Source: an optimization exercise on an open RTL-to-GDS flow (aim: small area). Production flows keep margins and buffers that such runs may drop.
Where RTL was checked, it was by simulation tests only, not by an equivalence proof against the original.
Not every run is shown, and edits may drop behaviour that the tests do not exercise.
No functional check of the RTL was part of run 10.

### constraint.sdc
create_clock -name core_clock -period 30.0 [get_ports {system_clk}]
set_input_delay 6.0000 -clock core_clock [delete_from_list [all_inputs] [get_ports {system_clk}]]
set_output_delay 6.0000 -clock core_clock [all_outputs]
set_load 0.01 [all_outputs]
### design.v
module LCD_driver(
    input system_clk, rst, run,
    input [31:0] score,
    output reg LCD_RW, LCD_EN, LCD_RS, LCD_RST,
    output reg [7:0] LCD_DATA
);
    reg [3:0] state;
    reg [17:0] counter;
    reg [5:0] DATA_INDEX;
    wire [7:0] DATA;
    LCDM_Table LT(
        .table_index(DATA_INDEX),
        .data_out(DATA)
    );
    reg [7:0] score_ascii [0:9];
    integer i;
    reg [31:0] temp;
    always @(score) begin
        temp = score;
        for(i=9; i>=0; i=i-1) begin
            score_ascii[i] = (temp%10) + 8'h30;
            temp = temp/10;
        end
    end
    reg [3:0] SCORE_ASCII_INDEX;
    always @(posedge system_clk) begin
        if(rst) begin
            LCD_DATA <= 8'd0;
            LCD_RW <= 1'b1;
            LCD_EN <= 1'b1;
            LCD_RS <= 1'b0;
            state <= 4'd0;
            counter <= 18'd0;
            DATA_INDEX <= 6'd0;
            LCD_RST <= 1'd1;
            SCORE_ASCII_INDEX <= 4'd0;
        end
        else begin
            case(state)
                4'd0: begin
                    if(run && DATA_INDEX < 6'd32) begin
                        state <= 4'd4;
                    end
                    else if(DATA_INDEX == 6'd32)
                        state <= 4'd4;
                    else if(DATA_INDEX == 6'd38 && SCORE_ASCII_INDEX == 4'd10) begin
                        state <= 4'd4;
                        SCORE_ASCII_INDEX <= 4'd0;
                    end
                    else
                        state <= 4'd1;
                    LCD_RST <= 1'd0;
                end
                4'd1: begin
                    LCD_EN <= 1'b1;
                    LCD_RS <= 1'b1;
                    LCD_RW <= 1'b0;
                    LCD_RST <= 1'b0;
                    if(DATA_INDEX < 6'd38)
                        LCD_DATA <= DATA[7:0];
                    else
                        LCD_DATA <= score_ascii[SCORE_ASCII_INDEX];
                    state <= 4'd2;
                end
                4'd2: begin
                    if(counter < 18'd1) counter <= counter + 18'd1;
                    else state <= 4'd3;
                end
                4'd3: begin
                    LCD_EN <= 1'b0;
                    counter <= 18'd0;
                    if(DATA_INDEX < 6'd38)
                        DATA_INDEX <= DATA_INDEX + 6'd1;
                    else if(SCORE_ASCII_INDEX < 4'd10)
                        SCORE_ASCII_INDEX <= SCORE_ASCII_INDEX + 4'd1;
                    state <= 4'd0;
                end
                4'd4: begin
                    if(run) begin
                        state <= 4'd1;
                        LCD_RST <= 1'b1;
                        DATA_INDEX <= 6'd32;
                    end
                    else state <= 4'd4;
                end
            endcase
        end
    end
endmodule
module LCDM_Table(
    input [5:0] table_index,
    output reg [7:0] data_out
);
    always @(table_index) begin
        case(table_index) 
            6'd0: data_out = 8'h28;  
            6'd1: data_out = 8'h45;  
            6'd2: data_out = 8'h4C;  
            6'd3: data_out = 8'h4C;  
            6'd4: data_out = 8'h4F;  
            6'd5: data_out = 8'h01;  
            6'd6: data_out = 8'h5F;  
            6'd7: data_out = 8'h5F;  
            6'd8: data_out = 8'h5F;  
            6'd9: data_out = 8'h5F;  
            6'd10: data_out = 8'h5F;  
            6'd11: data_out = 8'h5F;  
            6'd12: data_out = 8'h5F;  
            6'd13: data_out = 8'h5F;  
            6'd14: data_out = 8'h5F;  
            6'd15: data_out = 8'h5F;  
            6'd16: data_out = 8'h30;  
            6'd17: data_out = 8'h52;  
            6'd18: data_out = 8'h45;  
            6'd19: data_out = 8'h53;  
            6'd20: data_out = 8'h53;  
            6'd21: data_out = 8'h5F;  
            6'd22: data_out = 8'h52;  
            6'd23: data_out = 8'h55;  
            6'd24: data_out = 8'h4E;  
            6'd25: data_out = 8'h01;  
            6'd26: data_out = 8'h5F;  
            6'd27: data_out = 8'h5F;  
            6'd28: data_out = 8'h5F;  
            6'd29: data_out = 8'h5F;  
            6'd30: data_out = 8'h5F;  
            6'd31: data_out = 8'h5F;  
            6'd32: data_out = 8'h33;  
            6'd33: data_out = 8'h43;  
            6'd34: data_out = 8'h4F;  
            6'd35: data_out = 8'h52;  
            6'd36: data_out = 8'h45;  
            6'd37: data_out = 8'h1A;  
            default: data_out = 8'h00;
        endcase
    end
endmodule
### config.mk
export PLATFORM = sky130hd
export DESIGN_NAME = LCD_driver
export DESIGN_NICKNAME = LCD_driver
export VERILOG_FILES = /design/flow/design.v
export SDC_FILE = /design/flow/constraint.sdc
export NUM_CORES = 4
export LEC_CHECK = 0
export CAP_MARGIN = 20
export CORE_MARGIN = 2
export CORE_UTILIZATION = 40
export SLEW_MARGIN = 20
### run.sh
#!/bin/bash
# synth_recipe.tcl (not shown) runs the flow's synth.tcl, then flattens the netlist and writes it again
# the make line also repeats each setting of config.mk as NAME=value (left out here)
make -C /OpenROAD-flow-scripts/flow DESIGN_CONFIG=/design/flow/config.mk WORK_HOME=/design/flow/orfs CLKGATE_MAP_FILE= SYNTH_SCRIPT=/design/flow/synth_recipe.tcl finish
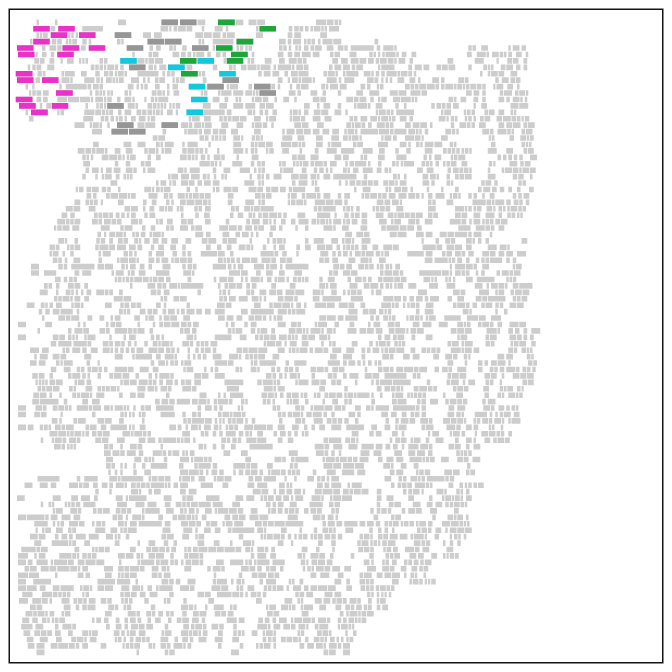
Fig. 1. Sequential cells grouped by signal name (run 1).
color	netlist name	flops
green	LCD_DATA	8
magenta	counter	18
cyan	DATA	7
not colored	17
Sequential cell area: 1000 µm²

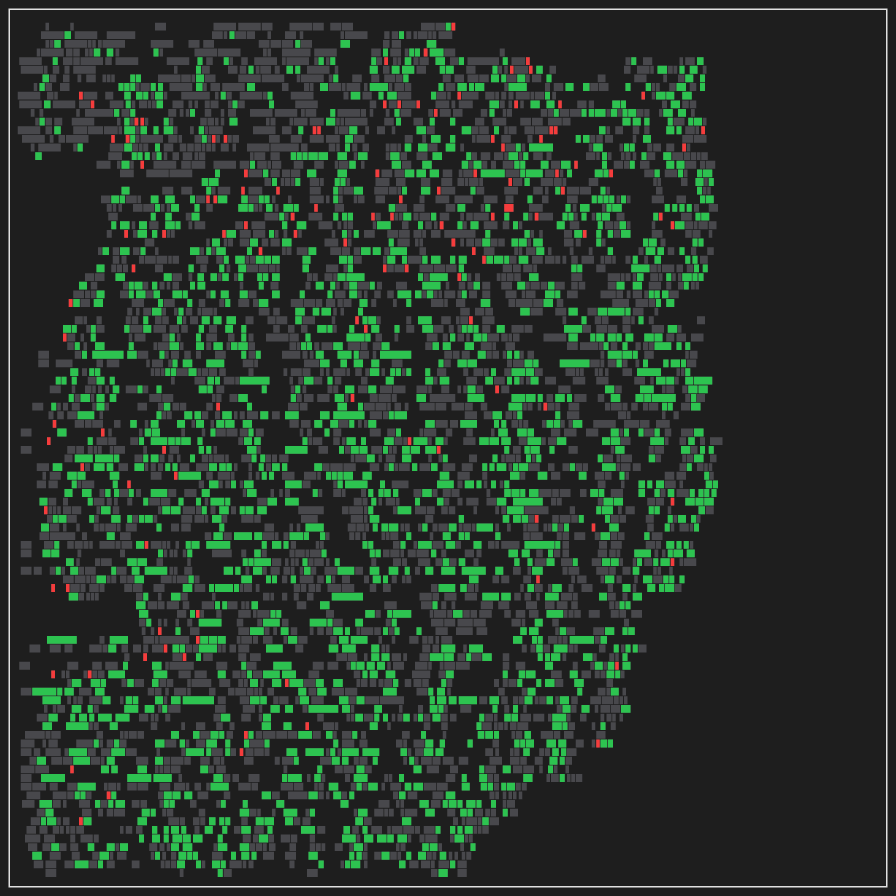
Fig. 2. Selected gate families (run 1).
color	family	cells
green	aoi and oai cells	1449
red	inv cells	115

==> impl_metrics.json, run 1 <==
{
  "post-route-util_pct": 40.3,
  "io_pins": 47,
  "dpl_cell_area_um2": 29200,
  "dominant_cells": "multi-input combinational cells",
  "fp.dieArea_um2": 76100,
  "min_to": "LCD_DATA[3]",
  "synth_xor_area_share_pct": 4.68,
  "finalCritPeriodShare_pct": 93.8,
  "crit_path_end": "LCD_DATA[6]",
  "detail-route-antenna-nets": 0,
  "root_buffer": "clkbuf_16",
  "cts_buffers": 5,
  "nNetsFinal": 4097,
  "htreeDepth": 2,
  "inverters_excl_clock": 115,
  "hold_buffers": 0,
  "synth_area_um2": 29600,
  "synth_compound_area_share_pct": 47.1,
  "synth_warnings": 3,
  "post-route-drc-count": 0,
  "pre_cts_ws_ns": 1.64,
  "clock_latency_ns": 0.29,
  "worstPathRequired_ns": 30.21,
  "yosysTopAreaCell": "a21oi_1",
  "largest_reg_flops": 18,
  "bufAreaShareNonClock_pct": 3.23,
  "reg2reg_to": "LCD_DATA[6]",
  "hp-start": "LCD_DATA[3]",
  "grt_start_max_net_pins": 35,
  "nMultiInputCombCells": 3733,
  "final-clk-cell-share_pct": 0.502,
  "status": "no timing/DRC/antenna violations",
  "cts_tree": "built",
  "dp.cells": 4961,
  "cp_max_fo": 29,
  "drive_gt1_share_pct": 13.9,
  "antenna_found_initial": 2,
  "dpl.hpwl_um": 64400,
  "cts.repair.resized": 0,
  "synth_edf_count": 0,
  "maxCapViolCount": 0,
  "area_delta_synth_final_pct": -0.419,
  "crit_family": "compound AO/OA/AOI/OAI gates",
  "ys_seq_area_share_pct": 3.39,
  "worstMarginPinSlew_ns": 1.14,
  "reg2regPathDepth": 14,
  "worst-setup-path-type": "in -> reg",
  "r2r-start": "SCORE_ASCII_INDEX[0]",
  "grt_pass1_wl_um": 146000,
  "clock_path_buffers": 2,
  "io_buffers": 46,
  "hold_depth": 2,
  "multi_input_area_share_pct": 87.3,
  "syn_avg_cell_area_um2": 6.98,
  "place_congestion": 0.907,
  "seq_share_pct": 3.40,
  "vias": 33000,
  "finalHoldViolCount": 0,
  "fin_skew_ns": 0.00269,
  "routed_wl_um": 87500,
  "path_buf_inv": 6,
  "clock.fmax_mhz": 35.6,
  "rsz0062_at_grt": "no",
  "ys.flop_type": "dfxtp_1",
  "row_count": 99,
  "grt_use_met3_pct": 1.10,
  "ys_types": 196,
  "crit_cells": 75,
  "post_cts_buffers": 0,
  "synth_mux_area_share_pct": 3.70,
  "filler_cell_count": 7671,
  "viasPerCell": 6.64,
  "drt-initial-drc-count": 3596,
  "timing.final.ws_setup_ns": 1.87,
  "synth_cells": 4237,
  "slowest_delay_ns": 1.15,
  "design.core.area_um2": 73100,
  "fin_cells": 4977
}
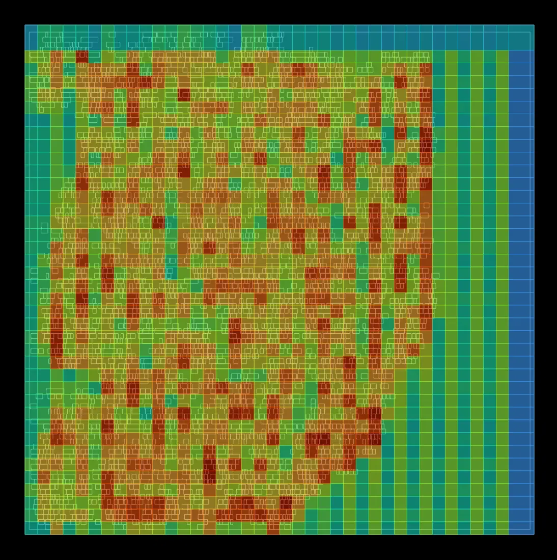
Fig. 3. Routing congestion map (run 1).
gr busiest metal: met2
Tot GR Track Use: 21.7%
met2 Use GR: 33.8%
drt wl/cell: 17.6 µm

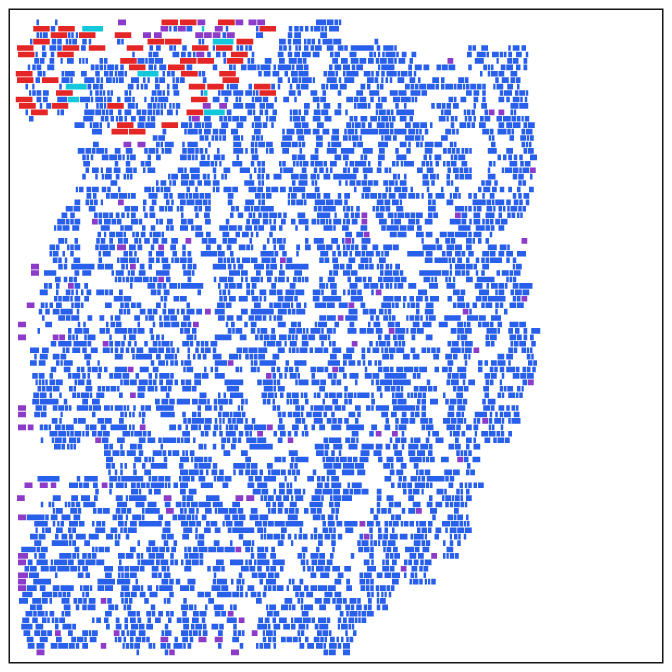
Fig. 4. Cell classes on the final placement (run 1).
color	class	cells	share of their area
cyan	clock drivers and dummy loads	8	0.52%
red	registers	50	3.5%
purple	remaining buffers and delay cells	110	3.4%
blue	remaining logic cells	3848	93%

==> run 1: cells in the final DEF, fill, tap and decap left out, types with 23 or more instances in the layout <==
cell | synthesis | final
and3_1 | 39 | 39
clkdlybuf4s50_1 | 0 | 44
o2111ai_1 | 35 | 35
o221ai_1 | 42 | 41
nor2_1 | 365 | 365
xnor2_1 | 128 | 128
nand2_1 | 388 | 388
or3_1 | 35 | 35
buf_4 | 21 | 63
o21a_1 | 45 | 45
inv_1 | 99 | 99
a211o_1 | 24 | 24
mux2i_1 | 71 | 70
a211oi_1 | 98 | 98
a221oi_1 | 34 | 33
or2_2 | 26 | 26
and2_1 | 53 | 53
o31a_1 | 23 | 23
o31ai_1 | 42 | 42
a21o_1 | 43 | 43
a311oi_1 | 24 | 24
nor3_1 | 171 | 170
ha_1 | 47 | 47
o22ai_1 | 47 | 47
nand3_1 | 170 | 170
a21oi_1 | 323 | 321
o211ai_1 | 81 | 81
o21ai_1 | 67 | 67
nand4_1 | 50 | 50
o21ai_0 | 234 | 234
nor4_1 | 56 | 56
dfxtp_1 | 50 | 50
a31oi_1 | 82 | 82
Fig. 5: run 1, pin placement
Scale bar: 100 µm. Pins as bars across the die edge, other pins in gray.
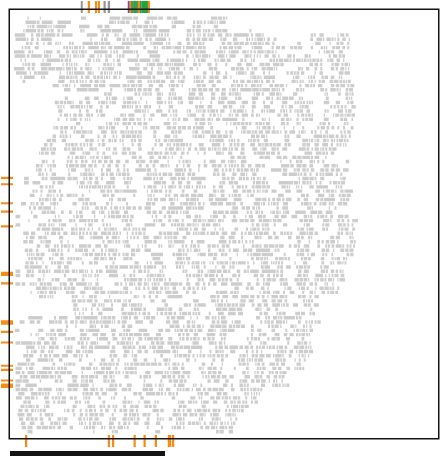

==> run 2: a larger rewrite; changed files in full <==
==> design.v <==
module LCD_driver(
    input system_clk, rst, run,
    input [31:0] score,
    output LCD_RW,
    output reg LCD_EN, LCD_RS, LCD_RST,
    output reg [7:0] LCD_DATA
);
    localparam S0 = 3'd0, S1 = 3'd1, S1J = 3'd5, S2A = 3'd2, S2B = 3'd3, S3 = 3'd4, S4 = 3'd6;
    reg [2:0] st;
    reg [5:0] idx;    
    reg [3:0] dreg;   
    wire [3:0] dig;
    LCD_conv conv(.x(score), .k(~idx[3:0]), .d(dig));
    wire ld  = (st == S1);
    wire ldj = (st == S1J);
    wire go4 = (run & ~idx[5]) | (idx[5] & (idx[4] | (idx[3:0] == 4'd0)));
    assign LCD_RW = ~LCD_RS;
    always @(posedge system_clk) begin
        LCD_RST <= rst | ((st == S4) & run);
        LCD_EN  <= rst | ld | ldj | (LCD_EN & ~(st == S3));
        LCD_RS  <= ~rst & (LCD_RS | ld | ldj);
        if (ld) dreg <= dig;
        if (rst) begin
            st <= S0;
            idx <= 6'd0;
        end else begin
            case (st)
                S0:  st <= go4 ? S4 : S1;
                S1:  begin st <= S2A; idx <= idx + 6'd1; end
                S1J: begin st <= S2A; idx <= 6'd33; end
                S2A: st <= S2B;
                S2B: st <= S3;
                S3:  st <= S0;
                S4:  st <= run ? S1J : S4;
                default: st <= 3'bxxx;
            endcase
        end
    end
    always @* begin
        case (idx)
            6'd0:  LCD_DATA = 8'h00;
            6'd1:  LCD_DATA = 8'h28;  
            6'd2:  LCD_DATA = 8'h45;  
            6'd3:  LCD_DATA = 8'h4C;  
            6'd4:  LCD_DATA = 8'h4C;  
            6'd5:  LCD_DATA = 8'h4F;  
            6'd6:  LCD_DATA = 8'h01;  
            6'd7, 6'd8, 6'd9, 6'd10, 6'd11, 6'd12, 6'd13, 6'd14, 6'd15, 6'd16:
                   LCD_DATA = 8'h5F;  
            6'd17: LCD_DATA = 8'h30;  
            6'd18: LCD_DATA = 8'h52;  
            6'd19: LCD_DATA = 8'h45;  
            6'd20: LCD_DATA = 8'h53;  
            6'd21: LCD_DATA = 8'h53;  
            6'd22: LCD_DATA = 8'h5F;  
            6'd23: LCD_DATA = 8'h52;  
            6'd24: LCD_DATA = 8'h55;  
            6'd25: LCD_DATA = 8'h4E;  
            6'd26: LCD_DATA = 8'h01;  
            6'd27, 6'd28, 6'd29, 6'd30, 6'd31, 6'd32:
                   LCD_DATA = 8'h5F;  
            6'd33: LCD_DATA = 8'h33;  
            6'd34: LCD_DATA = 8'h43;  
            6'd35: LCD_DATA = 8'h4F;  
            6'd36: LCD_DATA = 8'h52;  
            6'd37: LCD_DATA = 8'h45;  
            6'd38: LCD_DATA = 8'h1A;  
            default: LCD_DATA = {4'h3, dreg};
        endcase
    end
endmodule
module LCD_conv(input [31:0] x, input [3:0] k, output reg [3:0] d);
  wire [31:0] y0;
  wire [28:0] y1;
  wire [25:0] y2;
  wire [22:0] y3;
  wire [18:0] y4;
  wire [15:0] y5;
  wire [12:0] y6;
  wire [8:0] y7;
  wire [5:0] y8;
  wire [2:0] y9;
  assign y0 = x;
  wire [2:0] s_0_31; wire q_0_31;
  LCD_m5 c1(.s(3'd0), .y(y0[31]), .q(q_0_31), .o(s_0_31));
  wire [2:0] s_0_30; wire q_0_30;
  LCD_m5 c2(.s(s_0_31), .y(y0[30]), .q(q_0_30), .o(s_0_30));
  wire [2:0] s_0_29; wire q_0_29;
  LCD_m5 c3(.s(s_0_30), .y(y0[29]), .q(q_0_29), .o(s_0_29));
  wire [2:0] s_0_28; wire q_0_28;
  LCD_m5 c4(.s(s_0_29), .y(y0[28]), .q(q_0_28), .o(s_0_28));
  wire [2:0] s_0_27; wire q_0_27;
  LCD_m5 c5(.s(s_0_28), .y(y0[27]), .q(q_0_27), .o(s_0_27));
  wire [2:0] s_0_26; wire q_0_26;
  LCD_m5 c6(.s(s_0_27), .y(y0[26]), .q(q_0_26), .o(s_0_26));
  wire [2:0] s_0_25; wire q_0_25;
  LCD_m5 c7(.s(s_0_26), .y(y0[25]), .q(q_0_25), .o(s_0_25));
  wire [2:0] s_0_24; wire q_0_24;
  LCD_m5 c8(.s(s_0_25), .y(y0[24]), .q(q_0_24), .o(s_0_24));
  wire [2:0] s_0_23; wire q_0_23;
  LCD_m5 c9(.s(s_0_24), .y(y0[23]), .q(q_0_23), .o(s_0_23));
  wire [2:0] s_0_22; wire q_0_22;
  LCD_m5 c10(.s(s_0_23), .y(y0[22]), .q(q_0_22), .o(s_0_22));
  wire [2:0] s_0_21; wire q_0_21;
  LCD_m5 c11(.s(s_0_22), .y(y0[21]), .q(q_0_21), .o(s_0_21));
  wire [2:0] s_0_20; wire q_0_20;
  LCD_m5 c12(.s(s_0_21), .y(y0[20]), .q(q_0_20), .o(s_0_20));
  wire [2:0] s_0_19; wire q_0_19;
  LCD_m5 c13(.s(s_0_20), .y(y0[19]), .q(q_0_19), .o(s_0_19));
  wire [2:0] s_0_18; wire q_0_18;
  LCD_m5 c14(.s(s_0_19), .y(y0[18]), .q(q_0_18), .o(s_0_18));
  wire [2:0] s_0_17; wire q_0_17;
  LCD_m5 c15(.s(s_0_18), .y(y0[17]), .q(q_0_17), .o(s_0_17));
  wire [2:0] s_0_16; wire q_0_16;
  LCD_m5 c16(.s(s_0_17), .y(y0[16]), .q(q_0_16), .o(s_0_16));
  wire [2:0] s_0_15; wire q_0_15;
  LCD_m5 c17(.s(s_0_16), .y(y0[15]), .q(q_0_15), .o(s_0_15));
  wire [2:0] s_0_14; wire q_0_14;
  LCD_m5 c18(.s(s_0_15), .y(y0[14]), .q(q_0_14), .o(s_0_14));
  wire [2:0] s_0_13; wire q_0_13;
  LCD_m5 c19(.s(s_0_14), .y(y0[13]), .q(q_0_13), .o(s_0_13));
  wire [2:0] s_0_12; wire q_0_12;
  LCD_m5 c20(.s(s_0_13), .y(y0[12]), .q(q_0_12), .o(s_0_12));
  wire [2:0] s_0_11; wire q_0_11;
  LCD_m5 c21(.s(s_0_12), .y(y0[11]), .q(q_0_11), .o(s_0_11));
  wire [2:0] s_0_10; wire q_0_10;
  LCD_m5 c22(.s(s_0_11), .y(y0[10]), .q(q_0_10), .o(s_0_10));
  wire [2:0] s_0_9; wire q_0_9;
  LCD_m5 c23(.s(s_0_10), .y(y0[9]), .q(q_0_9), .o(s_0_9));
  wire [2:0] s_0_8; wire q_0_8;
  LCD_m5 c24(.s(s_0_9), .y(y0[8]), .q(q_0_8), .o(s_0_8));
  wire [2:0] s_0_7; wire q_0_7;
  LCD_m5 c25(.s(s_0_8), .y(y0[7]), .q(q_0_7), .o(s_0_7));
  wire [2:0] s_0_6; wire q_0_6;
  LCD_m5 c26(.s(s_0_7), .y(y0[6]), .q(q_0_6), .o(s_0_6));
  wire [2:0] s_0_5; wire q_0_5;
  LCD_m5 c27(.s(s_0_6), .y(y0[5]), .q(q_0_5), .o(s_0_5));
  wire [2:0] s_0_4; wire q_0_4;
  LCD_m5 c28(.s(s_0_5), .y(y0[4]), .q(q_0_4), .o(s_0_4));
  wire [2:0] s_0_3; wire q_0_3;
  LCD_m5 c29(.s(s_0_4), .y(y0[3]), .q(q_0_3), .o(s_0_3));
  wire [2:0] s_0_2; wire q_0_2;
  LCD_m5 c30(.s(s_0_3), .y(y0[2]), .q(q_0_2), .o(s_0_2));
  wire [2:0] s_0_1; wire q_0_1;
  LCD_m5 c31(.s(s_0_2), .y(y0[1]), .q(q_0_1), .o(s_0_1));
  assign y1[0] = q_0_1;
  assign y1[1] = q_0_2;
  assign y1[2] = q_0_3;
  assign y1[3] = q_0_4;
  assign y1[4] = q_0_5;
  assign y1[5] = q_0_6;
  assign y1[6] = q_0_7;
  assign y1[7] = q_0_8;
  assign y1[8] = q_0_9;
  assign y1[9] = q_0_10;
  assign y1[10] = q_0_11;
  assign y1[11] = q_0_12;
  assign y1[12] = q_0_13;
  assign y1[13] = q_0_14;
  assign y1[14] = q_0_15;
  assign y1[15] = q_0_16;
  assign y1[16] = q_0_17;
  assign y1[17] = q_0_18;
  assign y1[18] = q_0_19;
  assign y1[19] = q_0_20;
  assign y1[20] = q_0_21;
  assign y1[21] = q_0_22;
  assign y1[22] = q_0_23;
  assign y1[23] = q_0_24;
  assign y1[24] = q_0_25;
  assign y1[25] = q_0_26;
  assign y1[26] = q_0_27;
  assign y1[27] = q_0_28;
  assign y1[28] = q_0_29;
  wire [3:0] r0 = {s_0_1, y0[0]};
  wire [2:0] s_1_28; wire q_1_28;
  LCD_m5 c32(.s(3'd0), .y(y1[28]), .q(q_1_28), .o(s_1_28));
  wire [2:0] s_1_27; wire q_1_27;
  LCD_m5 c33(.s(s_1_28), .y(y1[27]), .q(q_1_27), .o(s_1_27));
  wire [2:0] s_1_26; wire q_1_26;
  LCD_m5 c34(.s(s_1_27), .y(y1[26]), .q(q_1_26), .o(s_1_26));
  wire [2:0] s_1_25; wire q_1_25;
  LCD_m5 c35(.s(s_1_26), .y(y1[25]), .q(q_1_25), .o(s_1_25));
  wire [2:0] s_1_24; wire q_1_24;
  LCD_m5 c36(.s(s_1_25), .y(y1[24]), .q(q_1_24), .o(s_1_24));
  wire [2:0] s_1_23; wire q_1_23;
  LCD_m5 c37(.s(s_1_24), .y(y1[23]), .q(q_1_23), .o(s_1_23));
  wire [2:0] s_1_22; wire q_1_22;
  LCD_m5 c38(.s(s_1_23), .y(y1[22]), .q(q_1_22), .o(s_1_22));
  wire [2:0] s_1_21; wire q_1_21;
  LCD_m5 c39(.s(s_1_22), .y(y1[21]), .q(q_1_21), .o(s_1_21));
  wire [2:0] s_1_20; wire q_1_20;
  LCD_m5 c40(.s(s_1_21), .y(y1[20]), .q(q_1_20), .o(s_1_20));
  wire [2:0] s_1_19; wire q_1_19;
  LCD_m5 c41(.s(s_1_20), .y(y1[19]), .q(q_1_19), .o(s_1_19));
  wire [2:0] s_1_18; wire q_1_18;
  LCD_m5 c42(.s(s_1_19), .y(y1[18]), .q(q_1_18), .o(s_1_18));
  wire [2:0] s_1_17; wire q_1_17;
  LCD_m5 c43(.s(s_1_18), .y(y1[17]), .q(q_1_17), .o(s_1_17));
  wire [2:0] s_1_16; wire q_1_16;
  LCD_m5 c44(.s(s_1_17), .y(y1[16]), .q(q_1_16), .o(s_1_16));
  wire [2:0] s_1_15; wire q_1_15;
  LCD_m5 c45(.s(s_1_16), .y(y1[15]), .q(q_1_15), .o(s_1_15));
  wire [2:0] s_1_14; wire q_1_14;
  LCD_m5 c46(.s(s_1_15), .y(y1[14]), .q(q_1_14), .o(s_1_14));
  wire [2:0] s_1_13; wire q_1_13;
  LCD_m5 c47(.s(s_1_14), .y(y1[13]), .q(q_1_13), .o(s_1_13));
  wire [2:0] s_1_12; wire q_1_12;
  LCD_m5 c48(.s(s_1_13), .y(y1[12]), .q(q_1_12), .o(s_1_12));
  wire [2:0] s_1_11; wire q_1_11;
  LCD_m5 c49(.s(s_1_12), .y(y1[11]), .q(q_1_11), .o(s_1_11));
  wire [2:0] s_1_10; wire q_1_10;
  LCD_m5 c50(.s(s_1_11), .y(y1[10]), .q(q_1_10), .o(s_1_10));
  wire [2:0] s_1_9; wire q_1_9;
  LCD_m5 c51(.s(s_1_10), .y(y1[9]), .q(q_1_9), .o(s_1_9));
  wire [2:0] s_1_8; wire q_1_8;
  LCD_m5 c52(.s(s_1_9), .y(y1[8]), .q(q_1_8), .o(s_1_8));
  wire [2:0] s_1_7; wire q_1_7;
  LCD_m5 c53(.s(s_1_8), .y(y1[7]), .q(q_1_7), .o(s_1_7));
  wire [2:0] s_1_6; wire q_1_6;
  LCD_m5 c54(.s(s_1_7), .y(y1[6]), .q(q_1_6), .o(s_1_6));
  wire [2:0] s_1_5; wire q_1_5;
  LCD_m5 c55(.s(s_1_6), .y(y1[5]), .q(q_1_5), .o(s_1_5));
  wire [2:0] s_1_4; wire q_1_4;
  LCD_m5 c56(.s(s_1_5), .y(y1[4]), .q(q_1_4), .o(s_1_4));
  wire [2:0] s_1_3; wire q_1_3;
  LCD_m5 c57(.s(s_1_4), .y(y1[3]), .q(q_1_3), .o(s_1_3));
  wire [2:0] s_1_2; wire q_1_2;
  LCD_m5 c58(.s(s_1_3), .y(y1[2]), .q(q_1_2), .o(s_1_2));
  wire [2:0] s_1_1; wire q_1_1;
  LCD_m5 c59(.s(s_1_2), .y(y1[1]), .q(q_1_1), .o(s_1_1));
  assign y2[0] = q_1_1;
  assign y2[1] = q_1_2;
  assign y2[2] = q_1_3;
  assign y2[3] = q_1_4;
  assign y2[4] = q_1_5;
  assign y2[5] = q_1_6;
  assign y2[6] = q_1_7;
  assign y2[7] = q_1_8;
  assign y2[8] = q_1_9;
  assign y2[9] = q_1_10;
  assign y2[10] = q_1_11;
  assign y2[11] = q_1_12;
  assign y2[12] = q_1_13;
  assign y2[13] = q_1_14;
  assign y2[14] = q_1_15;
  assign y2[15] = q_1_16;
  assign y2[16] = q_1_17;
  assign y2[17] = q_1_18;
  assign y2[18] = q_1_19;
  assign y2[19] = q_1_20;
  assign y2[20] = q_1_21;
  assign y2[21] = q_1_22;
  assign y2[22] = q_1_23;
  assign y2[23] = q_1_24;
  assign y2[24] = q_1_25;
  assign y2[25] = q_1_26;
  wire [3:0] r1 = {s_1_1, y1[0]};
  wire [2:0] s_2_25; wire q_2_25;
  LCD_m5 c60(.s(3'd0), .y(y2[25]), .q(q_2_25), .o(s_2_25));
  wire [2:0] s_2_24; wire q_2_24;
  LCD_m5 c61(.s(s_2_25), .y(y2[24]), .q(q_2_24), .o(s_2_24));
  wire [2:0] s_2_23; wire q_2_23;
  LCD_m5 c62(.s(s_2_24), .y(y2[23]), .q(q_2_23), .o(s_2_23));
  wire [2:0] s_2_22; wire q_2_22;
  LCD_m5 c63(.s(s_2_23), .y(y2[22]), .q(q_2_22), .o(s_2_22));
  wire [2:0] s_2_21; wire q_2_21;
  LCD_m5 c64(.s(s_2_22), .y(y2[21]), .q(q_2_21), .o(s_2_21));
  wire [2:0] s_2_20; wire q_2_20;
  LCD_m5 c65(.s(s_2_21), .y(y2[20]), .q(q_2_20), .o(s_2_20));
  wire [2:0] s_2_19; wire q_2_19;
  LCD_m5 c66(.s(s_2_20), .y(y2[19]), .q(q_2_19), .o(s_2_19));
  wire [2:0] s_2_18; wire q_2_18;
  LCD_m5 c67(.s(s_2_19), .y(y2[18]), .q(q_2_18), .o(s_2_18));
  wire [2:0] s_2_17; wire q_2_17;
  LCD_m5 c68(.s(s_2_18), .y(y2[17]), .q(q_2_17), .o(s_2_17));
  wire [2:0] s_2_16; wire q_2_16;
  LCD_m5 c69(.s(s_2_17), .y(y2[16]), .q(q_2_16), .o(s_2_16));
  wire [2:0] s_2_15; wire q_2_15;
  LCD_m5 c70(.s(s_2_16), .y(y2[15]), .q(q_2_15), .o(s_2_15));
  wire [2:0] s_2_14; wire q_2_14;
  LCD_m5 c71(.s(s_2_15), .y(y2[14]), .q(q_2_14), .o(s_2_14));
  wire [2:0] s_2_13; wire q_2_13;
  LCD_m5 c72(.s(s_2_14), .y(y2[13]), .q(q_2_13), .o(s_2_13));
  wire [2:0] s_2_12; wire q_2_12;
  LCD_m5 c73(.s(s_2_13), .y(y2[12]), .q(q_2_12), .o(s_2_12));
  wire [2:0] s_2_11; wire q_2_11;
  LCD_m5 c74(.s(s_2_12), .y(y2[11]), .q(q_2_11), .o(s_2_11));
  wire [2:0] s_2_10; wire q_2_10;
  LCD_m5 c75(.s(s_2_11), .y(y2[10]), .q(q_2_10), .o(s_2_10));
  wire [2:0] s_2_9; wire q_2_9;
  LCD_m5 c76(.s(s_2_10), .y(y2[9]), .q(q_2_9), .o(s_2_9));
  wire [2:0] s_2_8; wire q_2_8;
  LCD_m5 c77(.s(s_2_9), .y(y2[8]), .q(q_2_8), .o(s_2_8));
  wire [2:0] s_2_7; wire q_2_7;
  LCD_m5 c78(.s(s_2_8), .y(y2[7]), .q(q_2_7), .o(s_2_7));
  wire [2:0] s_2_6; wire q_2_6;
  LCD_m5 c79(.s(s_2_7), .y(y2[6]), .q(q_2_6), .o(s_2_6));
  wire [2:0] s_2_5; wire q_2_5;
  LCD_m5 c80(.s(s_2_6), .y(y2[5]), .q(q_2_5), .o(s_2_5));
  wire [2:0] s_2_4; wire q_2_4;
  LCD_m5 c81(.s(s_2_5), .y(y2[4]), .q(q_2_4), .o(s_2_4));
  wire [2:0] s_2_3; wire q_2_3;
  LCD_m5 c82(.s(s_2_4), .y(y2[3]), .q(q_2_3), .o(s_2_3));
  wire [2:0] s_2_2; wire q_2_2;
  LCD_m5 c83(.s(s_2_3), .y(y2[2]), .q(q_2_2), .o(s_2_2));
  wire [2:0] s_2_1; wire q_2_1;
  LCD_m5 c84(.s(s_2_2), .y(y2[1]), .q(q_2_1), .o(s_2_1));
  assign y3[0] = q_2_1;
  assign y3[1] = q_2_2;
  assign y3[2] = q_2_3;
  assign y3[3] = q_2_4;
  assign y3[4] = q_2_5;
  assign y3[5] = q_2_6;
  assign y3[6] = q_2_7;
  assign y3[7] = q_2_8;
  assign y3[8] = q_2_9;
  assign y3[9] = q_2_10;
  assign y3[10] = q_2_11;
  assign y3[11] = q_2_12;
  assign y3[12] = q_2_13;
  assign y3[13] = q_2_14;
  assign y3[14] = q_2_15;
  assign y3[15] = q_2_16;
  assign y3[16] = q_2_17;
  assign y3[17] = q_2_18;
  assign y3[18] = q_2_19;
  assign y3[19] = q_2_20;
  assign y3[20] = q_2_21;
  assign y3[21] = q_2_22;
  assign y3[22] = q_2_23;
  wire [3:0] r2 = {s_2_1, y2[0]};
  wire [2:0] s_3_22; wire q_3_22;
  LCD_m5 c85(.s(3'd0), .y(y3[22]), .q(q_3_22), .o(s_3_22));
  wire [2:0] s_3_21; wire q_3_21;
  LCD_m5 c86(.s(s_3_22), .y(y3[21]), .q(q_3_21), .o(s_3_21));
  wire [2:0] s_3_20; wire q_3_20;
  LCD_m5 c87(.s(s_3_21), .y(y3[20]), .q(q_3_20), .o(s_3_20));
  wire [2:0] s_3_19; wire q_3_19;
  LCD_m5 c88(.s(s_3_20), .y(y3[19]), .q(q_3_19), .o(s_3_19));
  wire [2:0] s_3_18; wire q_3_18;
  LCD_m5 c89(.s(s_3_19), .y(y3[18]), .q(q_3_18), .o(s_3_18));
  wire [2:0] s_3_17; wire q_3_17;
  LCD_m5 c90(.s(s_3_18), .y(y3[17]), .q(q_3_17), .o(s_3_17));
  wire [2:0] s_3_16; wire q_3_16;
  LCD_m5 c91(.s(s_3_17), .y(y3[16]), .q(q_3_16), .o(s_3_16));
  wire [2:0] s_3_15; wire q_3_15;
  LCD_m5 c92(.s(s_3_16), .y(y3[15]), .q(q_3_15), .o(s_3_15));
  wire [2:0] s_3_14; wire q_3_14;
  LCD_m5 c93(.s(s_3_15), .y(y3[14]), .q(q_3_14), .o(s_3_14));
  wire [2:0] s_3_13; wire q_3_13;
  LCD_m5 c94(.s(s_3_14), .y(y3[13]), .q(q_3_13), .o(s_3_13));
  wire [2:0] s_3_12; wire q_3_12;
  LCD_m5 c95(.s(s_3_13), .y(y3[12]), .q(q_3_12), .o(s_3_12));
  wire [2:0] s_3_11; wire q_3_11;
  LCD_m5 c96(.s(s_3_12), .y(y3[11]), .q(q_3_11), .o(s_3_11));
  wire [2:0] s_3_10; wire q_3_10;
  LCD_m5 c97(.s(s_3_11), .y(y3[10]), .q(q_3_10), .o(s_3_10));
  wire [2:0] s_3_9; wire q_3_9;
  LCD_m5 c98(.s(s_3_10), .y(y3[9]), .q(q_3_9), .o(s_3_9));
  wire [2:0] s_3_8; wire q_3_8;
  LCD_m5 c99(.s(s_3_9), .y(y3[8]), .q(q_3_8), .o(s_3_8));
  wire [2:0] s_3_7; wire q_3_7;
  LCD_m5 c100(.s(s_3_8), .y(y3[7]), .q(q_3_7), .o(s_3_7));
  wire [2:0] s_3_6; wire q_3_6;
  LCD_m5 c101(.s(s_3_7), .y(y3[6]), .q(q_3_6), .o(s_3_6));
  wire [2:0] s_3_5; wire q_3_5;
  LCD_m5 c102(.s(s_3_6), .y(y3[5]), .q(q_3_5), .o(s_3_5));
  wire [2:0] s_3_4; wire q_3_4;
  LCD_m5 c103(.s(s_3_5), .y(y3[4]), .q(q_3_4), .o(s_3_4));
  wire [2:0] s_3_3; wire q_3_3;
  LCD_m5 c104(.s(s_3_4), .y(y3[3]), .q(q_3_3), .o(s_3_3));
  wire [2:0] s_3_2; wire q_3_2;
  LCD_m5 c105(.s(s_3_3), .y(y3[2]), .q(q_3_2), .o(s_3_2));
  wire [2:0] s_3_1; wire q_3_1;
  LCD_m5 c106(.s(s_3_2), .y(y3[1]), .q(q_3_1), .o(s_3_1));
  assign y4[0] = q_3_1;
  assign y4[1] = q_3_2;
  assign y4[2] = q_3_3;
  assign y4[3] = q_3_4;
  assign y4[4] = q_3_5;
  assign y4[5] = q_3_6;
  assign y4[6] = q_3_7;
  assign y4[7] = q_3_8;
  assign y4[8] = q_3_9;
  assign y4[9] = q_3_10;
  assign y4[10] = q_3_11;
  assign y4[11] = q_3_12;
  assign y4[12] = q_3_13;
  assign y4[13] = q_3_14;
  assign y4[14] = q_3_15;
  assign y4[15] = q_3_16;
  assign y4[16] = q_3_17;
  assign y4[17] = q_3_18;
  assign y4[18] = q_3_19;
  wire [3:0] r3 = {s_3_1, y3[0]};
  wire [2:0] s_4_18; wire q_4_18;
  LCD_m5 c107(.s(3'd0), .y(y4[18]), .q(q_4_18), .o(s_4_18));
  wire [2:0] s_4_17; wire q_4_17;
  LCD_m5 c108(.s(s_4_18), .y(y4[17]), .q(q_4_17), .o(s_4_17));
  wire [2:0] s_4_16; wire q_4_16;
  LCD_m5 c109(.s(s_4_17), .y(y4[16]), .q(q_4_16), .o(s_4_16));
  wire [2:0] s_4_15; wire q_4_15;
  LCD_m5 c110(.s(s_4_16), .y(y4[15]), .q(q_4_15), .o(s_4_15));
  wire [2:0] s_4_14; wire q_4_14;
  LCD_m5 c111(.s(s_4_15), .y(y4[14]), .q(q_4_14), .o(s_4_14));
  wire [2:0] s_4_13; wire q_4_13;
  LCD_m5 c112(.s(s_4_14), .y(y4[13]), .q(q_4_13), .o(s_4_13));
  wire [2:0] s_4_12; wire q_4_12;
  LCD_m5 c113(.s(s_4_13), .y(y4[12]), .q(q_4_12), .o(s_4_12));
  wire [2:0] s_4_11; wire q_4_11;
  LCD_m5 c114(.s(s_4_12), .y(y4[11]), .q(q_4_11), .o(s_4_11));
  wire [2:0] s_4_10; wire q_4_10;
  LCD_m5 c115(.s(s_4_11), .y(y4[10]), .q(q_4_10), .o(s_4_10));
  wire [2:0] s_4_9; wire q_4_9;
  LCD_m5 c116(.s(s_4_10), .y(y4[9]), .q(q_4_9), .o(s_4_9));
  wire [2:0] s_4_8; wire q_4_8;
  LCD_m5 c117(.s(s_4_9), .y(y4[8]), .q(q_4_8), .o(s_4_8));
  wire [2:0] s_4_7; wire q_4_7;
  LCD_m5 c118(.s(s_4_8), .y(y4[7]), .q(q_4_7), .o(s_4_7));
  wire [2:0] s_4_6; wire q_4_6;
  LCD_m5 c119(.s(s_4_7), .y(y4[6]), .q(q_4_6), .o(s_4_6));
  wire [2:0] s_4_5; wire q_4_5;
  LCD_m5 c120(.s(s_4_6), .y(y4[5]), .q(q_4_5), .o(s_4_5));
  wire [2:0] s_4_4; wire q_4_4;
  LCD_m5 c121(.s(s_4_5), .y(y4[4]), .q(q_4_4), .o(s_4_4));
  wire [2:0] s_4_3; wire q_4_3;
  LCD_m5 c122(.s(s_4_4), .y(y4[3]), .q(q_4_3), .o(s_4_3));
  wire [2:0] s_4_2; wire q_4_2;
  LCD_m5 c123(.s(s_4_3), .y(y4[2]), .q(q_4_2), .o(s_4_2));
  wire [2:0] s_4_1; wire q_4_1;
  LCD_m5 c124(.s(s_4_2), .y(y4[1]), .q(q_4_1), .o(s_4_1));
  assign y5[0] = q_4_1;
  assign y5[1] = q_4_2;
  assign y5[2] = q_4_3;
  assign y5[3] = q_4_4;
  assign y5[4] = q_4_5;
  assign y5[5] = q_4_6;
  assign y5[6] = q_4_7;
  assign y5[7] = q_4_8;
  assign y5[8] = q_4_9;
  assign y5[9] = q_4_10;
  assign y5[10] = q_4_11;
  assign y5[11] = q_4_12;
  assign y5[12] = q_4_13;
  assign y5[13] = q_4_14;
  assign y5[14] = q_4_15;
  assign y5[15] = q_4_16;
  wire [3:0] r4 = {s_4_1, y4[0]};
  wire [2:0] s_5_15; wire q_5_15;
  LCD_m5 c125(.s(3'd0), .y(y5[15]), .q(q_5_15), .o(s_5_15));
  wire [2:0] s_5_14; wire q_5_14;
  LCD_m5 c126(.s(s_5_15), .y(y5[14]), .q(q_5_14), .o(s_5_14));
  wire [2:0] s_5_13; wire q_5_13;
  LCD_m5 c127(.s(s_5_14), .y(y5[13]), .q(q_5_13), .o(s_5_13));
  wire [2:0] s_5_12; wire q_5_12;
  LCD_m5 c128(.s(s_5_13), .y(y5[12]), .q(q_5_12), .o(s_5_12));
  wire [2:0] s_5_11; wire q_5_11;
  LCD_m5 c129(.s(s_5_12), .y(y5[11]), .q(q_5_11), .o(s_5_11));
  wire [2:0] s_5_10; wire q_5_10;
  LCD_m5 c130(.s(s_5_11), .y(y5[10]), .q(q_5_10), .o(s_5_10));
  wire [2:0] s_5_9; wire q_5_9;
  LCD_m5 c131(.s(s_5_10), .y(y5[9]), .q(q_5_9), .o(s_5_9));
  wire [2:0] s_5_8; wire q_5_8;
  LCD_m5 c132(.s(s_5_9), .y(y5[8]), .q(q_5_8), .o(s_5_8));
  wire [2:0] s_5_7; wire q_5_7;
  LCD_m5 c133(.s(s_5_8), .y(y5[7]), .q(q_5_7), .o(s_5_7));
  wire [2:0] s_5_6; wire q_5_6;
  LCD_m5 c134(.s(s_5_7), .y(y5[6]), .q(q_5_6), .o(s_5_6));
  wire [2:0] s_5_5; wire q_5_5;
  LCD_m5 c135(.s(s_5_6), .y(y5[5]), .q(q_5_5), .o(s_5_5));
  wire [2:0] s_5_4; wire q_5_4;
  LCD_m5 c136(.s(s_5_5), .y(y5[4]), .q(q_5_4), .o(s_5_4));
  wire [2:0] s_5_3; wire q_5_3;
  LCD_m5 c137(.s(s_5_4), .y(y5[3]), .q(q_5_3), .o(s_5_3));
  wire [2:0] s_5_2; wire q_5_2;
  LCD_m5 c138(.s(s_5_3), .y(y5[2]), .q(q_5_2), .o(s_5_2));
  wire [2:0] s_5_1; wire q_5_1;
  LCD_m5 c139(.s(s_5_2), .y(y5[1]), .q(q_5_1), .o(s_5_1));
  assign y6[0] = q_5_1;
  assign y6[1] = q_5_2;
  assign y6[2] = q_5_3;
  assign y6[3] = q_5_4;
  assign y6[4] = q_5_5;
  assign y6[5] = q_5_6;
  assign y6[6] = q_5_7;
  assign y6[7] = q_5_8;
  assign y6[8] = q_5_9;
  assign y6[9] = q_5_10;
  assign y6[10] = q_5_11;
  assign y6[11] = q_5_12;
  assign y6[12] = q_5_13;
  wire [3:0] r5 = {s_5_1, y5[0]};
  wire [2:0] s_6_12; wire q_6_12;
  LCD_m5 c140(.s(3'd0), .y(y6[12]), .q(q_6_12), .o(s_6_12));
  wire [2:0] s_6_11; wire q_6_11;
  LCD_m5 c141(.s(s_6_12), .y(y6[11]), .q(q_6_11), .o(s_6_11));
  wire [2:0] s_6_10; wire q_6_10;
  LCD_m5 c142(.s(s_6_11), .y(y6[10]), .q(q_6_10), .o(s_6_10));
  wire [2:0] s_6_9; wire q_6_9;
  LCD_m5 c143(.s(s_6_10), .y(y6[9]), .q(q_6_9), .o(s_6_9));
  wire [2:0] s_6_8; wire q_6_8;
  LCD_m5 c144(.s(s_6_9), .y(y6[8]), .q(q_6_8), .o(s_6_8));
  wire [2:0] s_6_7; wire q_6_7;
  LCD_m5 c145(.s(s_6_8), .y(y6[7]), .q(q_6_7), .o(s_6_7));
  wire [2:0] s_6_6; wire q_6_6;
  LCD_m5 c146(.s(s_6_7), .y(y6[6]), .q(q_6_6), .o(s_6_6));
  wire [2:0] s_6_5; wire q_6_5;
  LCD_m5 c147(.s(s_6_6), .y(y6[5]), .q(q_6_5), .o(s_6_5));
  wire [2:0] s_6_4; wire q_6_4;
  LCD_m5 c148(.s(s_6_5), .y(y6[4]), .q(q_6_4), .o(s_6_4));
  wire [2:0] s_6_3; wire q_6_3;
  LCD_m5 c149(.s(s_6_4), .y(y6[3]), .q(q_6_3), .o(s_6_3));
  wire [2:0] s_6_2; wire q_6_2;
  LCD_m5 c150(.s(s_6_3), .y(y6[2]), .q(q_6_2), .o(s_6_2));
  wire [2:0] s_6_1; wire q_6_1;
  LCD_m5 c151(.s(s_6_2), .y(y6[1]), .q(q_6_1), .o(s_6_1));
  assign y7[0] = q_6_1;
  assign y7[1] = q_6_2;
  assign y7[2] = q_6_3;
  assign y7[3] = q_6_4;
  assign y7[4] = q_6_5;
  assign y7[5] = q_6_6;
  assign y7[6] = q_6_7;
  assign y7[7] = q_6_8;
  assign y7[8] = q_6_9;
  wire [3:0] r6 = {s_6_1, y6[0]};
  wire [2:0] s_7_8; wire q_7_8;
  LCD_m5 c152(.s(3'd0), .y(y7[8]), .q(q_7_8), .o(s_7_8));
  wire [2:0] s_7_7; wire q_7_7;
  LCD_m5 c153(.s(s_7_8), .y(y7[7]), .q(q_7_7), .o(s_7_7));
  wire [2:0] s_7_6; wire q_7_6;
  LCD_m5 c154(.s(s_7_7), .y(y7[6]), .q(q_7_6), .o(s_7_6));
  wire [2:0] s_7_5; wire q_7_5;
  LCD_m5 c155(.s(s_7_6), .y(y7[5]), .q(q_7_5), .o(s_7_5));
  wire [2:0] s_7_4; wire q_7_4;
  LCD_m5 c156(.s(s_7_5), .y(y7[4]), .q(q_7_4), .o(s_7_4));
  wire [2:0] s_7_3; wire q_7_3;
  LCD_m5 c157(.s(s_7_4), .y(y7[3]), .q(q_7_3), .o(s_7_3));
  wire [2:0] s_7_2; wire q_7_2;
  LCD_m5 c158(.s(s_7_3), .y(y7[2]), .q(q_7_2), .o(s_7_2));
  wire [2:0] s_7_1; wire q_7_1;
  LCD_m5 c159(.s(s_7_2), .y(y7[1]), .q(q_7_1), .o(s_7_1));
  assign y8[0] = q_7_1;
  assign y8[1] = q_7_2;
  assign y8[2] = q_7_3;
  assign y8[3] = q_7_4;
  assign y8[4] = q_7_5;
  assign y8[5] = q_7_6;
  wire [3:0] r7 = {s_7_1, y7[0]};
  wire [2:0] s_8_5; wire q_8_5;
  LCD_m5 c160(.s(3'd0), .y(y8[5]), .q(q_8_5), .o(s_8_5));
  wire [2:0] s_8_4; wire q_8_4;
  LCD_m5 c161(.s(s_8_5), .y(y8[4]), .q(q_8_4), .o(s_8_4));
  wire [2:0] s_8_3; wire q_8_3;
  LCD_m5 c162(.s(s_8_4), .y(y8[3]), .q(q_8_3), .o(s_8_3));
  wire [2:0] s_8_2; wire q_8_2;
  LCD_m5 c163(.s(s_8_3), .y(y8[2]), .q(q_8_2), .o(s_8_2));
  wire [2:0] s_8_1; wire q_8_1;
  LCD_m5 c164(.s(s_8_2), .y(y8[1]), .q(q_8_1), .o(s_8_1));
  assign y9[0] = q_8_1;
  assign y9[1] = q_8_2;
  assign y9[2] = q_8_3;
  wire [3:0] r8 = {s_8_1, y8[0]};
  wire [3:0] r9 = y9;
  always @* begin
    case (k)
      4'd0: d = r0;
      4'd1: d = r1;
      4'd2: d = r2;
      4'd3: d = r3;
      4'd4: d = r4;
      4'd5: d = r5;
      4'd6: d = r6;
      4'd7: d = r7;
      4'd8: d = r8;
      4'd9: d = r9;
      default: d = 4'bxxxx;
    endcase
  end
endmodule
module LCD_m5(input [2:0] s, input y, output q, output [2:0] o);
  assign q = s[2] | (s[1] & (s[0] | y));
  assign o[2] = (s[1] & ~s[0] & ~y) | (s[2] & y);
  assign o[1] = (s[0] & (~s[1] | y)) | (s[2] & ~y);
  assign o[0] = y ? ~(s[2] | s[1]) : (s[2] | (s[1] & s[0]));
endmodule
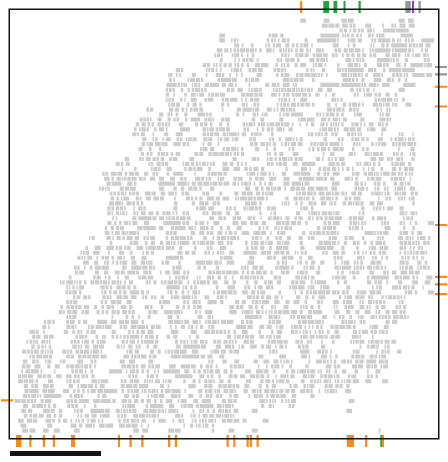
Fig. 6. Pin placement (run 2).
Scale bar: 50 µm. Pins as bars across the die edge, other pins in gray.
color	port	pins	direction	edge
orange	score	32	input	24 bottom, 6 right, 1 top, 1 left
green	LCD_DATA	8	output	7 top, 1 bottom
purple	system_clk	1	input	top
all pins by edge	25 bottom, 13 top, 8 right, 1 left
die height: 236 µm
Port Buf Inserts: 45

==> impl_metrics.json, run 2 <==
{
  "post_cts_buffers": 0,
  "met3_length_um": 3080,
  "drive_gt1_share_pct": 7.90,
  "syn_avg_cell_area_um2": 6.32,
  "grt_start_max_net_pins": 33,
  "clk_pin_slew_ns": 0.05,
  "cts_tree": "built",
  "grt_pass1_wl_um": 110000,
  "clock_latency_ns": 0.25,
  "yosysTopAreaCell": "nor2_1",
  "drt-initial-drc-count": 2836,
  "grt_use_met3_pct": 0.657,
  "grt.met1_usage_pct": 31.5,
  "slowest_delay_ns": 0.90,
  "clock.fmax_mhz": 47.0,
  "nFlopsAndLatches": 16,
  "post-route-drc-count": 0,
  "use_met2_pct": 36.1,
  "layout_common_cells": "nor2_1, nand2_1, a21oi_1",
  "buffers": 75,
  "fp.dieArea_um2": 55600,
  "worstMarginPinSlew_ns": 1.05,
  "final_common_cell": "nor2_1",
  "dpl.hpwl_um": 46900,
  "maxCapViolCount": 0,
  "hp-start": "LCD_EN",
  "design.core.area_um2": 52900,
  "clock_path_buffers": 2,
  "synth_area_um2": 21500,
  "status": "no timing/DRC/antenna violations",
  "worst-setup-path-type": "in -> reg",
  "cpMaxStageDelayCell": "clkdlybuf4s50_1",
  "finalCritPeriodShare_pct": 71.0,
  "row_count": 84,
  "hold_depth": 2,
  "dominant_cells": "multi-input combinational cells",
  "reg2regPathDepth": 8,
  "inverters_excl_clock": 67,
  "synth_edf_count": 4,
  "hold_class": "reg -> reg",
  "worstPathRequired_ns": 30.09,
  "htreeDepth": 1,
  "antenna_found_initial": 0,
  "vias": 26500,
  "final-clk-cell-share_pct": 0.406,
  "wl_met1_um": 30900,
  "crit_family": "compound AO/OA/AOI/OAI gates",
  "crit_cells": 44,
  "area_delta_synth_final_pct": 1.84,
  "synth_cells": 3396,
  "cts_buffers": 3,
  "detail-route-antenna-nets": 0,
  "path_buf_inv": 2,
  "top_usage_layer": "met2",
  "bufAreaShareNonClock_pct": 3.09,
  "cts.repair.resized": 0,
  "ys_seq_area_share_pct": 1.68,
  "ys_ff_latch": 16,
  "io_pins": 47,
  "grtUsageTotal_pct": 21.7,
  "min_to": "LCD_EN",
  "synth_warnings": 2,
  "cp.arrival_ns": 21.39,
  "routed_wl_um": 64800,
  "start_kind": "input port",
  "reg2reg_to": "dreg[3]",
  "ys.flop_type": "dfxtp_1",
  "finalMaxSlewViolations": 0,
  "place_congestion": 0.889,
  "largest_reg_flops": 6,
  "r2r-start": "idx[0]",
  "wire_per_inst_um": 16.7,
  "finalHoldViolCount": 0,
  "root_buffer": "clkbuf_16",
  "grt_pass1_vias": 22700,
  "seq_share_pct": 1.65,
  "register_area_um2": 360,
  "nNetsFinal": 3241,
  "nMultiInputCombCells": 3039,
  "cp_max_fo": 32,
  "min_period_ns": 21.30,
  "viasPerCell": 6.80,
  "filler_cell_count": 5579,
  "hold_buffers": 0,
  "multi_input_area_share_pct": 89.8,
  "fin_skew_ns": 0.00584,
  "ys_types": 151,
  "rsz0062_at_grt": "no"
}
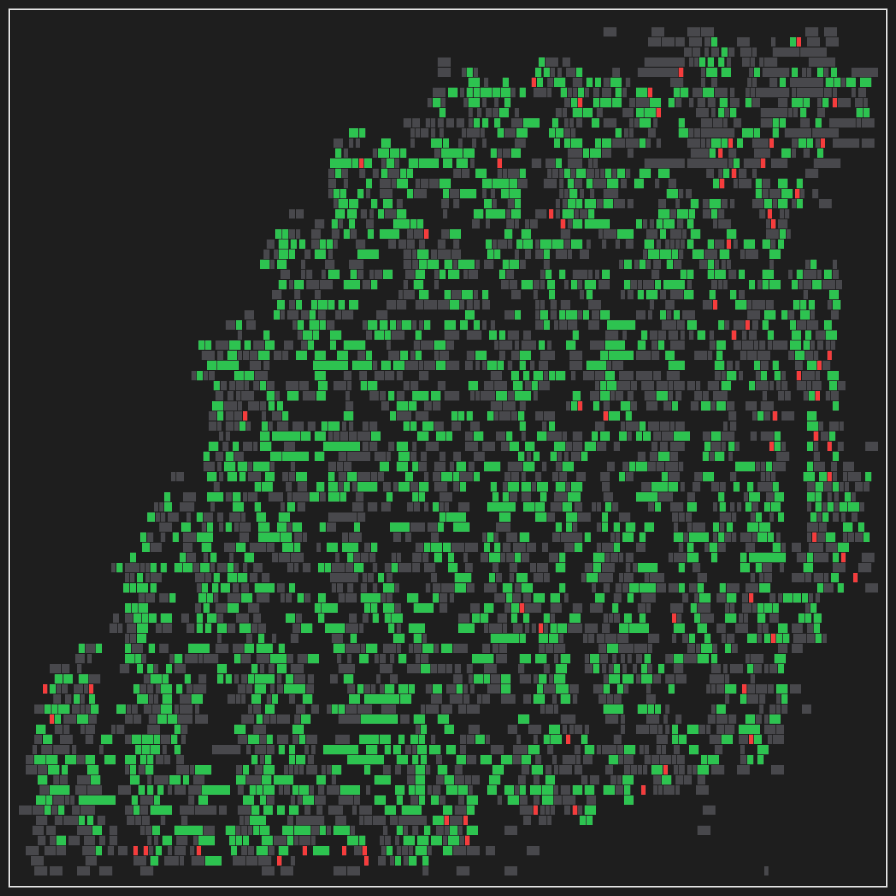
Fig. 7. Selected gate families (run 2).
color	family	cells	where
green	aoi and oai cells	1211	all over the die
red	inv cells	67	all over the die

## run 2: worst min-delay path, stage by stage, from the launching register on
cell     delay, ns
dfxtp_1       0.30
o21ai_0       0.07
nand2_1       0.05
## run 2: kinds of logic after synthesis
kind of cell	Yosys count	synth area share [%]
compound gates	1494	52.1
xor+xnor	37	1.51
fa+ha+maj	37	1.82
buf+inv	341	6.98
flops	16	1.68
mux	61	2.94
other cells	1	0.0175
simple gates	1409	33.0
## run 2: through the flow
step | instance area (µm²) | hold WS, ns | util [%] | std cells | setup WS [ns]
CTS | 21900 | 0.467 | 41.4 | 3889 | 8.93
floorplan | 21500 | 0.480 | - | 3396 | 12.92
detailed placement | 21800 | 0.460 | 41.2 | 3885 | 8.68
global placement | 21800 | 0.454 | 41.2 | 3885 | 8.97
finish | 21900 | 0.467 | 41.4 | 3889 | 8.70
global route | 21900 | 0.493 | 41.4 | 3889 | 7.10
## run 2: how the worst max path moves through the flow
stage | start | end
after global placement | score[26] | dreg[1]
after floorplan | score[26] | dreg[3]
after global routing | score[29] | dreg[2]
final | score[31] | dreg[2]
after CTS | score[26] | dreg[2]
after detailed placement | score[26] | dreg[2]
Fig. 8: run 2, cell classes on the final placement
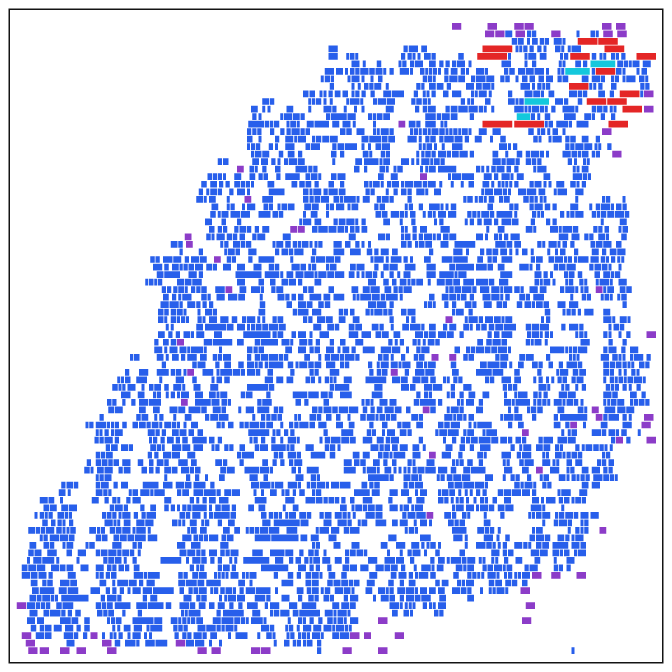

==> run 2 -> run 3 <==
--- a/config.mk
+++ b/config.mk
@@ -7,2 +7,3 @@
 export LEC_CHECK = 0
+export ABC_AREA = 1
 export CAP_MARGIN = 20
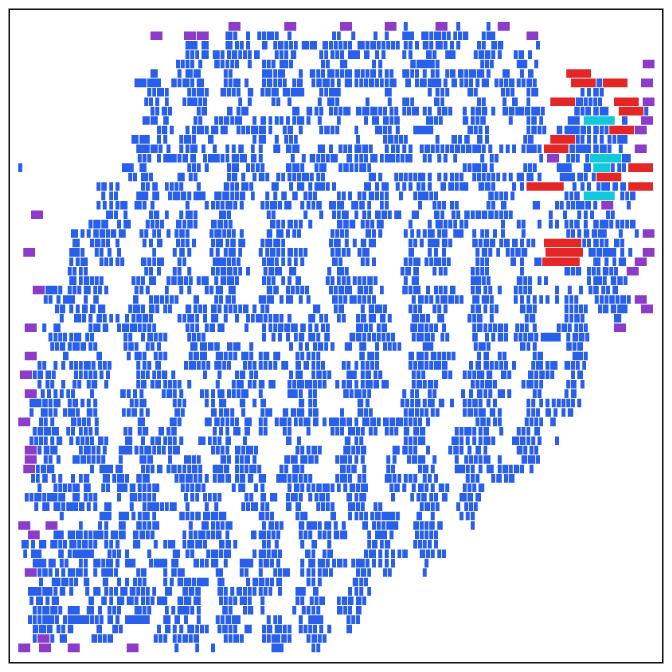
Fig. 9. Cell classes on the final placement (run 3).
color	class	cells	share of their area
red	registers	16	2.6%
cyan	clock drivers and dummy loads	4	0.63%
blue	remaining logic cells	2954	94%
purple	remaining buffers and delay cells	45	3.2%

==> impl_metrics.json, run 3 <==
{
  "maxCapViolCount": 0,
  "synth_top_family_by_area": "simple AND/OR/NAND/NOR gates",
  "fp.dieArea_um2": 35500,
  "clock.fmax_mhz": 68.8,
  "finalCritPeriodShare_pct": 48.4,
  "yosysTopAreaCell": "nand2_1",
  "status": "no timing/DRC/antenna violations",
  "io_pins": 47,
  "dpl.hpwl_um": 27100,
  "cts_tree": "built",
  "design.core.area_um2": 33500,
  "dpl_cell_area_um2": 14600,
  "ys_seq_area_share_pct": 2.65,
  "register_area_um2": 360,
  "cts_buffers": 3,
  "pre_cts_ws_ns": 15.28,
  "synth_cells": 2971,
  "synth_xor_area_share_pct": 0,
  "start_kind": "input port",
  "drt-initial-drc-count": 652,
  "io_buffers": 45,
  "place_congestion": 0.878,
  "wl_met1_um": 16200,
  "ys_ff_latch": 16,
  "synth_edf_count": 4,
  "post-route-util_pct": 43.8,
  "nNetsFinal": 3059,
  "path_buf_inv": 7,
  "largest_reg_flops": 6,
  "synthAdderAreaFrac_pct": 0.368,
  "filler_cell_count": 3741,
  "slowest_delay_ns": 0.50,
  "clock_path_buffers": 2,
  "synth_mux_area_share_pct": 0,
  "timing.final.ws_setup_ns": 15.47,
  "grt_pass1_vias": 14600,
  "ys_types": 48,
  "worstMarginPinSlew_ns": 0.491,
  "synth_compound_area_share_pct": 9.13,
  "detail-route-antenna-nets": 0,
  "grt_pass1_wl_um": 56900,
  "viasPerCell": 4.85,
  "worst-setup-path-type": "in -> reg",
  "synth_warnings": 2,
  "post_cts_buffers": 0,
  "cp_max_fo": 6,
  "syn_avg_cell_area_um2": 4.57,
  "crit_family": "simple AND/OR/NAND/NOR gates",
  "clk_pin_slew_ns": 0.05,
  "clock_latency_ns": 0.25,
  "wire_per_inst_um": 9.03,
  "grt_start_max_net_pins": 10,
  "worstPathRequired_ns": 29.98,
  "synth_area_um2": 13600
}
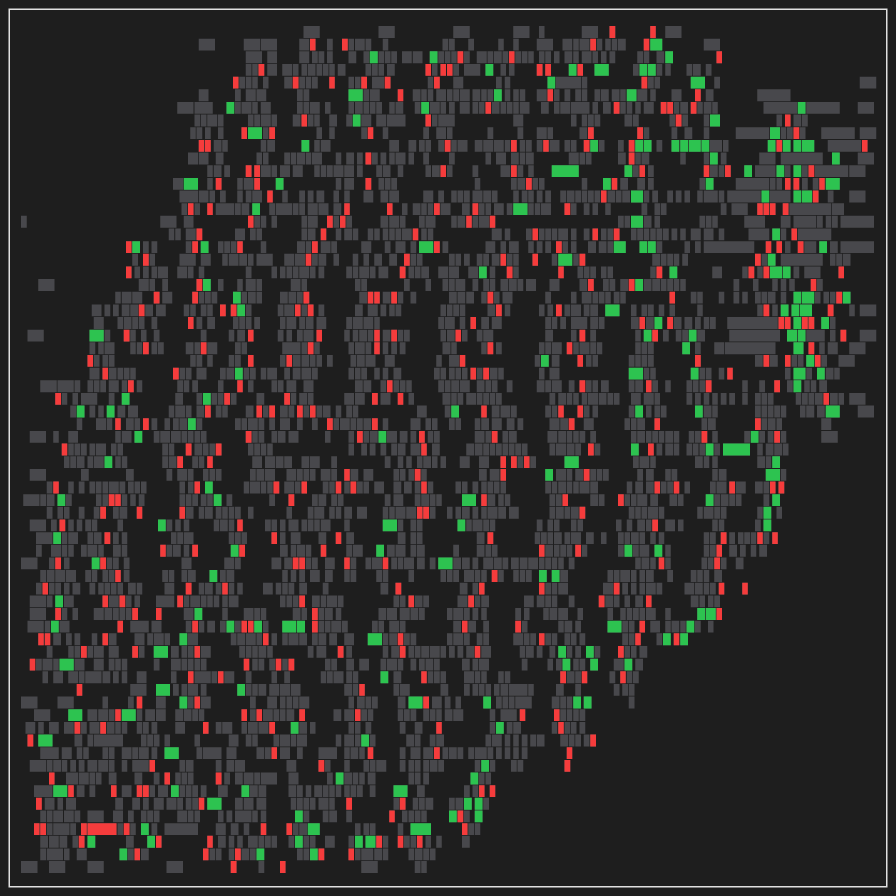
Fig. 10. Selected gate families (run 3).
commonest non-fill, non-tap cell in the layout: nand2_1
Final Instance Count excl. Fillers: 3467

## run 3: changes by cell type after synthesis, sizes merged, moves of 58 or more
cell	change
clkbuf	-164
and2	-59
o21ai	-190
nand3	+210
o211ai	-77
a211oi	-88
nand2	+1326
a31oi	-59
a21o	-58
inv	+330
nor3	-160
nor2	-80
a21oi	-189
buf	-109
## run 3: cell type report
cell class	count	share of cell area [%]
multi-input combinational	2558	79.8
tap	448	3.82
inverter	396	10.2
timing repair buffer	45	3.07
clock buffer	4	0.605
sequential	16	2.45
## run 3: per-layer routing
metal  vias up  track usage, %
met5         -               0
met4         0            1.41
met3        15           0.186
met2       176            31.9
met1      7252            23.0
li1       9384               -
## run 3: path summary, 6_finish.rpt
check,start,to,slack (ns),cells after the start
worst max register to register,idx[0],dreg[2],27.83,9
worst min register to register,LCD_RS,LCD_RS,0.47,2
worst max-delay path,score[28],dreg[1],15.47,78
worst min-delay path,LCD_RS,LCD_RS,0.47,2
Fig. 11: run 3, routing congestion map
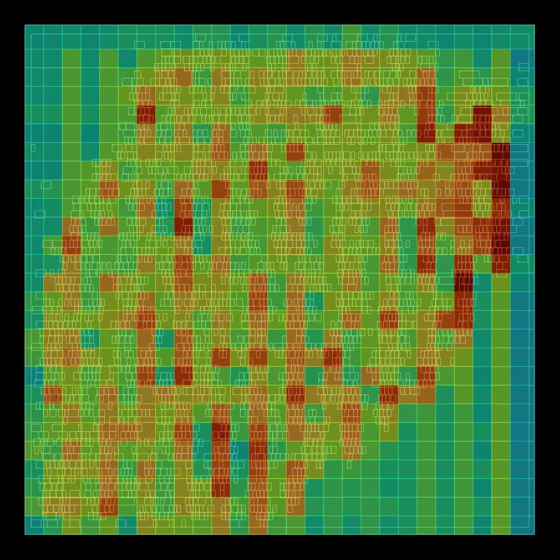

==> run 3 -> run 4 <==
==> flow/run.sh (new file) <==
#!/bin/bash
set -euo pipefail
W=$(pwd)
cat > "$W/area_synth.tcl" <<EOT
proc abc {args} {
  set i [lsearch -exact \$args -script]
  if {\$i >= 0} { lset args [expr {\$i + 1}] {$W/flow/area.abc} }
  yosys abc {*}\$args
}
source {$W/synth_recipe.tcl}
EOT
bash standard.sh SYNTH_SCRIPT="$W/area_synth.tcl" finish > "$W/standard_flow.log" 2>&1
==> flow/area.abc (new file) <==
strash
balance -l
resub -K 6 -l
rewrite -l
resub -K 6 -N 2 -l
refactor -l
resub -K 8 -l
balance -l
resub -K 8 -N 2 -l
rewrite -l
resub -K 10 -l
rewrite -z -l
resub -K 10 -N 2 -l
balance -l
resub -K 12 -l
refactor -z -l
resub -K 12 -N 2 -l
rewrite -z -l
balance -l
balance -l
resub -K 6 -l
rewrite -l
resub -K 6 -N 2 -l
refactor -l
resub -K 8 -l
balance -l
resub -K 8 -N 2 -l
rewrite -l
resub -K 10 -l
rewrite -z -l
resub -K 10 -N 2 -l
balance -l
resub -K 12 -l
refactor -z -l
resub -K 12 -N 2 -l
rewrite -z -l
balance -l
dch -f
amap
topo
==> standard.sh (new file) <==
#!/bin/bash
# synth_recipe.tcl (not shown) runs the flow's synth.tcl, then flattens the netlist and writes it again
# the make line also repeats each setting of config.mk as NAME=value (left out here)
make -C /OpenROAD-flow-scripts/flow DESIGN_CONFIG=/design/flow/config.mk WORK_HOME=/design/flow/orfs CLKGATE_MAP_FILE= SYNTH_SCRIPT=/design/flow/synth_recipe.tcl "${@:-finish}"
removed: run.sh
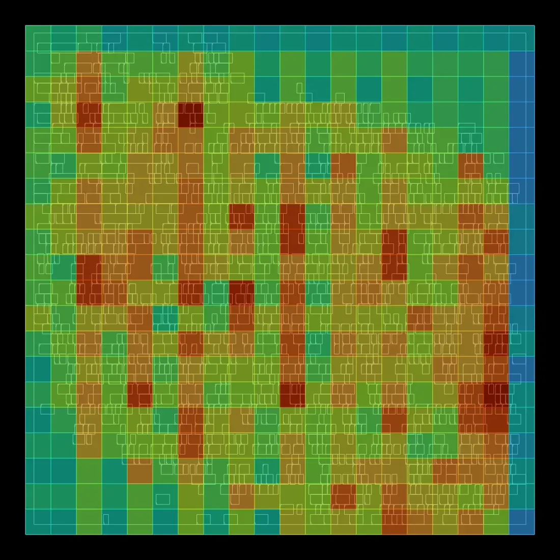
Fig. 12. Routing congestion map (run 4).
Tot GR Track Use: 18.1%
utilization after layout: 49.5%
drt wl/cell: 10.9 µm

==> impl_metrics.json, run 4 <==
{
  "ys_seq_area_share_pct": 5.01,
  "clock.fmax_mhz": 36.8,
  "grt_pass1_wl_um": 32200,
  "place_congestion": 0.850,
  "cts_tree": "built",
  "path_buf_inv": 41,
  "status": "no timing/DRC/antenna violations",
  "maxCapViolCount": 0,
  "cts_buffers": 3,
  "synth_edf_count": 4,
  "crit_family": "compound AO/OA/AOI/OAI gates",
  "worstMarginPinSlew_ns": 0.753,
  "use_met2_pct": 37.2,
  "grt_use_met3_pct": 0.520,
  "viasPerCell": 5.51,
  "drt-initial-drc-count": 353,
  "ys_ff_latch": 16,
  "nNetsFinal": 1496,
  "pre_cts_ws_ns": -1.91,
  "io_buffers": 45,
  "finalCritPeriodShare_pct": 90.7,
  "crit_cells": 155,
  "largest_reg_flops": 6,
  "grt.met1_usage_pct": 21.1,
  "post_cts_buffers": 0,
  "clock_latency_ns": 0.25,
  "dpl.hpwl_um": 15500,
  "detail-route-antenna-nets": 0,
  "synth_area_um2": 7190,
  "dpl_cell_area_um2": 8330,
  "grt_pass1_vias": 8237,
  "fp.dieArea_um2": 19100,
  "start_kind": "input port",
  "cp_max_fo": 5,
  "top_usage_layer": "met2",
  "grt_start_max_net_pins": 12,
  "clock_path_buffers": 2,
  "worstPathRequired_ns": 30.00,
  "syn_avg_cell_area_um2": 5.36,
  "synth_cells": 1342
}
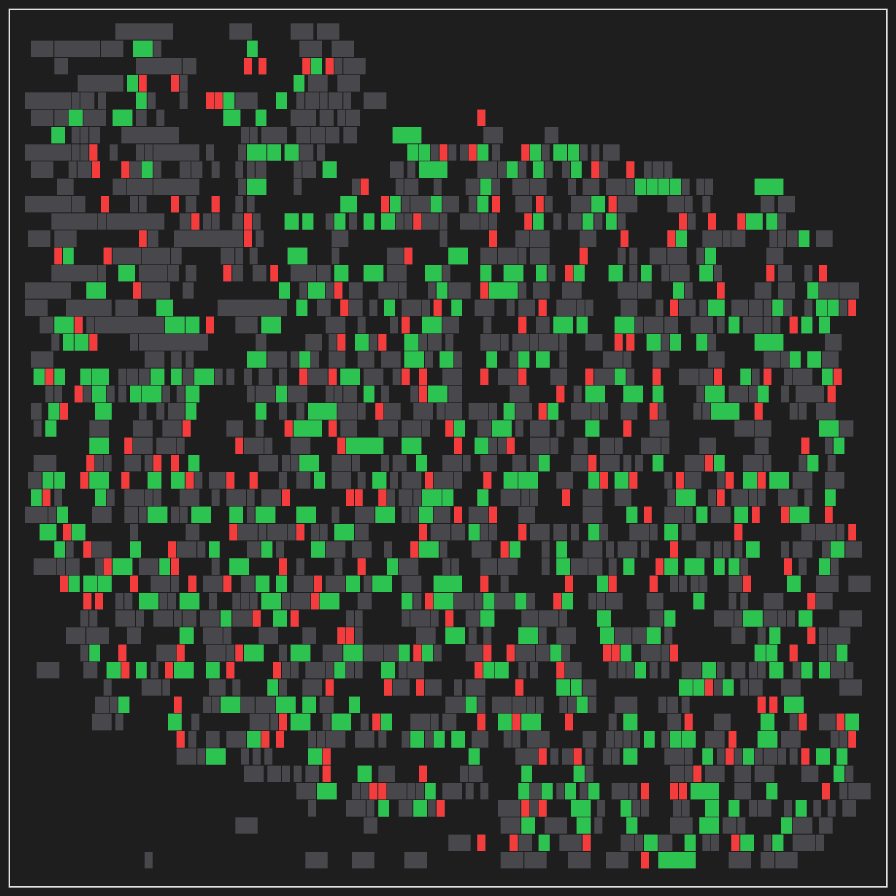
Fig. 13. Selected gate families (run 4).
color	family	cells	where
red	inv cells	226	all over the die
green	aoi and oai cells	345	all over the die
commonest non-fill, non-tap cell in the layout: nor2_1
fraction of area in multi-input gates: 71.4%
Final Instance Count excl. Fillers: 1685

run 4: cell type report:
class,count,share of cell area [%]
Tap cell,229,3.25
Clock inverter,1,0.0426
Sequential cell,16,4.09
Multi-Input combinational cell,1099,71.4
Timing Repair Buffer,111,10.7
Clock buffer,3,0.853
Inverter,226,9.63
run 4: cell families after synthesis:
kind of cell | share of synthesized area [%]
fa+ha+maj | 0.696
compound gates | 48.4
simple gates | 33.9
buf+inv | 11.9
other cells | 0.0522
flops | 5.01
run 4: worst paths after layout:
check                  from      end  slack (ns)
setup reg to reg     idx[3]  dreg[3]       27.15
hold reg to reg      LCD_RS   LCD_RS        0.46
hold / removal       LCD_RS   LCD_RS        0.46
setup / recovery  score[31]  dreg[2]        2.79
run 4: worst register-to-register path: stages (launching register included):
cell	delay [ns]
dfxtp_1	0.45
clkinv_1	0.26
nor3_1	0.37
clkinv_1	0.23
nand4_1	0.17
nor3_1	0.15
clkinv_1	0.11
o221ai_1	0.12
nor4_1	0.36
o221ai_1	0.20
o32a_1	0.19
Fig. 14: run 4, pin placement
Scale bar: 50 µm. Pins as bars across the die edge, other pins in gray.
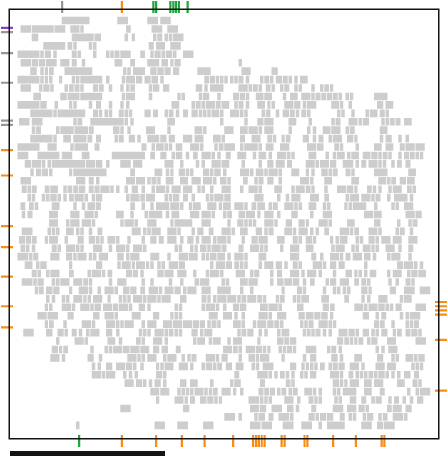

## Run 5: large edit since run 4, in outline
design.v: 587 -> 581 lines; modules unchanged: 1
  LCD_conv: edited, 510 -> 494 lines
  LCD_m5: edited, 6 -> 6 lines
  LCD_e5: new, 5 lines
  LCD_d5: new, 5 lines
==> module LCD_m5 as of run 5 <==
module LCD_m5(input [2:0] s, input y, output q, output [2:0] o);
  assign q = (s[2]) | (y & s[1]);
  assign o[0] = (~y & s[2]) | (y & ~s[1] & ~s[2]);
  assign o[1] = (~y & s[0] & ~s[2]) | (y & s[0] & s[2]);
  assign o[2] = (~s[0] & s[2]) | (~y & s[1]) | (y & s[0] & ~s[2]);
endmodule
==> module LCD_d5 as of run 5 <==
module LCD_d5(input [2:0] c, output [2:0] r);
  assign r[0] = (c[0]);
  assign r[1] = (c[1]) | (c[0] & c[2]);
  assign r[2] = (~c[0] & c[2]);
endmodule
==> module LCD_e5 as of run 5 <==
module LCD_e5(input [1:0] b, output [2:0] s);
  assign s[0] = (b[0]);
  assign s[1] = (~b[0] & b[1]);
  assign s[2] = (b[0] & b[1]);
endmodule
--- a/flow/run.sh
+++ b/flow/run.sh
@@ -10,3 +10,3 @@
 source {$W/synth_recipe.tcl}
 EOT
-bash standard.sh SYNTH_SCRIPT="$W/area_synth.tcl" finish > "$W/standard_flow.log" 2>&1
+bash standard.sh SYNTH_SCRIPT="$W/area_synth.tcl" "BUFFER_PORTS_ARGS=-buffer_cell sky130_fd_sc_hd__buf_1" finish > "$W/standard_flow.log" 2>&1
--- a/config.mk
+++ b/config.mk
@@ -10,3 +10,4 @@
 export CORE_MARGIN = 2
 export CORE_UTILIZATION = 40
+export CTS_BUF_LIST = sky130_fd_sc_hd__clkbuf_4
 export SLEW_MARGIN = 20
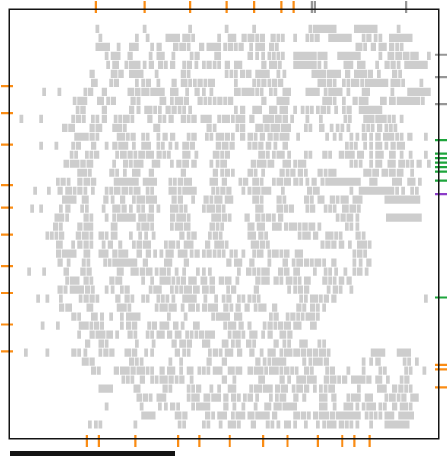
Fig. 15. Pin placement (run 5).
Scale bar: 50 µm. Pins as bars across the die edge, other pins in gray.
color	port	pins	direction	edge
green	LCD_DATA	8	output	right
orange	score	32	input	12 bottom, 10 left, 7 top, 3 right
purple	system_clk	1	input	right
all pins by edge	15 right, 12 bottom, 10 top, 10 left
die width: 129 µm
die height: 129 µm

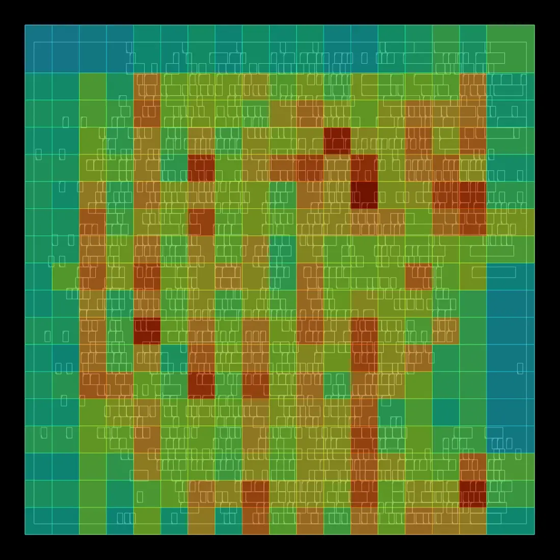
Fig. 16. Routing congestion map (run 5).
Tot GR Track Use: 18.1%
GR Util met3: 0.413%
met2 Use GR: 29.7%
utilization after layout: 46.9%

==> impl_metrics.json, run 5 <==
{
  "synthSimpleGateAreaFrac_pct": 29.6,
  "critical_path.startpoint": "score[31]",
  "crit_cells": 130,
  "status": "no timing/DRC/antenna violations",
  "clock_path_buffers": 2,
  "dpl.hpwl_um": 12800,
  "syn_avg_cell_area_um2": 5.13,
  "grt.met1_usage_pct": 26.9,
  "start_kind": "input port",
  "synth_compound_area_share_pct": 50.1,
  "pre_cts_ws_ns": -0.448,
  "synth_xor_area_share_pct": 0,
  "crit_family": "compound AO/OA/AOI/OAI gates",
  "synth_top_family_by_area": "compound AO/OA/AOI/OAI gates",
  "wire_per_inst_um": 10.4,
  "final_common_cell": "nor2_1",
  "cp_max_fo": 5,
  "fp.dieArea_um2": 16800,
  "post_cts_buffers": 0,
  "ys_ff_latch": 16,
  "cts_tree": "built",
  "viasPerCell": 5.44,
  "reg2reg_to": "dreg[0]",
  "nNetsFinal": 1327,
  "clock.fmax_mhz": 36.6,
  "io_buffers": 45,
  "min_to": "LCD_RS",
  "r2r-start": "idx[1]",
  "synth_edf_count": 4,
  "ys_seq_area_share_pct": 5.72,
  "synth_area_um2": 6300,
  "finalCritPeriodShare_pct": 91.2,
  "r2r_slack_ns": 26.76,
  "clock_latency_ns": 0.30,
  "synthAdderAreaFrac_pct": 0.795,
  "largest_reg_flops": 6,
  "detail-route-antenna-nets": 0,
  "top_usage_layer": "met2",
  "cts_buffers": 3
}
-- run 5: cell type report --
class,count,area (µm²)
clock inverters,1,3.75
clock buffers,3,22.5
repair buffers,56,251
fillers,1727,8140
inverters,227,852
multi-input cells,984,5430
flip-flops and latches,16,360
well taps,211,264
-- run 5: stage by stage --
| step | setup TNS [ns] | hold slack, ns | std cells | instance area, µm² |
|---|---|---|---|---|
| 2_1_floorplan | 0 | 0.490 | 1228 | 6300 |
| 3_3_place_gp | -0.454 | 0.443 | 1484 | 6730 |
| 3_5_place_dp | -1.26 | 0.449 | 1484 | 6730 |
| 5_1_grt | -0.815 | 0.486 | 1498 | 7180 |
| 4_1_cts | 0 | 0.467 | 1488 | 6760 |
| 6_report | 0 | 0.465 | 1498 | 7180 |
-- run 5: cells by family after synthesis --
kind of cell	count (synthesis)
adders and majority gates	4
DFF	16
AOI/OAI and AO/OA	533
buffers and inverters	228
and+or+nand+nor	446
other	1
Fig. 17: run 5, sequential cells grouped by signal name
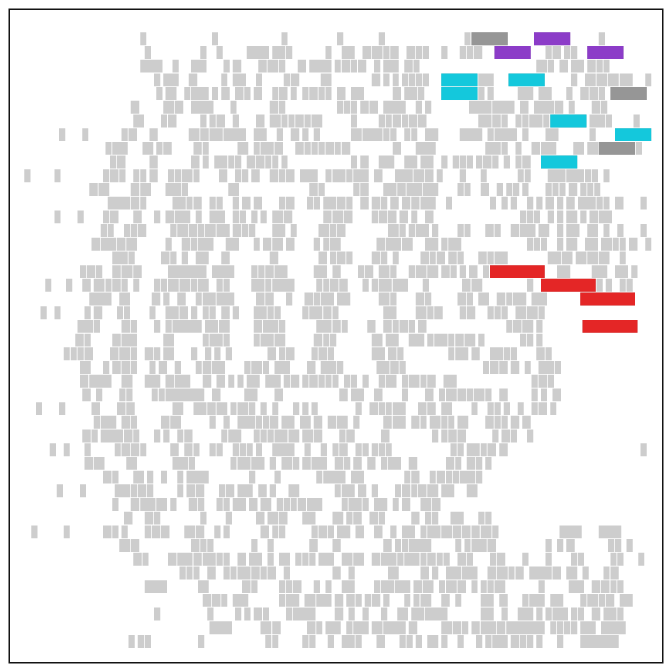

==> run 5 -> run 6 <==
--- a/config.mk
+++ b/config.mk
@@ -10,4 +10,5 @@
 export CORE_MARGIN = 2
-export CORE_UTILIZATION = 40
+export CORE_UTILIZATION = 75
 export CTS_BUF_LIST = sky130_fd_sc_hd__clkbuf_4
+export PLACE_DENSITY = 0.85
 export SLEW_MARGIN = 20
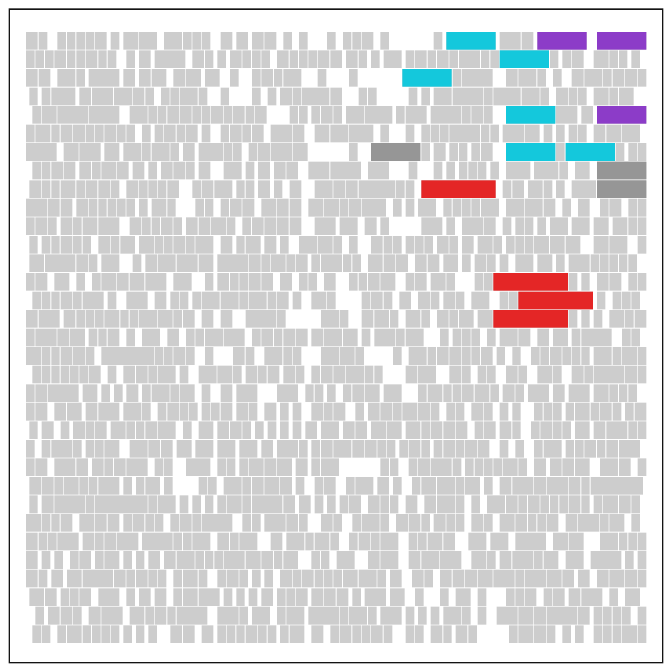
Fig. 18. Sequential cells grouped by signal name (run 6).
color	netlist name	flops
red	dreg	4
cyan	idx	6
purple	st	3

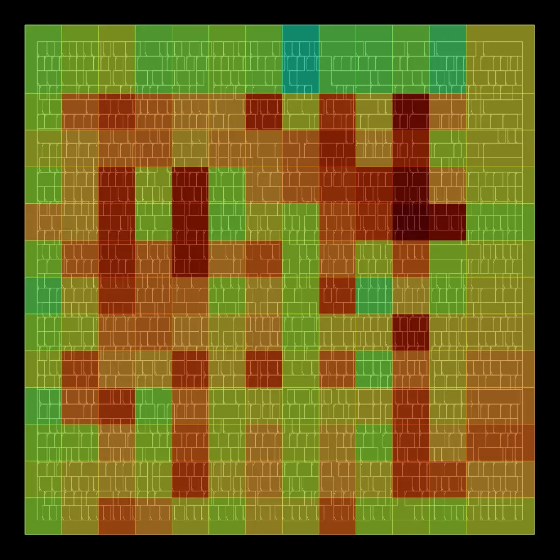
Fig. 19. Routing congestion map (run 6).
grt met1 use: 43.6%
Tot GR Track Use: 32.7%
drt wl/cell: 12.5 µm
GR Util met3: 2.21%

==> impl_metrics.json, run 6 <==
{
  "vias": 8747,
  "synth_compound_area_share_pct": 50.1,
  "cts_tree": "built",
  "cp_max_fo": 5,
  "nMultiInputCombCells": 984,
  "synth_top_family_by_area": "compound AO/OA/AOI/OAI gates",
  "clock_path_buffers": 2,
  "fp.dieArea_um2": 9150,
  "critical_path.startpoint": "score[31]",
  "synth_xor_area_share_pct": 0,
  "r2r-start": "idx[0]",
  "synthSimpleGateAreaFrac_pct": 29.6,
  "synth_most_common_cell": "nor2_1",
  "crit_path_end": "dreg[2]",
  "final-clk-cell-share_pct": 0.378,
  "finalCritPeriodShare_pct": 95.1,
  "die_y_um": 95.6,
  "final_area_um2": 6950,
  "root_buffer": "clkbuf_4",
  "cts_buffers": 3,
  "post-route-util_pct": 85.0,
  "largest_reg_flops": 6,
  "crit_family": "compound AO/OA/AOI/OAI gates",
  "die_w_um": 95.6,
  "clock_latency_ns": 0.31,
  "final_common_cell": "nor2_1",
  "syn_avg_cell_area_um2": 5.13,
  "reg2reg_to": "dreg[0]",
  "clkbuf_count": 3,
  "path_common_cell": "o21ai_1",
  "synthAdderAreaFrac_pct": 0.795,
  "synth_area_um2": 6300,
  "filler_cell_count": 587,
  "multi_input_area_share_pct": 77.3,
  "cp.arrival_ns": 28.58,
  "synth_edf_count": 4,
  "start_kind": "input port",
  "start_util_pct": 77.0,
  "r2r_slack_ns": 26.83,
  "multiInputGateArea_um2": 5370,
  "viasPerCell": 6.31,
  "antenna_found_initial": 0,
  "nNetsFinal": 1321,
  "ys_ff_latch": 16,
  "buffers": 50,
  "clock.fmax_mhz": 35.1,
  "status": "no timing/DRC/antenna violations",
  "fin_setup_tns_ns": 0,
  "grt-ovfl-total": 0,
  "top_layer_used": "met4",
  "design.core.area_um2": 8180,
  "pre_cts_ws_ns": -0.402,
  "slew_headroom_pct": 40.6,
  "inverters_excl_clock": 227,
  "ys_seq_area_share_pct": 5.72,
  "dominant_cells": "multi-input combinational cells",
  "nFlopsAndLatches": 16,
  "register_area_um2": 360,
  "dpl_cell_area_um2": 6590,
  "whs_ns": 0.506,
  "synth_mux_area_share_pct": 0,
  "crit_cells": 125,
  "detail-route-antenna-nets": 0,
  "seq_share_pct": 5.19,
  "synth_top_area_share_pct": 17.0,
  "drt-initial-drc-count": 602,
  "dp.cells": 1377,
  "io_buffers": 45,
  "taps": 105,
  "fin_cells": 1386,
  "worstMarginPinSlew_ns": 0.880,
  "io_pins": 47,
  "bufAreaShareNonClock_pct": 2.97,
  "dpl.hpwl_um": 13100,
  "routed_wl_um": 17400
}
==> run 6: cell count changes in the layout (fill, tap and decap cells not counted), moves of 2 or more <==
cell,before,now
buf_4,11,5
o21ai_2,12,9
a31oi_1,7,9
nor2b_1,13,15
o21ai_0,158,160
o31ai_1,11,9
o31ai_2,6,8
==> run 6: routing by layer <==
layer  vias up  GRT usage, %
met5         -             0
met4         0          7.14
met3        49          2.21
met2       344          57.5
met1      3864          43.6
li1       4490             -
==> run 6: how the worst min path moves through the flow <==
| stage | start | endpoint | slack (ns) | cells after the start |
|---|---|---|---|---|
| global route | LCD_RS | LCD_RS | 0.55 | 2 |
| floorplan | idx[0] | idx[0] | 0.49 | 1 |
| CTS | LCD_RS | LCD_RS | 0.50 | 2 |
| global placement | LCD_RS | LCD_RS | 0.44 | 2 |
| finish | LCD_RS | LCD_RS | 0.51 | 2 |
| detailed placement | LCD_RS | LCD_RS | 0.49 | 2 |
==> run 6: timing repair <==
action,CTS,global route
buffers inserted,0,5
gates resized for setup,2,121
endpoints found under the setup margin,4,4
pin swaps,0,6
Fig. 20: run 6, pin placement
Scale bar: 20 µm. Pins as bars across the die edge, other pins in gray.
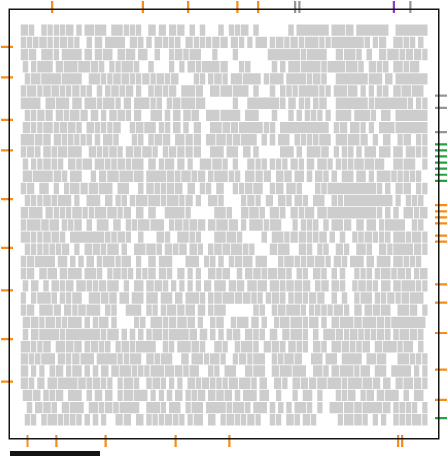

==> run 6 -> run 7 <==
--- a/config.mk
+++ b/config.mk
@@ -10,5 +10,5 @@
 export CORE_MARGIN = 2
-export CORE_UTILIZATION = 75
+export CORE_UTILIZATION = 60
 export CTS_BUF_LIST = sky130_fd_sc_hd__clkbuf_4
-export PLACE_DENSITY = 0.85
+export PLACE_DENSITY = 0.7
 export SLEW_MARGIN = 20
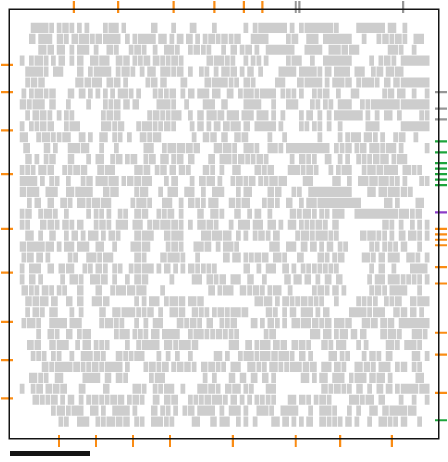
Fig. 21. Pin placement (run 7).
Scale bar: 20 µm. Pins as bars across the die edge, other pins in gray.
die width: 106 µm
die height: 106 µm

==> impl_metrics.json, run 7 <==
{
  "fin_setup_tns_ns": 0,
  "seq_share_pct": 5.19,
  "dp.cells": 1409,
  "ys.flop_type": "dfxtp_1",
  "final_common_cell": "nor2_1",
  "grt-ovfl-total": 0,
  "post-route-util_pct": 67.6,
  "antenna_found_initial": 0,
  "area_delta_synth_final_pct": 10.3,
  "vias": 8188,
  "syn_avg_cell_area_um2": 5.13,
  "clkbuf_count": 3,
  "synthArstFlopShare_pct": 0,
  "design.core.area_um2": 10300,
  "path_common_cell": "nand2_1",
  "post-route-drc-count": 0,
  "hold_depth": 2,
  "wire_per_inst_um": 10.9,
  "buffers": 53,
  "synth_edf_count": 4,
  "dpl_cell_area_um2": 6640,
  "hold_class": "reg -> reg",
  "fin_cells": 1420,
  "start_util_pct": 61.3,
  "cp.arrival_ns": 27.76,
  "reg2regPathDepth": 14,
  "pre_cts_ws_ns": -0.464,
  "ys_seq_area_share_pct": 5.72,
  "multi_input_area_share_pct": 76.4,
  "clock_path_buffers": 2,
  "root_buffer": "clkbuf_4",
  "clock_latency_ns": 0.30,
  "grt_pass1_wl_um": 26600,
  "synth_top_area_share_pct": 17.0,
  "ys_ff_latch": 16,
  "register_area_um2": 360,
  "cts_buffers": 3,
  "crit_cells": 123,
  "io_buffers": 45,
  "status": "no timing/DRC/antenna violations",
  "fin_skew_ns": 0.000855,
  "dominant_cells": "multi-input combinational cells",
  "finalCritPeriodShare_pct": 92.4,
  "viasPerCell": 5.77,
  "timing.final.ws_setup_ns": 2.29,
  "routed_wl_um": 15500,
  "drt-initial-drc-count": 470,
  "crit_family": "compound AO/OA/AOI/OAI gates",
  "yosysTopAreaCell": "o21ai_0",
  "largest_reg_flops": 6,
  "drtPass1Iterations": 5,
  "worstMarginPinSlew_ns": 0.868,
  "endpoint_kind": "flop",
  "clock_sinks": 16,
  "taps": 136,
  "final-clk-cell-share_pct": 0.378,
  "cts_tree": "built",
  "nMultiInputCombCells": 984,
  "nNetsFinal": 1324,
  "layout_common_cells": "nor2_1, clkinv_1, o21ai_0",
  "slowest_delay_ns": 0.47,
  "slew_headroom_pct": 41.4,
  "cpMaxStageDelayCell": "a2111oi_0",
  "drive_gt1_share_pct": 4.52,
  "finalMaxSlewViolations": 0,
  "filler_cell_count": 1105,
  "synth_most_common_cell": "nor2_1",
  "dpl.hpwl_um": 12700,
  "multiInputGateArea_um2": 5310,
  "detail-route-antenna-nets": 0,
  "cp_max_fo": 5,
  "whs_ns": 0.469,
  "bufAreaShareNonClock_pct": 3.30,
  "synth_area_um2": 6300,
  "inverters_excl_clock": 227,
  "clk_pin_slew_ns": 0.10,
  "synth_warnings": 2,
  "nFlopsAndLatches": 16,
  "final_area_um2": 6940,
  "io_pins": 47,
  "fp.dieArea_um2": 11300,
  "clock.fmax_mhz": 36.1,
  "start_kind": "input port",
  "grtUsageTotal_pct": 26.0,
  "synthTopCellsByCount": "nor2_1, clkinv_1, o21ai_0, nand2_1, a21oi_1",
  "regMostFlops": "idx"
}
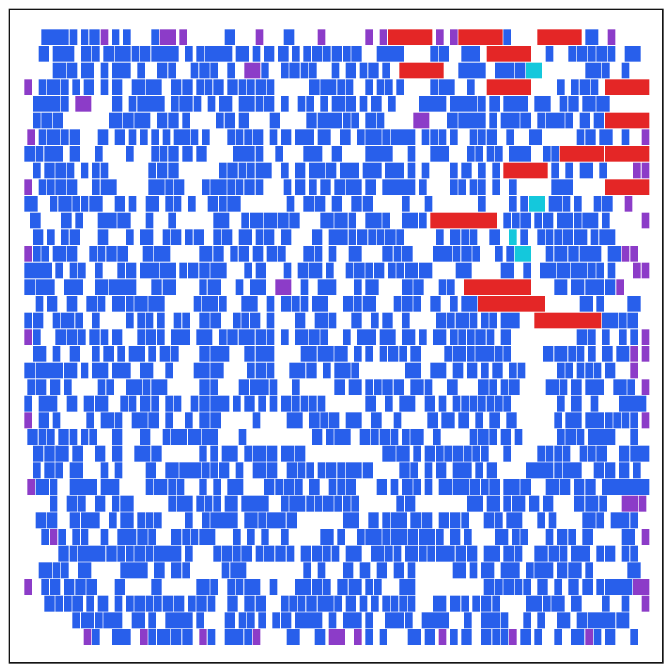
Fig. 22. Cell classes on the final placement (run 7).
color	class	cells	share of their area
cyan	clock drivers and dummy loads	4	0.39%
purple	remaining buffers and delay cells	53	3.4%
red	registers	16	5.3%
blue	remaining logic cells	1211	91%

[run 7: cell counts after synthesis]
No cell type changed its count.
[run 7: final timing paths]
kind             start      end  slack (ns)
max          score[31]  dreg[2]        2.29
min reg2reg     LCD_RS   LCD_RS        0.47
max reg2reg     idx[0]  dreg[0]       26.89
min             LCD_RS   LCD_RS        0.47
[run 7: what timing repair did]
| action | in CTS | in global routing |
|---|---|---|
| pin swaps | 0 | 7 |
| buffers inserted | 0 | 7 |
| endpoints found under the setup margin | 4 | 4 |
| hold buffers | 0 | 0 |
| gates resized for setup | 3 | 100 |
| cloned | 0 | 0 |
| hold endpoints to repair | 0 | 0 |
[run 7: metal layers]
metal / share of wire [%] / routed length [µm] / vias up / track usage, %
li1: - / - / 4522 / -
met1: 53 / 8240 / 3510 / 37.4
met2: 43 / 6720 / 143 / 44.4
met3: 3.1 / 475 / 13 / 0.797
met4: 0.56 / 87 / 0 / 2.97
met5: 0 / 0 / - / 0
[run 7: logic make-up after synthesis]
logic type               Yosys count  share of synthesized area (%)
flip-flops                        16                           5.72
other                              1                         0.0595
adder cells (fa/ha/maj)            4                          0.795
AND/OR/NAND/NOR                  446                           29.6
buffers and inverters            228                           13.6
AO/OA/AOI/OAI                    533                           50.1
Fig. 23: run 7, routing congestion map
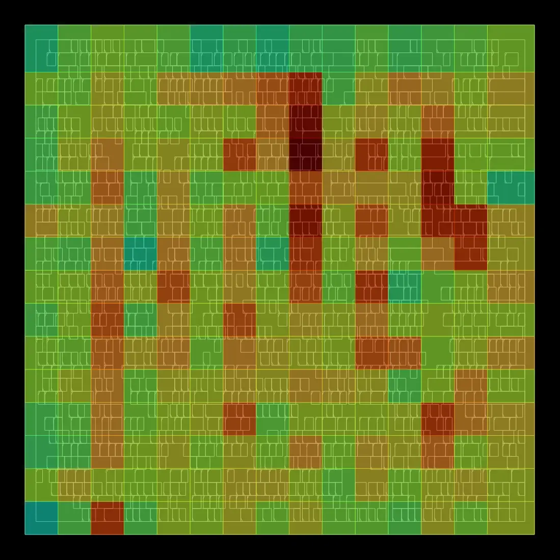

==> run 7 -> run 8 <==
--- a/flow/run.sh
+++ b/flow/run.sh
@@ -11,2 +11,2 @@
 EOT
-bash standard.sh SYNTH_SCRIPT="$W/area_synth.tcl" "BUFFER_PORTS_ARGS=-buffer_cell sky130_fd_sc_hd__buf_1" finish > "$W/standard_flow.log" 2>&1
+bash standard.sh SYNTH_SCRIPT="$W/area_synth.tcl" finish > "$W/standard_flow.log" 2>&1
--- a/config.mk
+++ b/config.mk
@@ -10,5 +10,3 @@
 export CORE_MARGIN = 2
-export CORE_UTILIZATION = 60
-export CTS_BUF_LIST = sky130_fd_sc_hd__clkbuf_4
-export PLACE_DENSITY = 0.7
+export CORE_UTILIZATION = 40
 export SLEW_MARGIN = 20
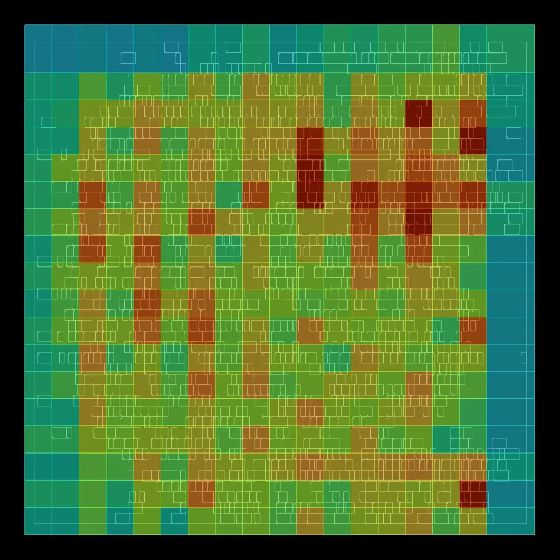
Fig. 24. Routing congestion map (run 8).
drt wl/cell: 10.6 µm
GR Util met3: 0.661%

==> impl_metrics.json, run 8 <==
{
  "synth_area_um2": 6300,
  "r2r-start": "idx[0]",
  "grtUsageTotal_pct": 18.3,
  "multiInputGateArea_um2": 5430,
  "hp-start": "LCD_RS",
  "largest_reg_flops": 6,
  "grt_pass1_vias": 6700,
  "grt-ovfl-total": 0,
  "path_common_cell": "o21ai_0",
  "syn_avg_cell_area_um2": 5.13,
  "nFlopsAndLatches": 16,
  "clk_pin_slew_ns": 0.05,
  "regMostFlops": "idx",
  "final-clk-cell-share_pct": 1.17,
  "inverters_excl_clock": 227,
  "synth_edf_count": 4,
  "start_util_pct": 41.1,
  "dominant_cells": "multi-input combinational cells",
  "fin_setup_tns_ns": 0,
  "clock_path_buffers": 2,
  "worstMarginPinSlew_ns": 0.992,
  "filler_cell_count": 1676,
  "post-route-drc-count": 0,
  "status": "no timing/DRC/antenna violations",
  "io_buffers": 45,
  "reg2regPathDepth": 14,
  "nNetsFinal": 1333,
  "synth_top_family_by_area": "compound AO/OA/AOI/OAI gates",
  "synth_top_area_share_pct": 17.0,
  "synth_mux_area_share_pct": 0,
  "hold_class": "reg -> reg",
  "r2r_slack_ns": 26.90,
  "synthAdderAreaFrac_pct": 0.795,
  "crit_family": "compound AO/OA/AOI/OAI gates",
  "cp_max_fo": 5,
  "min_to": "LCD_RS",
  "fp.dieArea_um2": 16800,
  "slowest_delay_ns": 0.54,
  "synth_most_common_cell": "nor2_1",
  "clkbuf_count": 4,
  "ys.flop_type": "dfxtp_1",
  "yosysTopAreaCell": "o21ai_0",
  "clock_sinks": 16,
  "clock.fmax_mhz": 36.6,
  "cts_tree": "built",
  "die_w_um": 129,
  "clock_latency_ns": 0.25,
  "ys_seq_area_share_pct": 5.72,
  "finalCritPeriodShare_pct": 91.1,
  "grt_pass1_wl_um": 27500,
  "synth_xor_area_share_pct": 0,
  "synthArstFlopShare_pct": 0,
  "drt-initial-drc-count": 440,
  "start_kind": "input port",
  "pre_cts_ws_ns": -0.439,
  "die_y_um": 129,
  "final_common_cell": "nor2_1",
  "hold_depth": 2,
  "finalMaxSlewViolations": 0,
  "timing.final.ws_setup_ns": 2.66,
  "io_pins": 47,
  "design.core.area_um2": 15300,
  "layout_common_cells": "nor2_1, clkinv_1, o21ai_0",
  "routed_wl_um": 16000,
  "nMultiInputCombCells": 984,
  "fin_skew_ns": 0.00130,
  "taps": 211,
  "cts_buffers": 3,
  "cp.arrival_ns": 27.34,
  "drtPass1Iterations": 5,
  "dpl.hpwl_um": 13100,
  "area_delta_synth_final_pct": 20.3,
  "drive_gt1_share_pct": 7.12,
  "endpoint_kind": "flop",
  "cpMaxStageDelayCell": "clkdlybuf4s50_1",
  "synth_warnings": 2,
  "reg2reg_to": "dreg[0]",
  "synthSimpleGateAreaFrac_pct": 29.6,
  "vias": 8258,
  "buffers": 62,
  "multi_input_area_share_pct": 71.7,
  "ys_ff_latch": 16,
  "antenna_found_initial": 0,
  "bufAreaShareNonClock_pct": 7.63,
  "viasPerCell": 5.49,
  "synth_compound_area_share_pct": 50.1,
  "root_buffer": "clkbuf_16"
}
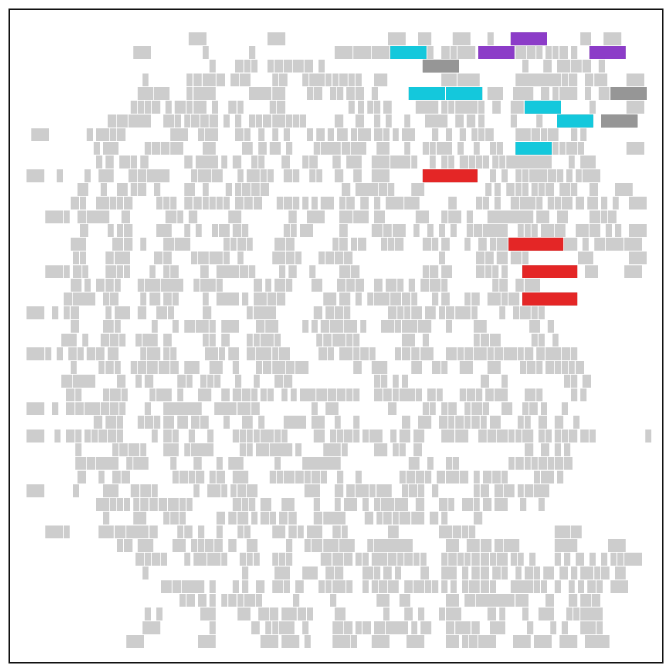
Fig. 25. Sequential cells grouped by signal name (run 8).
color	netlist name	flops
purple	st	3
red	dreg	4
cyan	idx	6
not colored	3
utilization after layout: 49.5%
Seq area share: 4.76%
Sequential cell area: 360 µm²

run 8: timing repair:
item                       4_1_cts  5_1_grt
buffers inserted                 0       12
setup endpoints to repair        4        4
gates resized for setup          4      132
pin swaps                        0       10
hold buffers                     0        0
run 8: metrics by stage:
step           utilization (%)  cells  instance area [µm²]  hold slack (ns)
2_1_floorplan                -   1228                 6300            0.490
3_3_place_gp              46.0   1488                 7040            0.441
3_5_place_dp              46.0   1488                 7040            0.447
4_1_cts                   46.6   1492                 7140            0.456
5_1_grt                   49.5   1504                 7570            0.467
6_report                  49.5   1504                 7570            0.450
run 8: layer usage:
metal / vias up / GRT usage, % / wire [µm]
li1: 4548 / - / -
met1: 3560 / 28.6 / 8820
met2: 134 / 28.6 / 6570
met3: 16 / 0.661 / 486
met4: 0 / 2.28 / 112
met5: - / 0 / 0
run 8: worst max path at each step:
stage / depth (start not counted) / to / start / slack (ns)
after floorplan: 111 / dreg[2] / score[31] / 3.75
after global placement: 109 / dreg[0] / score[31] / 0.53
after detailed placement: 111 / dreg[2] / score[31] / -0.44
after CTS: 115 / dreg[2] / score[31] / 0.13
after global routing: 127 / dreg[2] / score[31] / -0.24
final: 124 / dreg[2] / score[31] / 2.66
Fig. 26: run 8, cell classes on the final placement
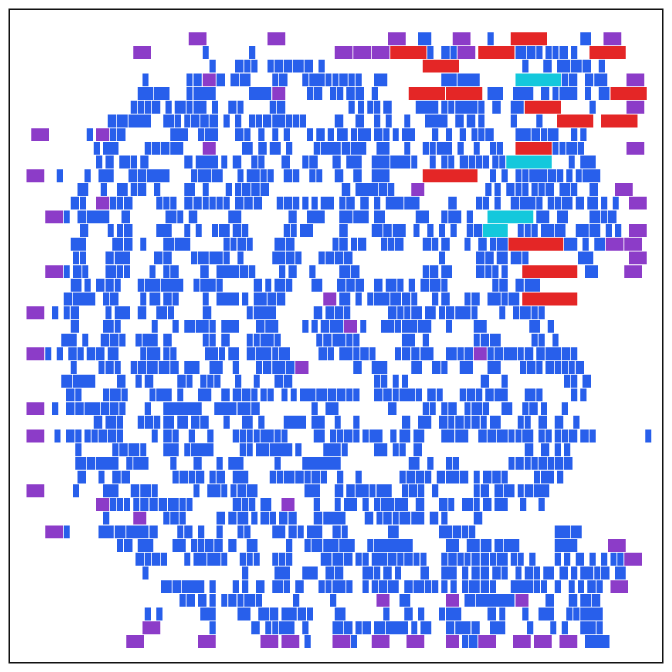

==> run 8 -> run 9 <==
--- a/design.v
+++ b/design.v
@@ -3,4 +3,3 @@
     input [31:0] score,
-    output LCD_RW,
-    output reg LCD_EN, LCD_RS, LCD_RST,
+    output LCD_RW, LCD_EN, LCD_RS, LCD_RST,
     output reg [7:0] LCD_DATA
@@ -9,3 +8,3 @@
     reg [2:0] st;
-    reg [5:0] idx;    
+    reg [5:0] idx;
     reg [3:0] dreg;   
@@ -13,11 +12,10 @@
     LCD_conv conv(.x(score), .k(~idx[3:0]), .d(dig));
-    wire ld  = (st == S1);
-    wire ldj = (st == S1J);
+    wire fresh = (idx == 6'd0);
+    assign LCD_RS  = ~fresh;
+    assign LCD_RW  = fresh;
+    assign LCD_EN  = fresh | (st == S2A) | (st == S2B) | (st == S3);
+    assign LCD_RST = (fresh & (st == S0)) | (st == S1J);
     wire go4 = (run & ~idx[5]) | (idx[5] & (idx[4] | (idx[3:0] == 4'd0)));
-    assign LCD_RW = ~LCD_RS;
     always @(posedge system_clk) begin
-        LCD_RST <= rst | ((st == S4) & run);
-        LCD_EN  <= rst | ld | ldj | (LCD_EN & ~(st == S3));
-        LCD_RS  <= ~rst & (LCD_RS | ld | ldj);
-        if (ld) dreg <= dig;
+        if (st == S1) dreg <= dig;
         if (rst) begin
--- a/flow/run.sh
+++ b/flow/run.sh
@@ -11,2 +11,2 @@
 EOT
-bash standard.sh SYNTH_SCRIPT="$W/area_synth.tcl" finish > "$W/standard_flow.log" 2>&1
+bash standard.sh SYNTH_SCRIPT="$W/area_synth.tcl" "BUFFER_PORTS_ARGS=-buffer_cell sky130_fd_sc_hd__buf_1" finish > "$W/standard_flow.log" 2>&1
--- a/config.mk
+++ b/config.mk
@@ -10,3 +10,6 @@
 export CORE_MARGIN = 2
-export CORE_UTILIZATION = 40
+export CORE_UTILIZATION = 60
+export CTS_BUF_LIST = sky130_fd_sc_hd__clkbuf_4
+export PLACE_DENSITY = 0.7
+export SETUP_SLACK_MARGIN = -1.0
 export SLEW_MARGIN = 20
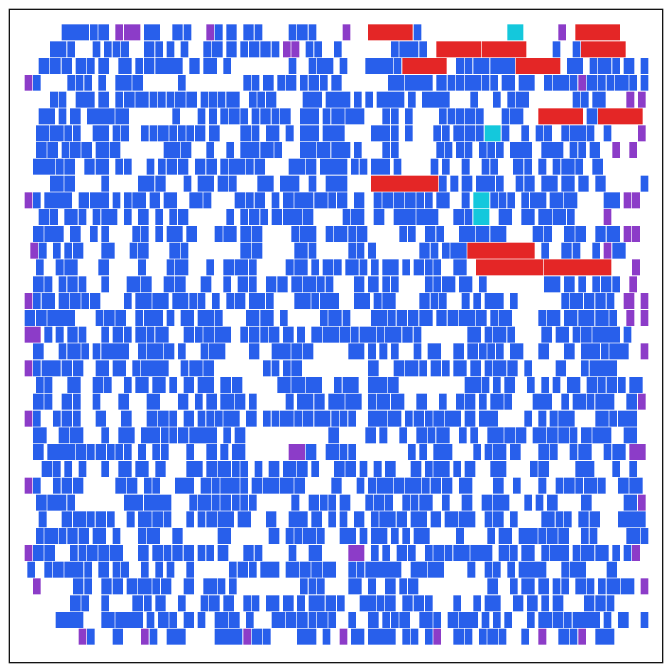
Fig. 27. Cell classes on the final placement (run 9).
utilization after layout: 66.6%
# rows: 37

==> impl_metrics.json, run 9 <==
{
  "r2r_slack_ns": 26.65,
  "post-route-drc-count": 0,
  "ys_ff_latch": 13,
  "nNetsFinal": 1300,
  "grt-ovfl-total": 0,
  "cts_buffers": 3,
  "die_y_um": 106,
  "setup_violations": 0,
  "top_layer_used": "met4",
  "fin_setup_tns_ns": 0,
  "drtPass1Iterations": 6,
  "design.core.area_um2": 10200,
  "wl_met2_um": 6710,
  "area_delta_synth_final_pct": 9.51,
  "clock_sinks": 13,
  "hold_class": "reg -> reg",
  "synth_xor_area_share_pct": 0,
  "multi_input_area_share_pct": 77.2,
  "critical_path.startpoint": "score[31]",
  "grt_pass1_wl_um": 26600,
  "synth_mux_area_share_pct": 0,
  "ys_seq_area_share_pct": 4.84,
  "synthArstFlopShare_pct": 0,
  "grt_use_met3_pct": 0.866,
  "r2r-start": "idx[0]",
  "clock.fmax_mhz": 35.1,
  "clock_path_buffers": 2,
  "worstMarginPinSlew_ns": 0.908,
  "dpl_cell_area_um2": 6540,
  "viasPerCell": 5.90,
  "status": "no timing/DRC/antenna violations",
  "slowest_delay_ns": 0.38,
  "final-clk-cell-share_pct": 0.442,
  "bufAreaShareNonClock_pct": 3.06,
  "pre_cts_ws_ns": -1.19,
  "fp.dieArea_um2": 11200,
  "crit_path_end": "dreg[2]",
  "start_kind": "input port",
  "taps": 136,
  "inverters_excl_clock": 224,
  "ys.flop_type": "dfxtp_1",
  "path_common_cell": "o21ai_1",
  "clock_latency_ns": 0.29,
  "regMostFlops": "idx",
  "antenna_found_initial": 0,
  "hold_buffers": 0,
  "synth_area_um2": 6200,
  "synth_edf_count": 4,
  "fin_cells": 1396,
  "cts_tree": "built",
  "fin_skew_ns": 0.0124,
  "grt.met1_usage_pct": 37.2,
  "final_common_cell": "clkinv_1",
  "vias": 8232,
  "clkbuf_count": 4,
  "routed_wl_um": 15400,
  "clk_pin_slew_ns": 0.10,
  "synthAdderAreaFrac_pct": 0.807,
  "met3_length_um": 590,
  "reg2regPathDepth": 14,
  "synth_warnings": 2,
  "whs_ns": 0.515,
  "filler_cell_count": 1075,
  "largest_reg_flops": 6,
  "top_usage_layer": "met2",
  "grt_pass1_vias": 6775,
  "timing.final.ws_setup_ns": 1.49,
  "dpl.hpwl_um": 12600,
  "finalCritPeriodShare_pct": 95.0,
  "wl_met1_um": 8010,
  "cpMaxStageDelayCell": "or3_1",
  "endpoint_kind": "flop",
  "nMultiInputCombCells": 969,
  "root_buffer": "clkbuf_4",
  "seq_share_pct": 4.42,
  "synth_compound_area_share_pct": 51.3,
  "layout_common_cells": "clkinv_1, nor2_1, o21ai_0",
  "dominant_cells": "multi-input combinational cells"
}
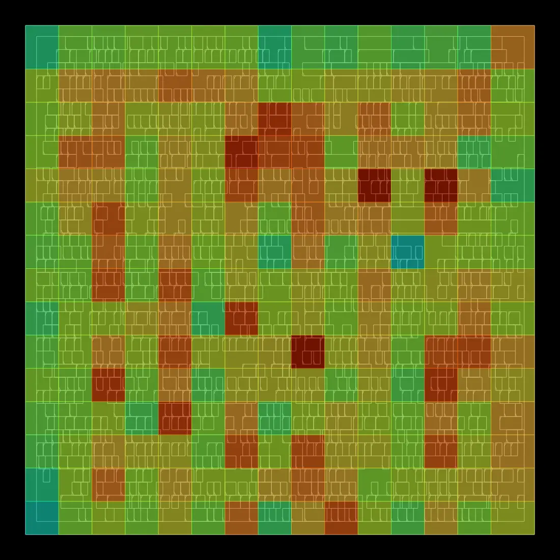
Fig. 28. Routing congestion map (run 9).
met2 Use GR: 44.8%
drt wl/cell: 11.1 µm
Tot GR Track Use: 26.1%

run 9: cell types whose count changed after synthesis, sizes merged, moves of 9 or more:
cell and change:
o21ai -9, nor2 -12, a31oi +10, nand2 -10, o22ai +11
run 9: cells by family (layout without fill, tap and decap cells):
kind of cell             Yosys count  count (layout)
adder cells (fa/ha/maj)            4               4
buffers and inverters            225             278
AND/OR/NAND/NOR                  428             428
other                              1               1
AO/OA/AOI/OAI                    536             536
flip-flops                        13              13
run 9: worst min path at each step:
| stage | from | to | slack, ns | cells past startpoint |
|---|---|---|---|---|
| floorplan | st[1] | st[2] | 0.46 | 2 |
| global route | st[1] | st[2] | 0.56 | 2 |
| CTS | st[1] | st[2] | 0.51 | 2 |
| detailed placement | st[1] | st[2] | 0.50 | 2 |
| finish | st[1] | st[2] | 0.51 | 2 |
| global placement | st[1] | st[2] | 0.50 | 2 |
run 9: what timing repair did:
item                                   CTS  global route
setup buffers                            0             4
endpoints found under the hold margin    0             0
gates resized for setup                  1            90
setup endpoints to repair                1             4
pin swaps                                0             4
run 9: critical path, delay by kind of cell:
family                 cells  cell delay, ns
AOI/OAI and AO/OA         68           13.58
and+or+nand+nor           39            6.92
buffers and inverters     16            2.00
Fig. 29: run 9, selected gate families
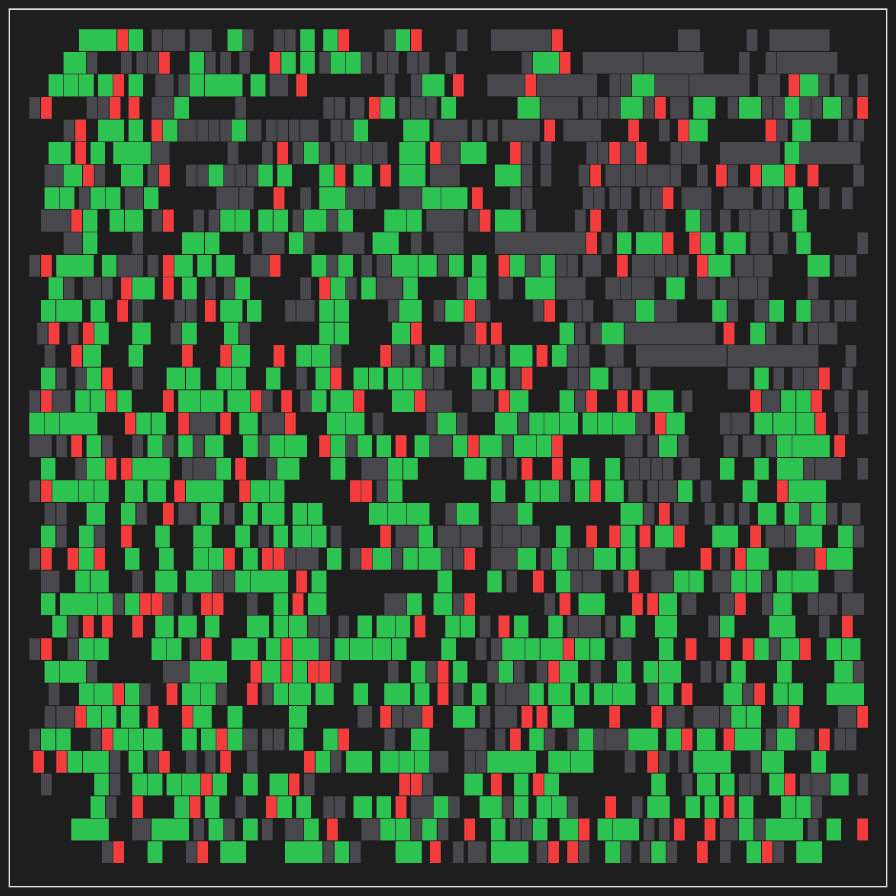

--- run 10: outline of the changes from run 9 ---
design.v: 579 -> 560 lines; modules unchanged: 4
  LCD_driver: edited, 69 -> 50 lines
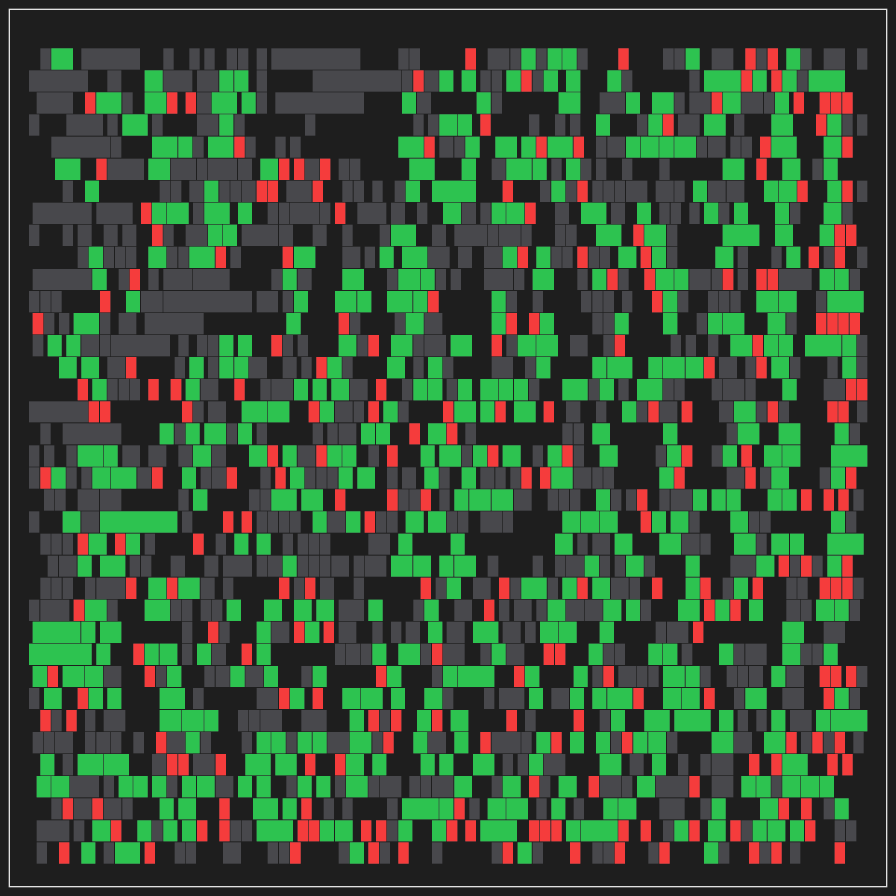
Fig. 30. Selected gate families (run 10).
color	family	cells	where
red	inv cells	235	all over the die
green	aoi and oai cells	466	all over the die

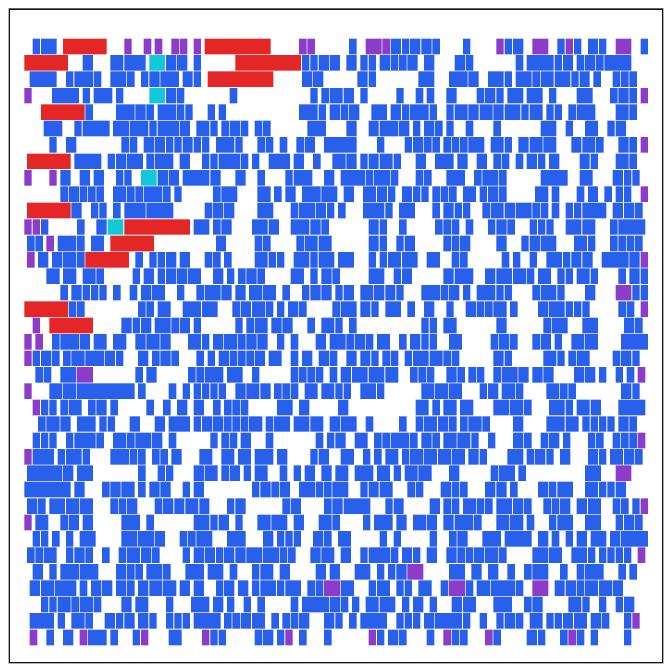
Fig. 31. Cell classes on the final placement (run 10).
color	class	cells	share of their area
red	registers	13	4.3%
cyan	clock drivers and dummy loads	4	0.43%
purple	remaining buffers and delay cells	55	3.5%
blue	remaining logic cells	1248	92%
Seq area share: 4.24%
utilization after layout: 68.0%
Core Box Area: 10400 µm²
Final Instance Area: 7090 µm²

==> impl_metrics.json, run 10 <==
{
  "vias": 8450,
  "largest_reg_flops": 6,
  "wire_per_inst_um": 11.0,
  "status": "no timing/DRC/antenna violations",
  "reg2regPathDepth": 9,
  "grt_pass1_vias": 6835,
  "area_delta_synth_final_pct": 9.11,
  "clk_pin_slew_ns": 0.09,
  "ys.flop_type": "dfxtp_1",
  "wl_met1_um": 8420,
  "ys_seq_area_share_pct": 4.62,
  "synthAdderAreaFrac_pct": 1.16,
  "antenna_found_initial": 0,
  "final_common_cell": "nor2_1",
  "hp-start": "st[2]",
  "synthArstFlopShare_pct": 0,
  "whs_ns": 0.511,
  "cts_tree": "built",
  "routed_wl_um": 16000,
  "synth_area_um2": 6490,
  "wl_met2_um": 6950,
  "fin_skew_ns": 0.0104,
  "dpl_cell_area_um2": 6830,
  "timing.final.ws_setup_ns": 1.71,
  "synth_xor_area_share_pct": 0,
  "synth_mux_area_share_pct": 0,
  "pre_cts_ws_ns": 0.224,
  "layout_common_cells": "nor2_1, clkinv_1, o21ai_0",
  "root_buffer": "clkbuf_4",
  "slowest_delay_ns": 0.46,
  "grt_use_met3_pct": 1.15,
  "grtUsageTotal_pct": 26.0,
  "hold_class": "reg -> reg",
  "path_buf_inv": 23,
  "min_to": "st[2]"
}
-- run 10: cell types whose count changed in the layout (fill, tap and decap cells not counted), sizes merged, moves of 9 or more --
cell,before,now
o22ai,67,54
nor3,19,35
o221ai,6,16
o211ai,22,13
a21oi,108,76
a31oi,31,50
o21ai,205,187
nor2,218,270
-- run 10: how the worst max path moves through the flow --
| stage | startpoint | depth (start not counted) | end |
|---|---|---|---|
| 2_1_floorplan | score[31] | 148 | dreg[2] |
| 3_3_place_gp | score[31] | 149 | dreg[2] |
| 3_5_place_dp | score[31] | 119 | dreg[2] |
| 4_1_cts | score[31] | 149 | dreg[2] |
| 5_1_grt | score[30] | 149 | dreg[2] |
| 6_report | score[30] | 123 | dreg[2] |
-- run 10: layout make-up --
class / instances / area, µm²
Clock buffer: 4 / 30.0
Fill cell: 1090 / 3330
Inverter: 235 / 882
Multi-Input combinational cell: 1013 / 5460
Sequential cell: 13 / 300
Tap cell: 136 / 170
Timing Repair Buffer: 55 / 244
-- run 10: timing repair --
action | CTS | global route
resized for setup | 0 | 44
endpoints found under the setup margin | 0 | 4
buffers inserted | 0 | 10
hold endpoints to repair | 0 | 0

## Gallery

Selected gate families.
shot_01.png
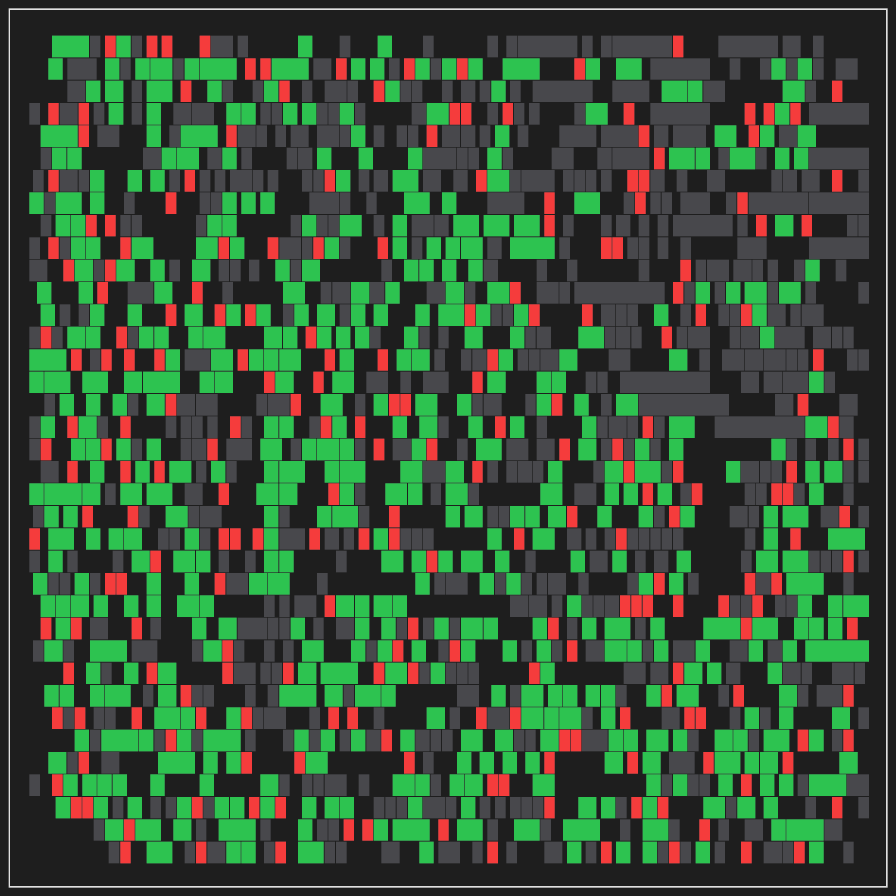
shot_02.png
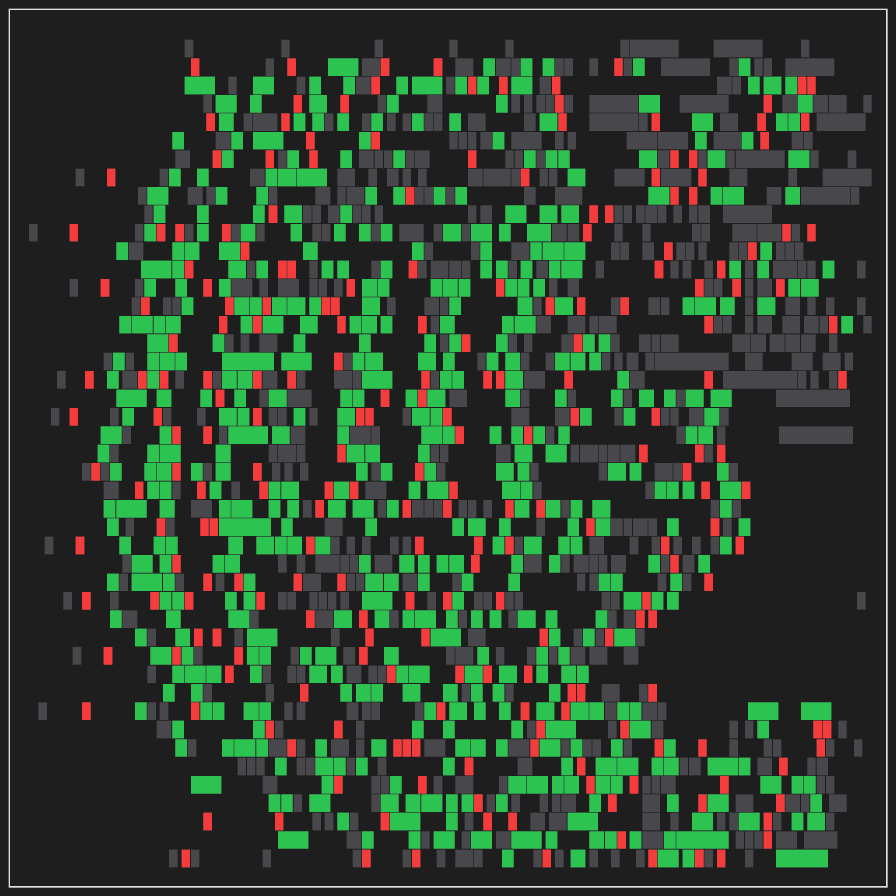
run 7 -> shot_01.png
run 5 -> shot_02.png


==> layout pictures side by side <==
Pin placement.
Plate I
Scale bar: 20 µm. Pins as bars across the die edge, other pins in gray.
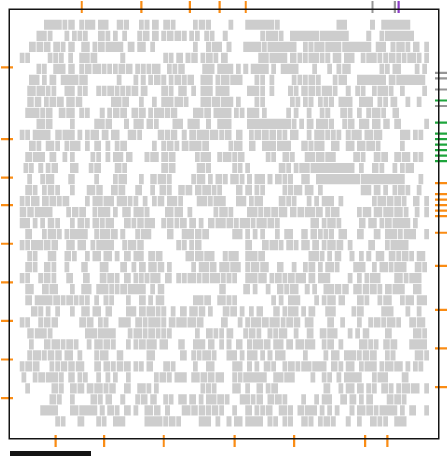
Plate II
Scale bar: 50 µm. Pins as bars across the die edge, other pins in gray.
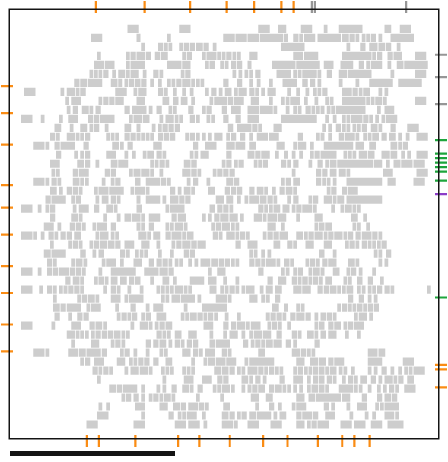
Plate III
Scale bar: 20 µm. Pins as bars across the die edge, other pins in gray.
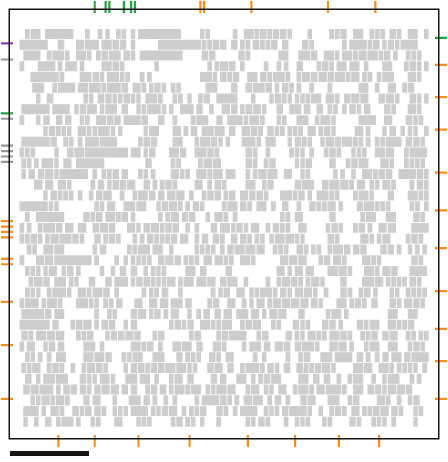
Plate IV
Scale bar: 50 µm. Pins as bars across the die edge, other pins in gray.
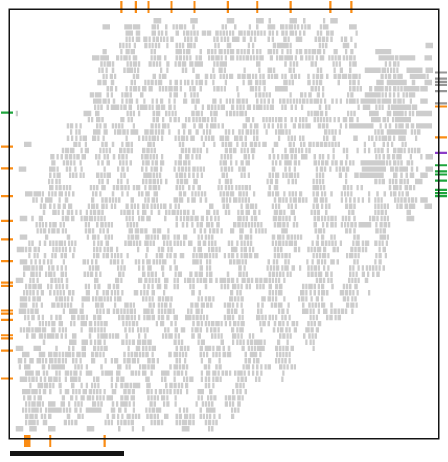
| from | picture |
|---|---|
| run 10 | Plate III |
| run 8 | Plate II |
| run 3 | Plate IV |
| run 9 | Plate I |

Key to Plate IV:
color	port	pins	direction	edge
green	LCD_DATA	8	output	7 right, 1 left
purple	system_clk	1	input	right
orange	score	32	input	15 left, 10 top, 5 bottom, 2 right

port drivers added, routing unchanged:
How much do the figures lean on ideal ports? The routed layouts below were timed once more, with nothing changed but the port constraints.
Step 1 sets driving cells, clkbuf_16 on the clock port and buf_2 on the other inputs (assumed; they add their load-dependent delay and slew).
Step 2 adds t to the input delays and takes it off the output delays; t is the mean of the earliest and latest rising clock arrival at the registers after step 1. Input paths then give back, and output paths get back, about the clock's delay inside the block.
Three values: ideal, step 1, step 2; two values: the first two.
run | shift t [ns] | slack for setup (ns) | worst hold slack (ns) | worst setup path after step 2
run 1 | 0.324 | 1.871 / 1.883 / 1.559 | 0.450 / 0.450 / 0.450 | input to register
run 2 | 0.277 | 8.704 / 8.712 / 8.435 | 0.467 / 0.467 / 0.467 | input to register
run 3 | 0.275 | 15.468 / 15.475 / 15.200 | 0.467 / 0.467 / 0.467 | input to register
run 4 | 0.274 | 2.792 / 2.795 / 2.521 | 0.464 / 0.464 / 0.464 | input to register
run 5 | 0.322 | 2.648 / 2.644 / 2.322 | 0.465 / 0.465 / 0.465 | input to register
run 6 | 0.329 | 1.476 / 1.479 / 1.151 | 0.506 / 0.506 / 0.506 | input to register
run 7 | 0.319 | 2.294 / 2.293 / 1.974 | 0.469 / 0.469 / 0.469 | input to register
run 8 | 0.280 | 2.659 / 2.662 / 2.382 | 0.450 / 0.450 / 0.450 | input to register
run 9 | 0.307 | 1.491 / 1.487 / 1.180 | 0.515 / 0.515 / 0.515 | input to register
run 10 | 0.304 | 1.707 / 1.707 / 1.403 | 0.511 / 0.511 / 0.511 | input to register
After both steps setup and hold are still met in every run listed. The setup slack of run 5, which loses most, moves by -0.004 ns with the drivers and by -0.326 ns with both steps.
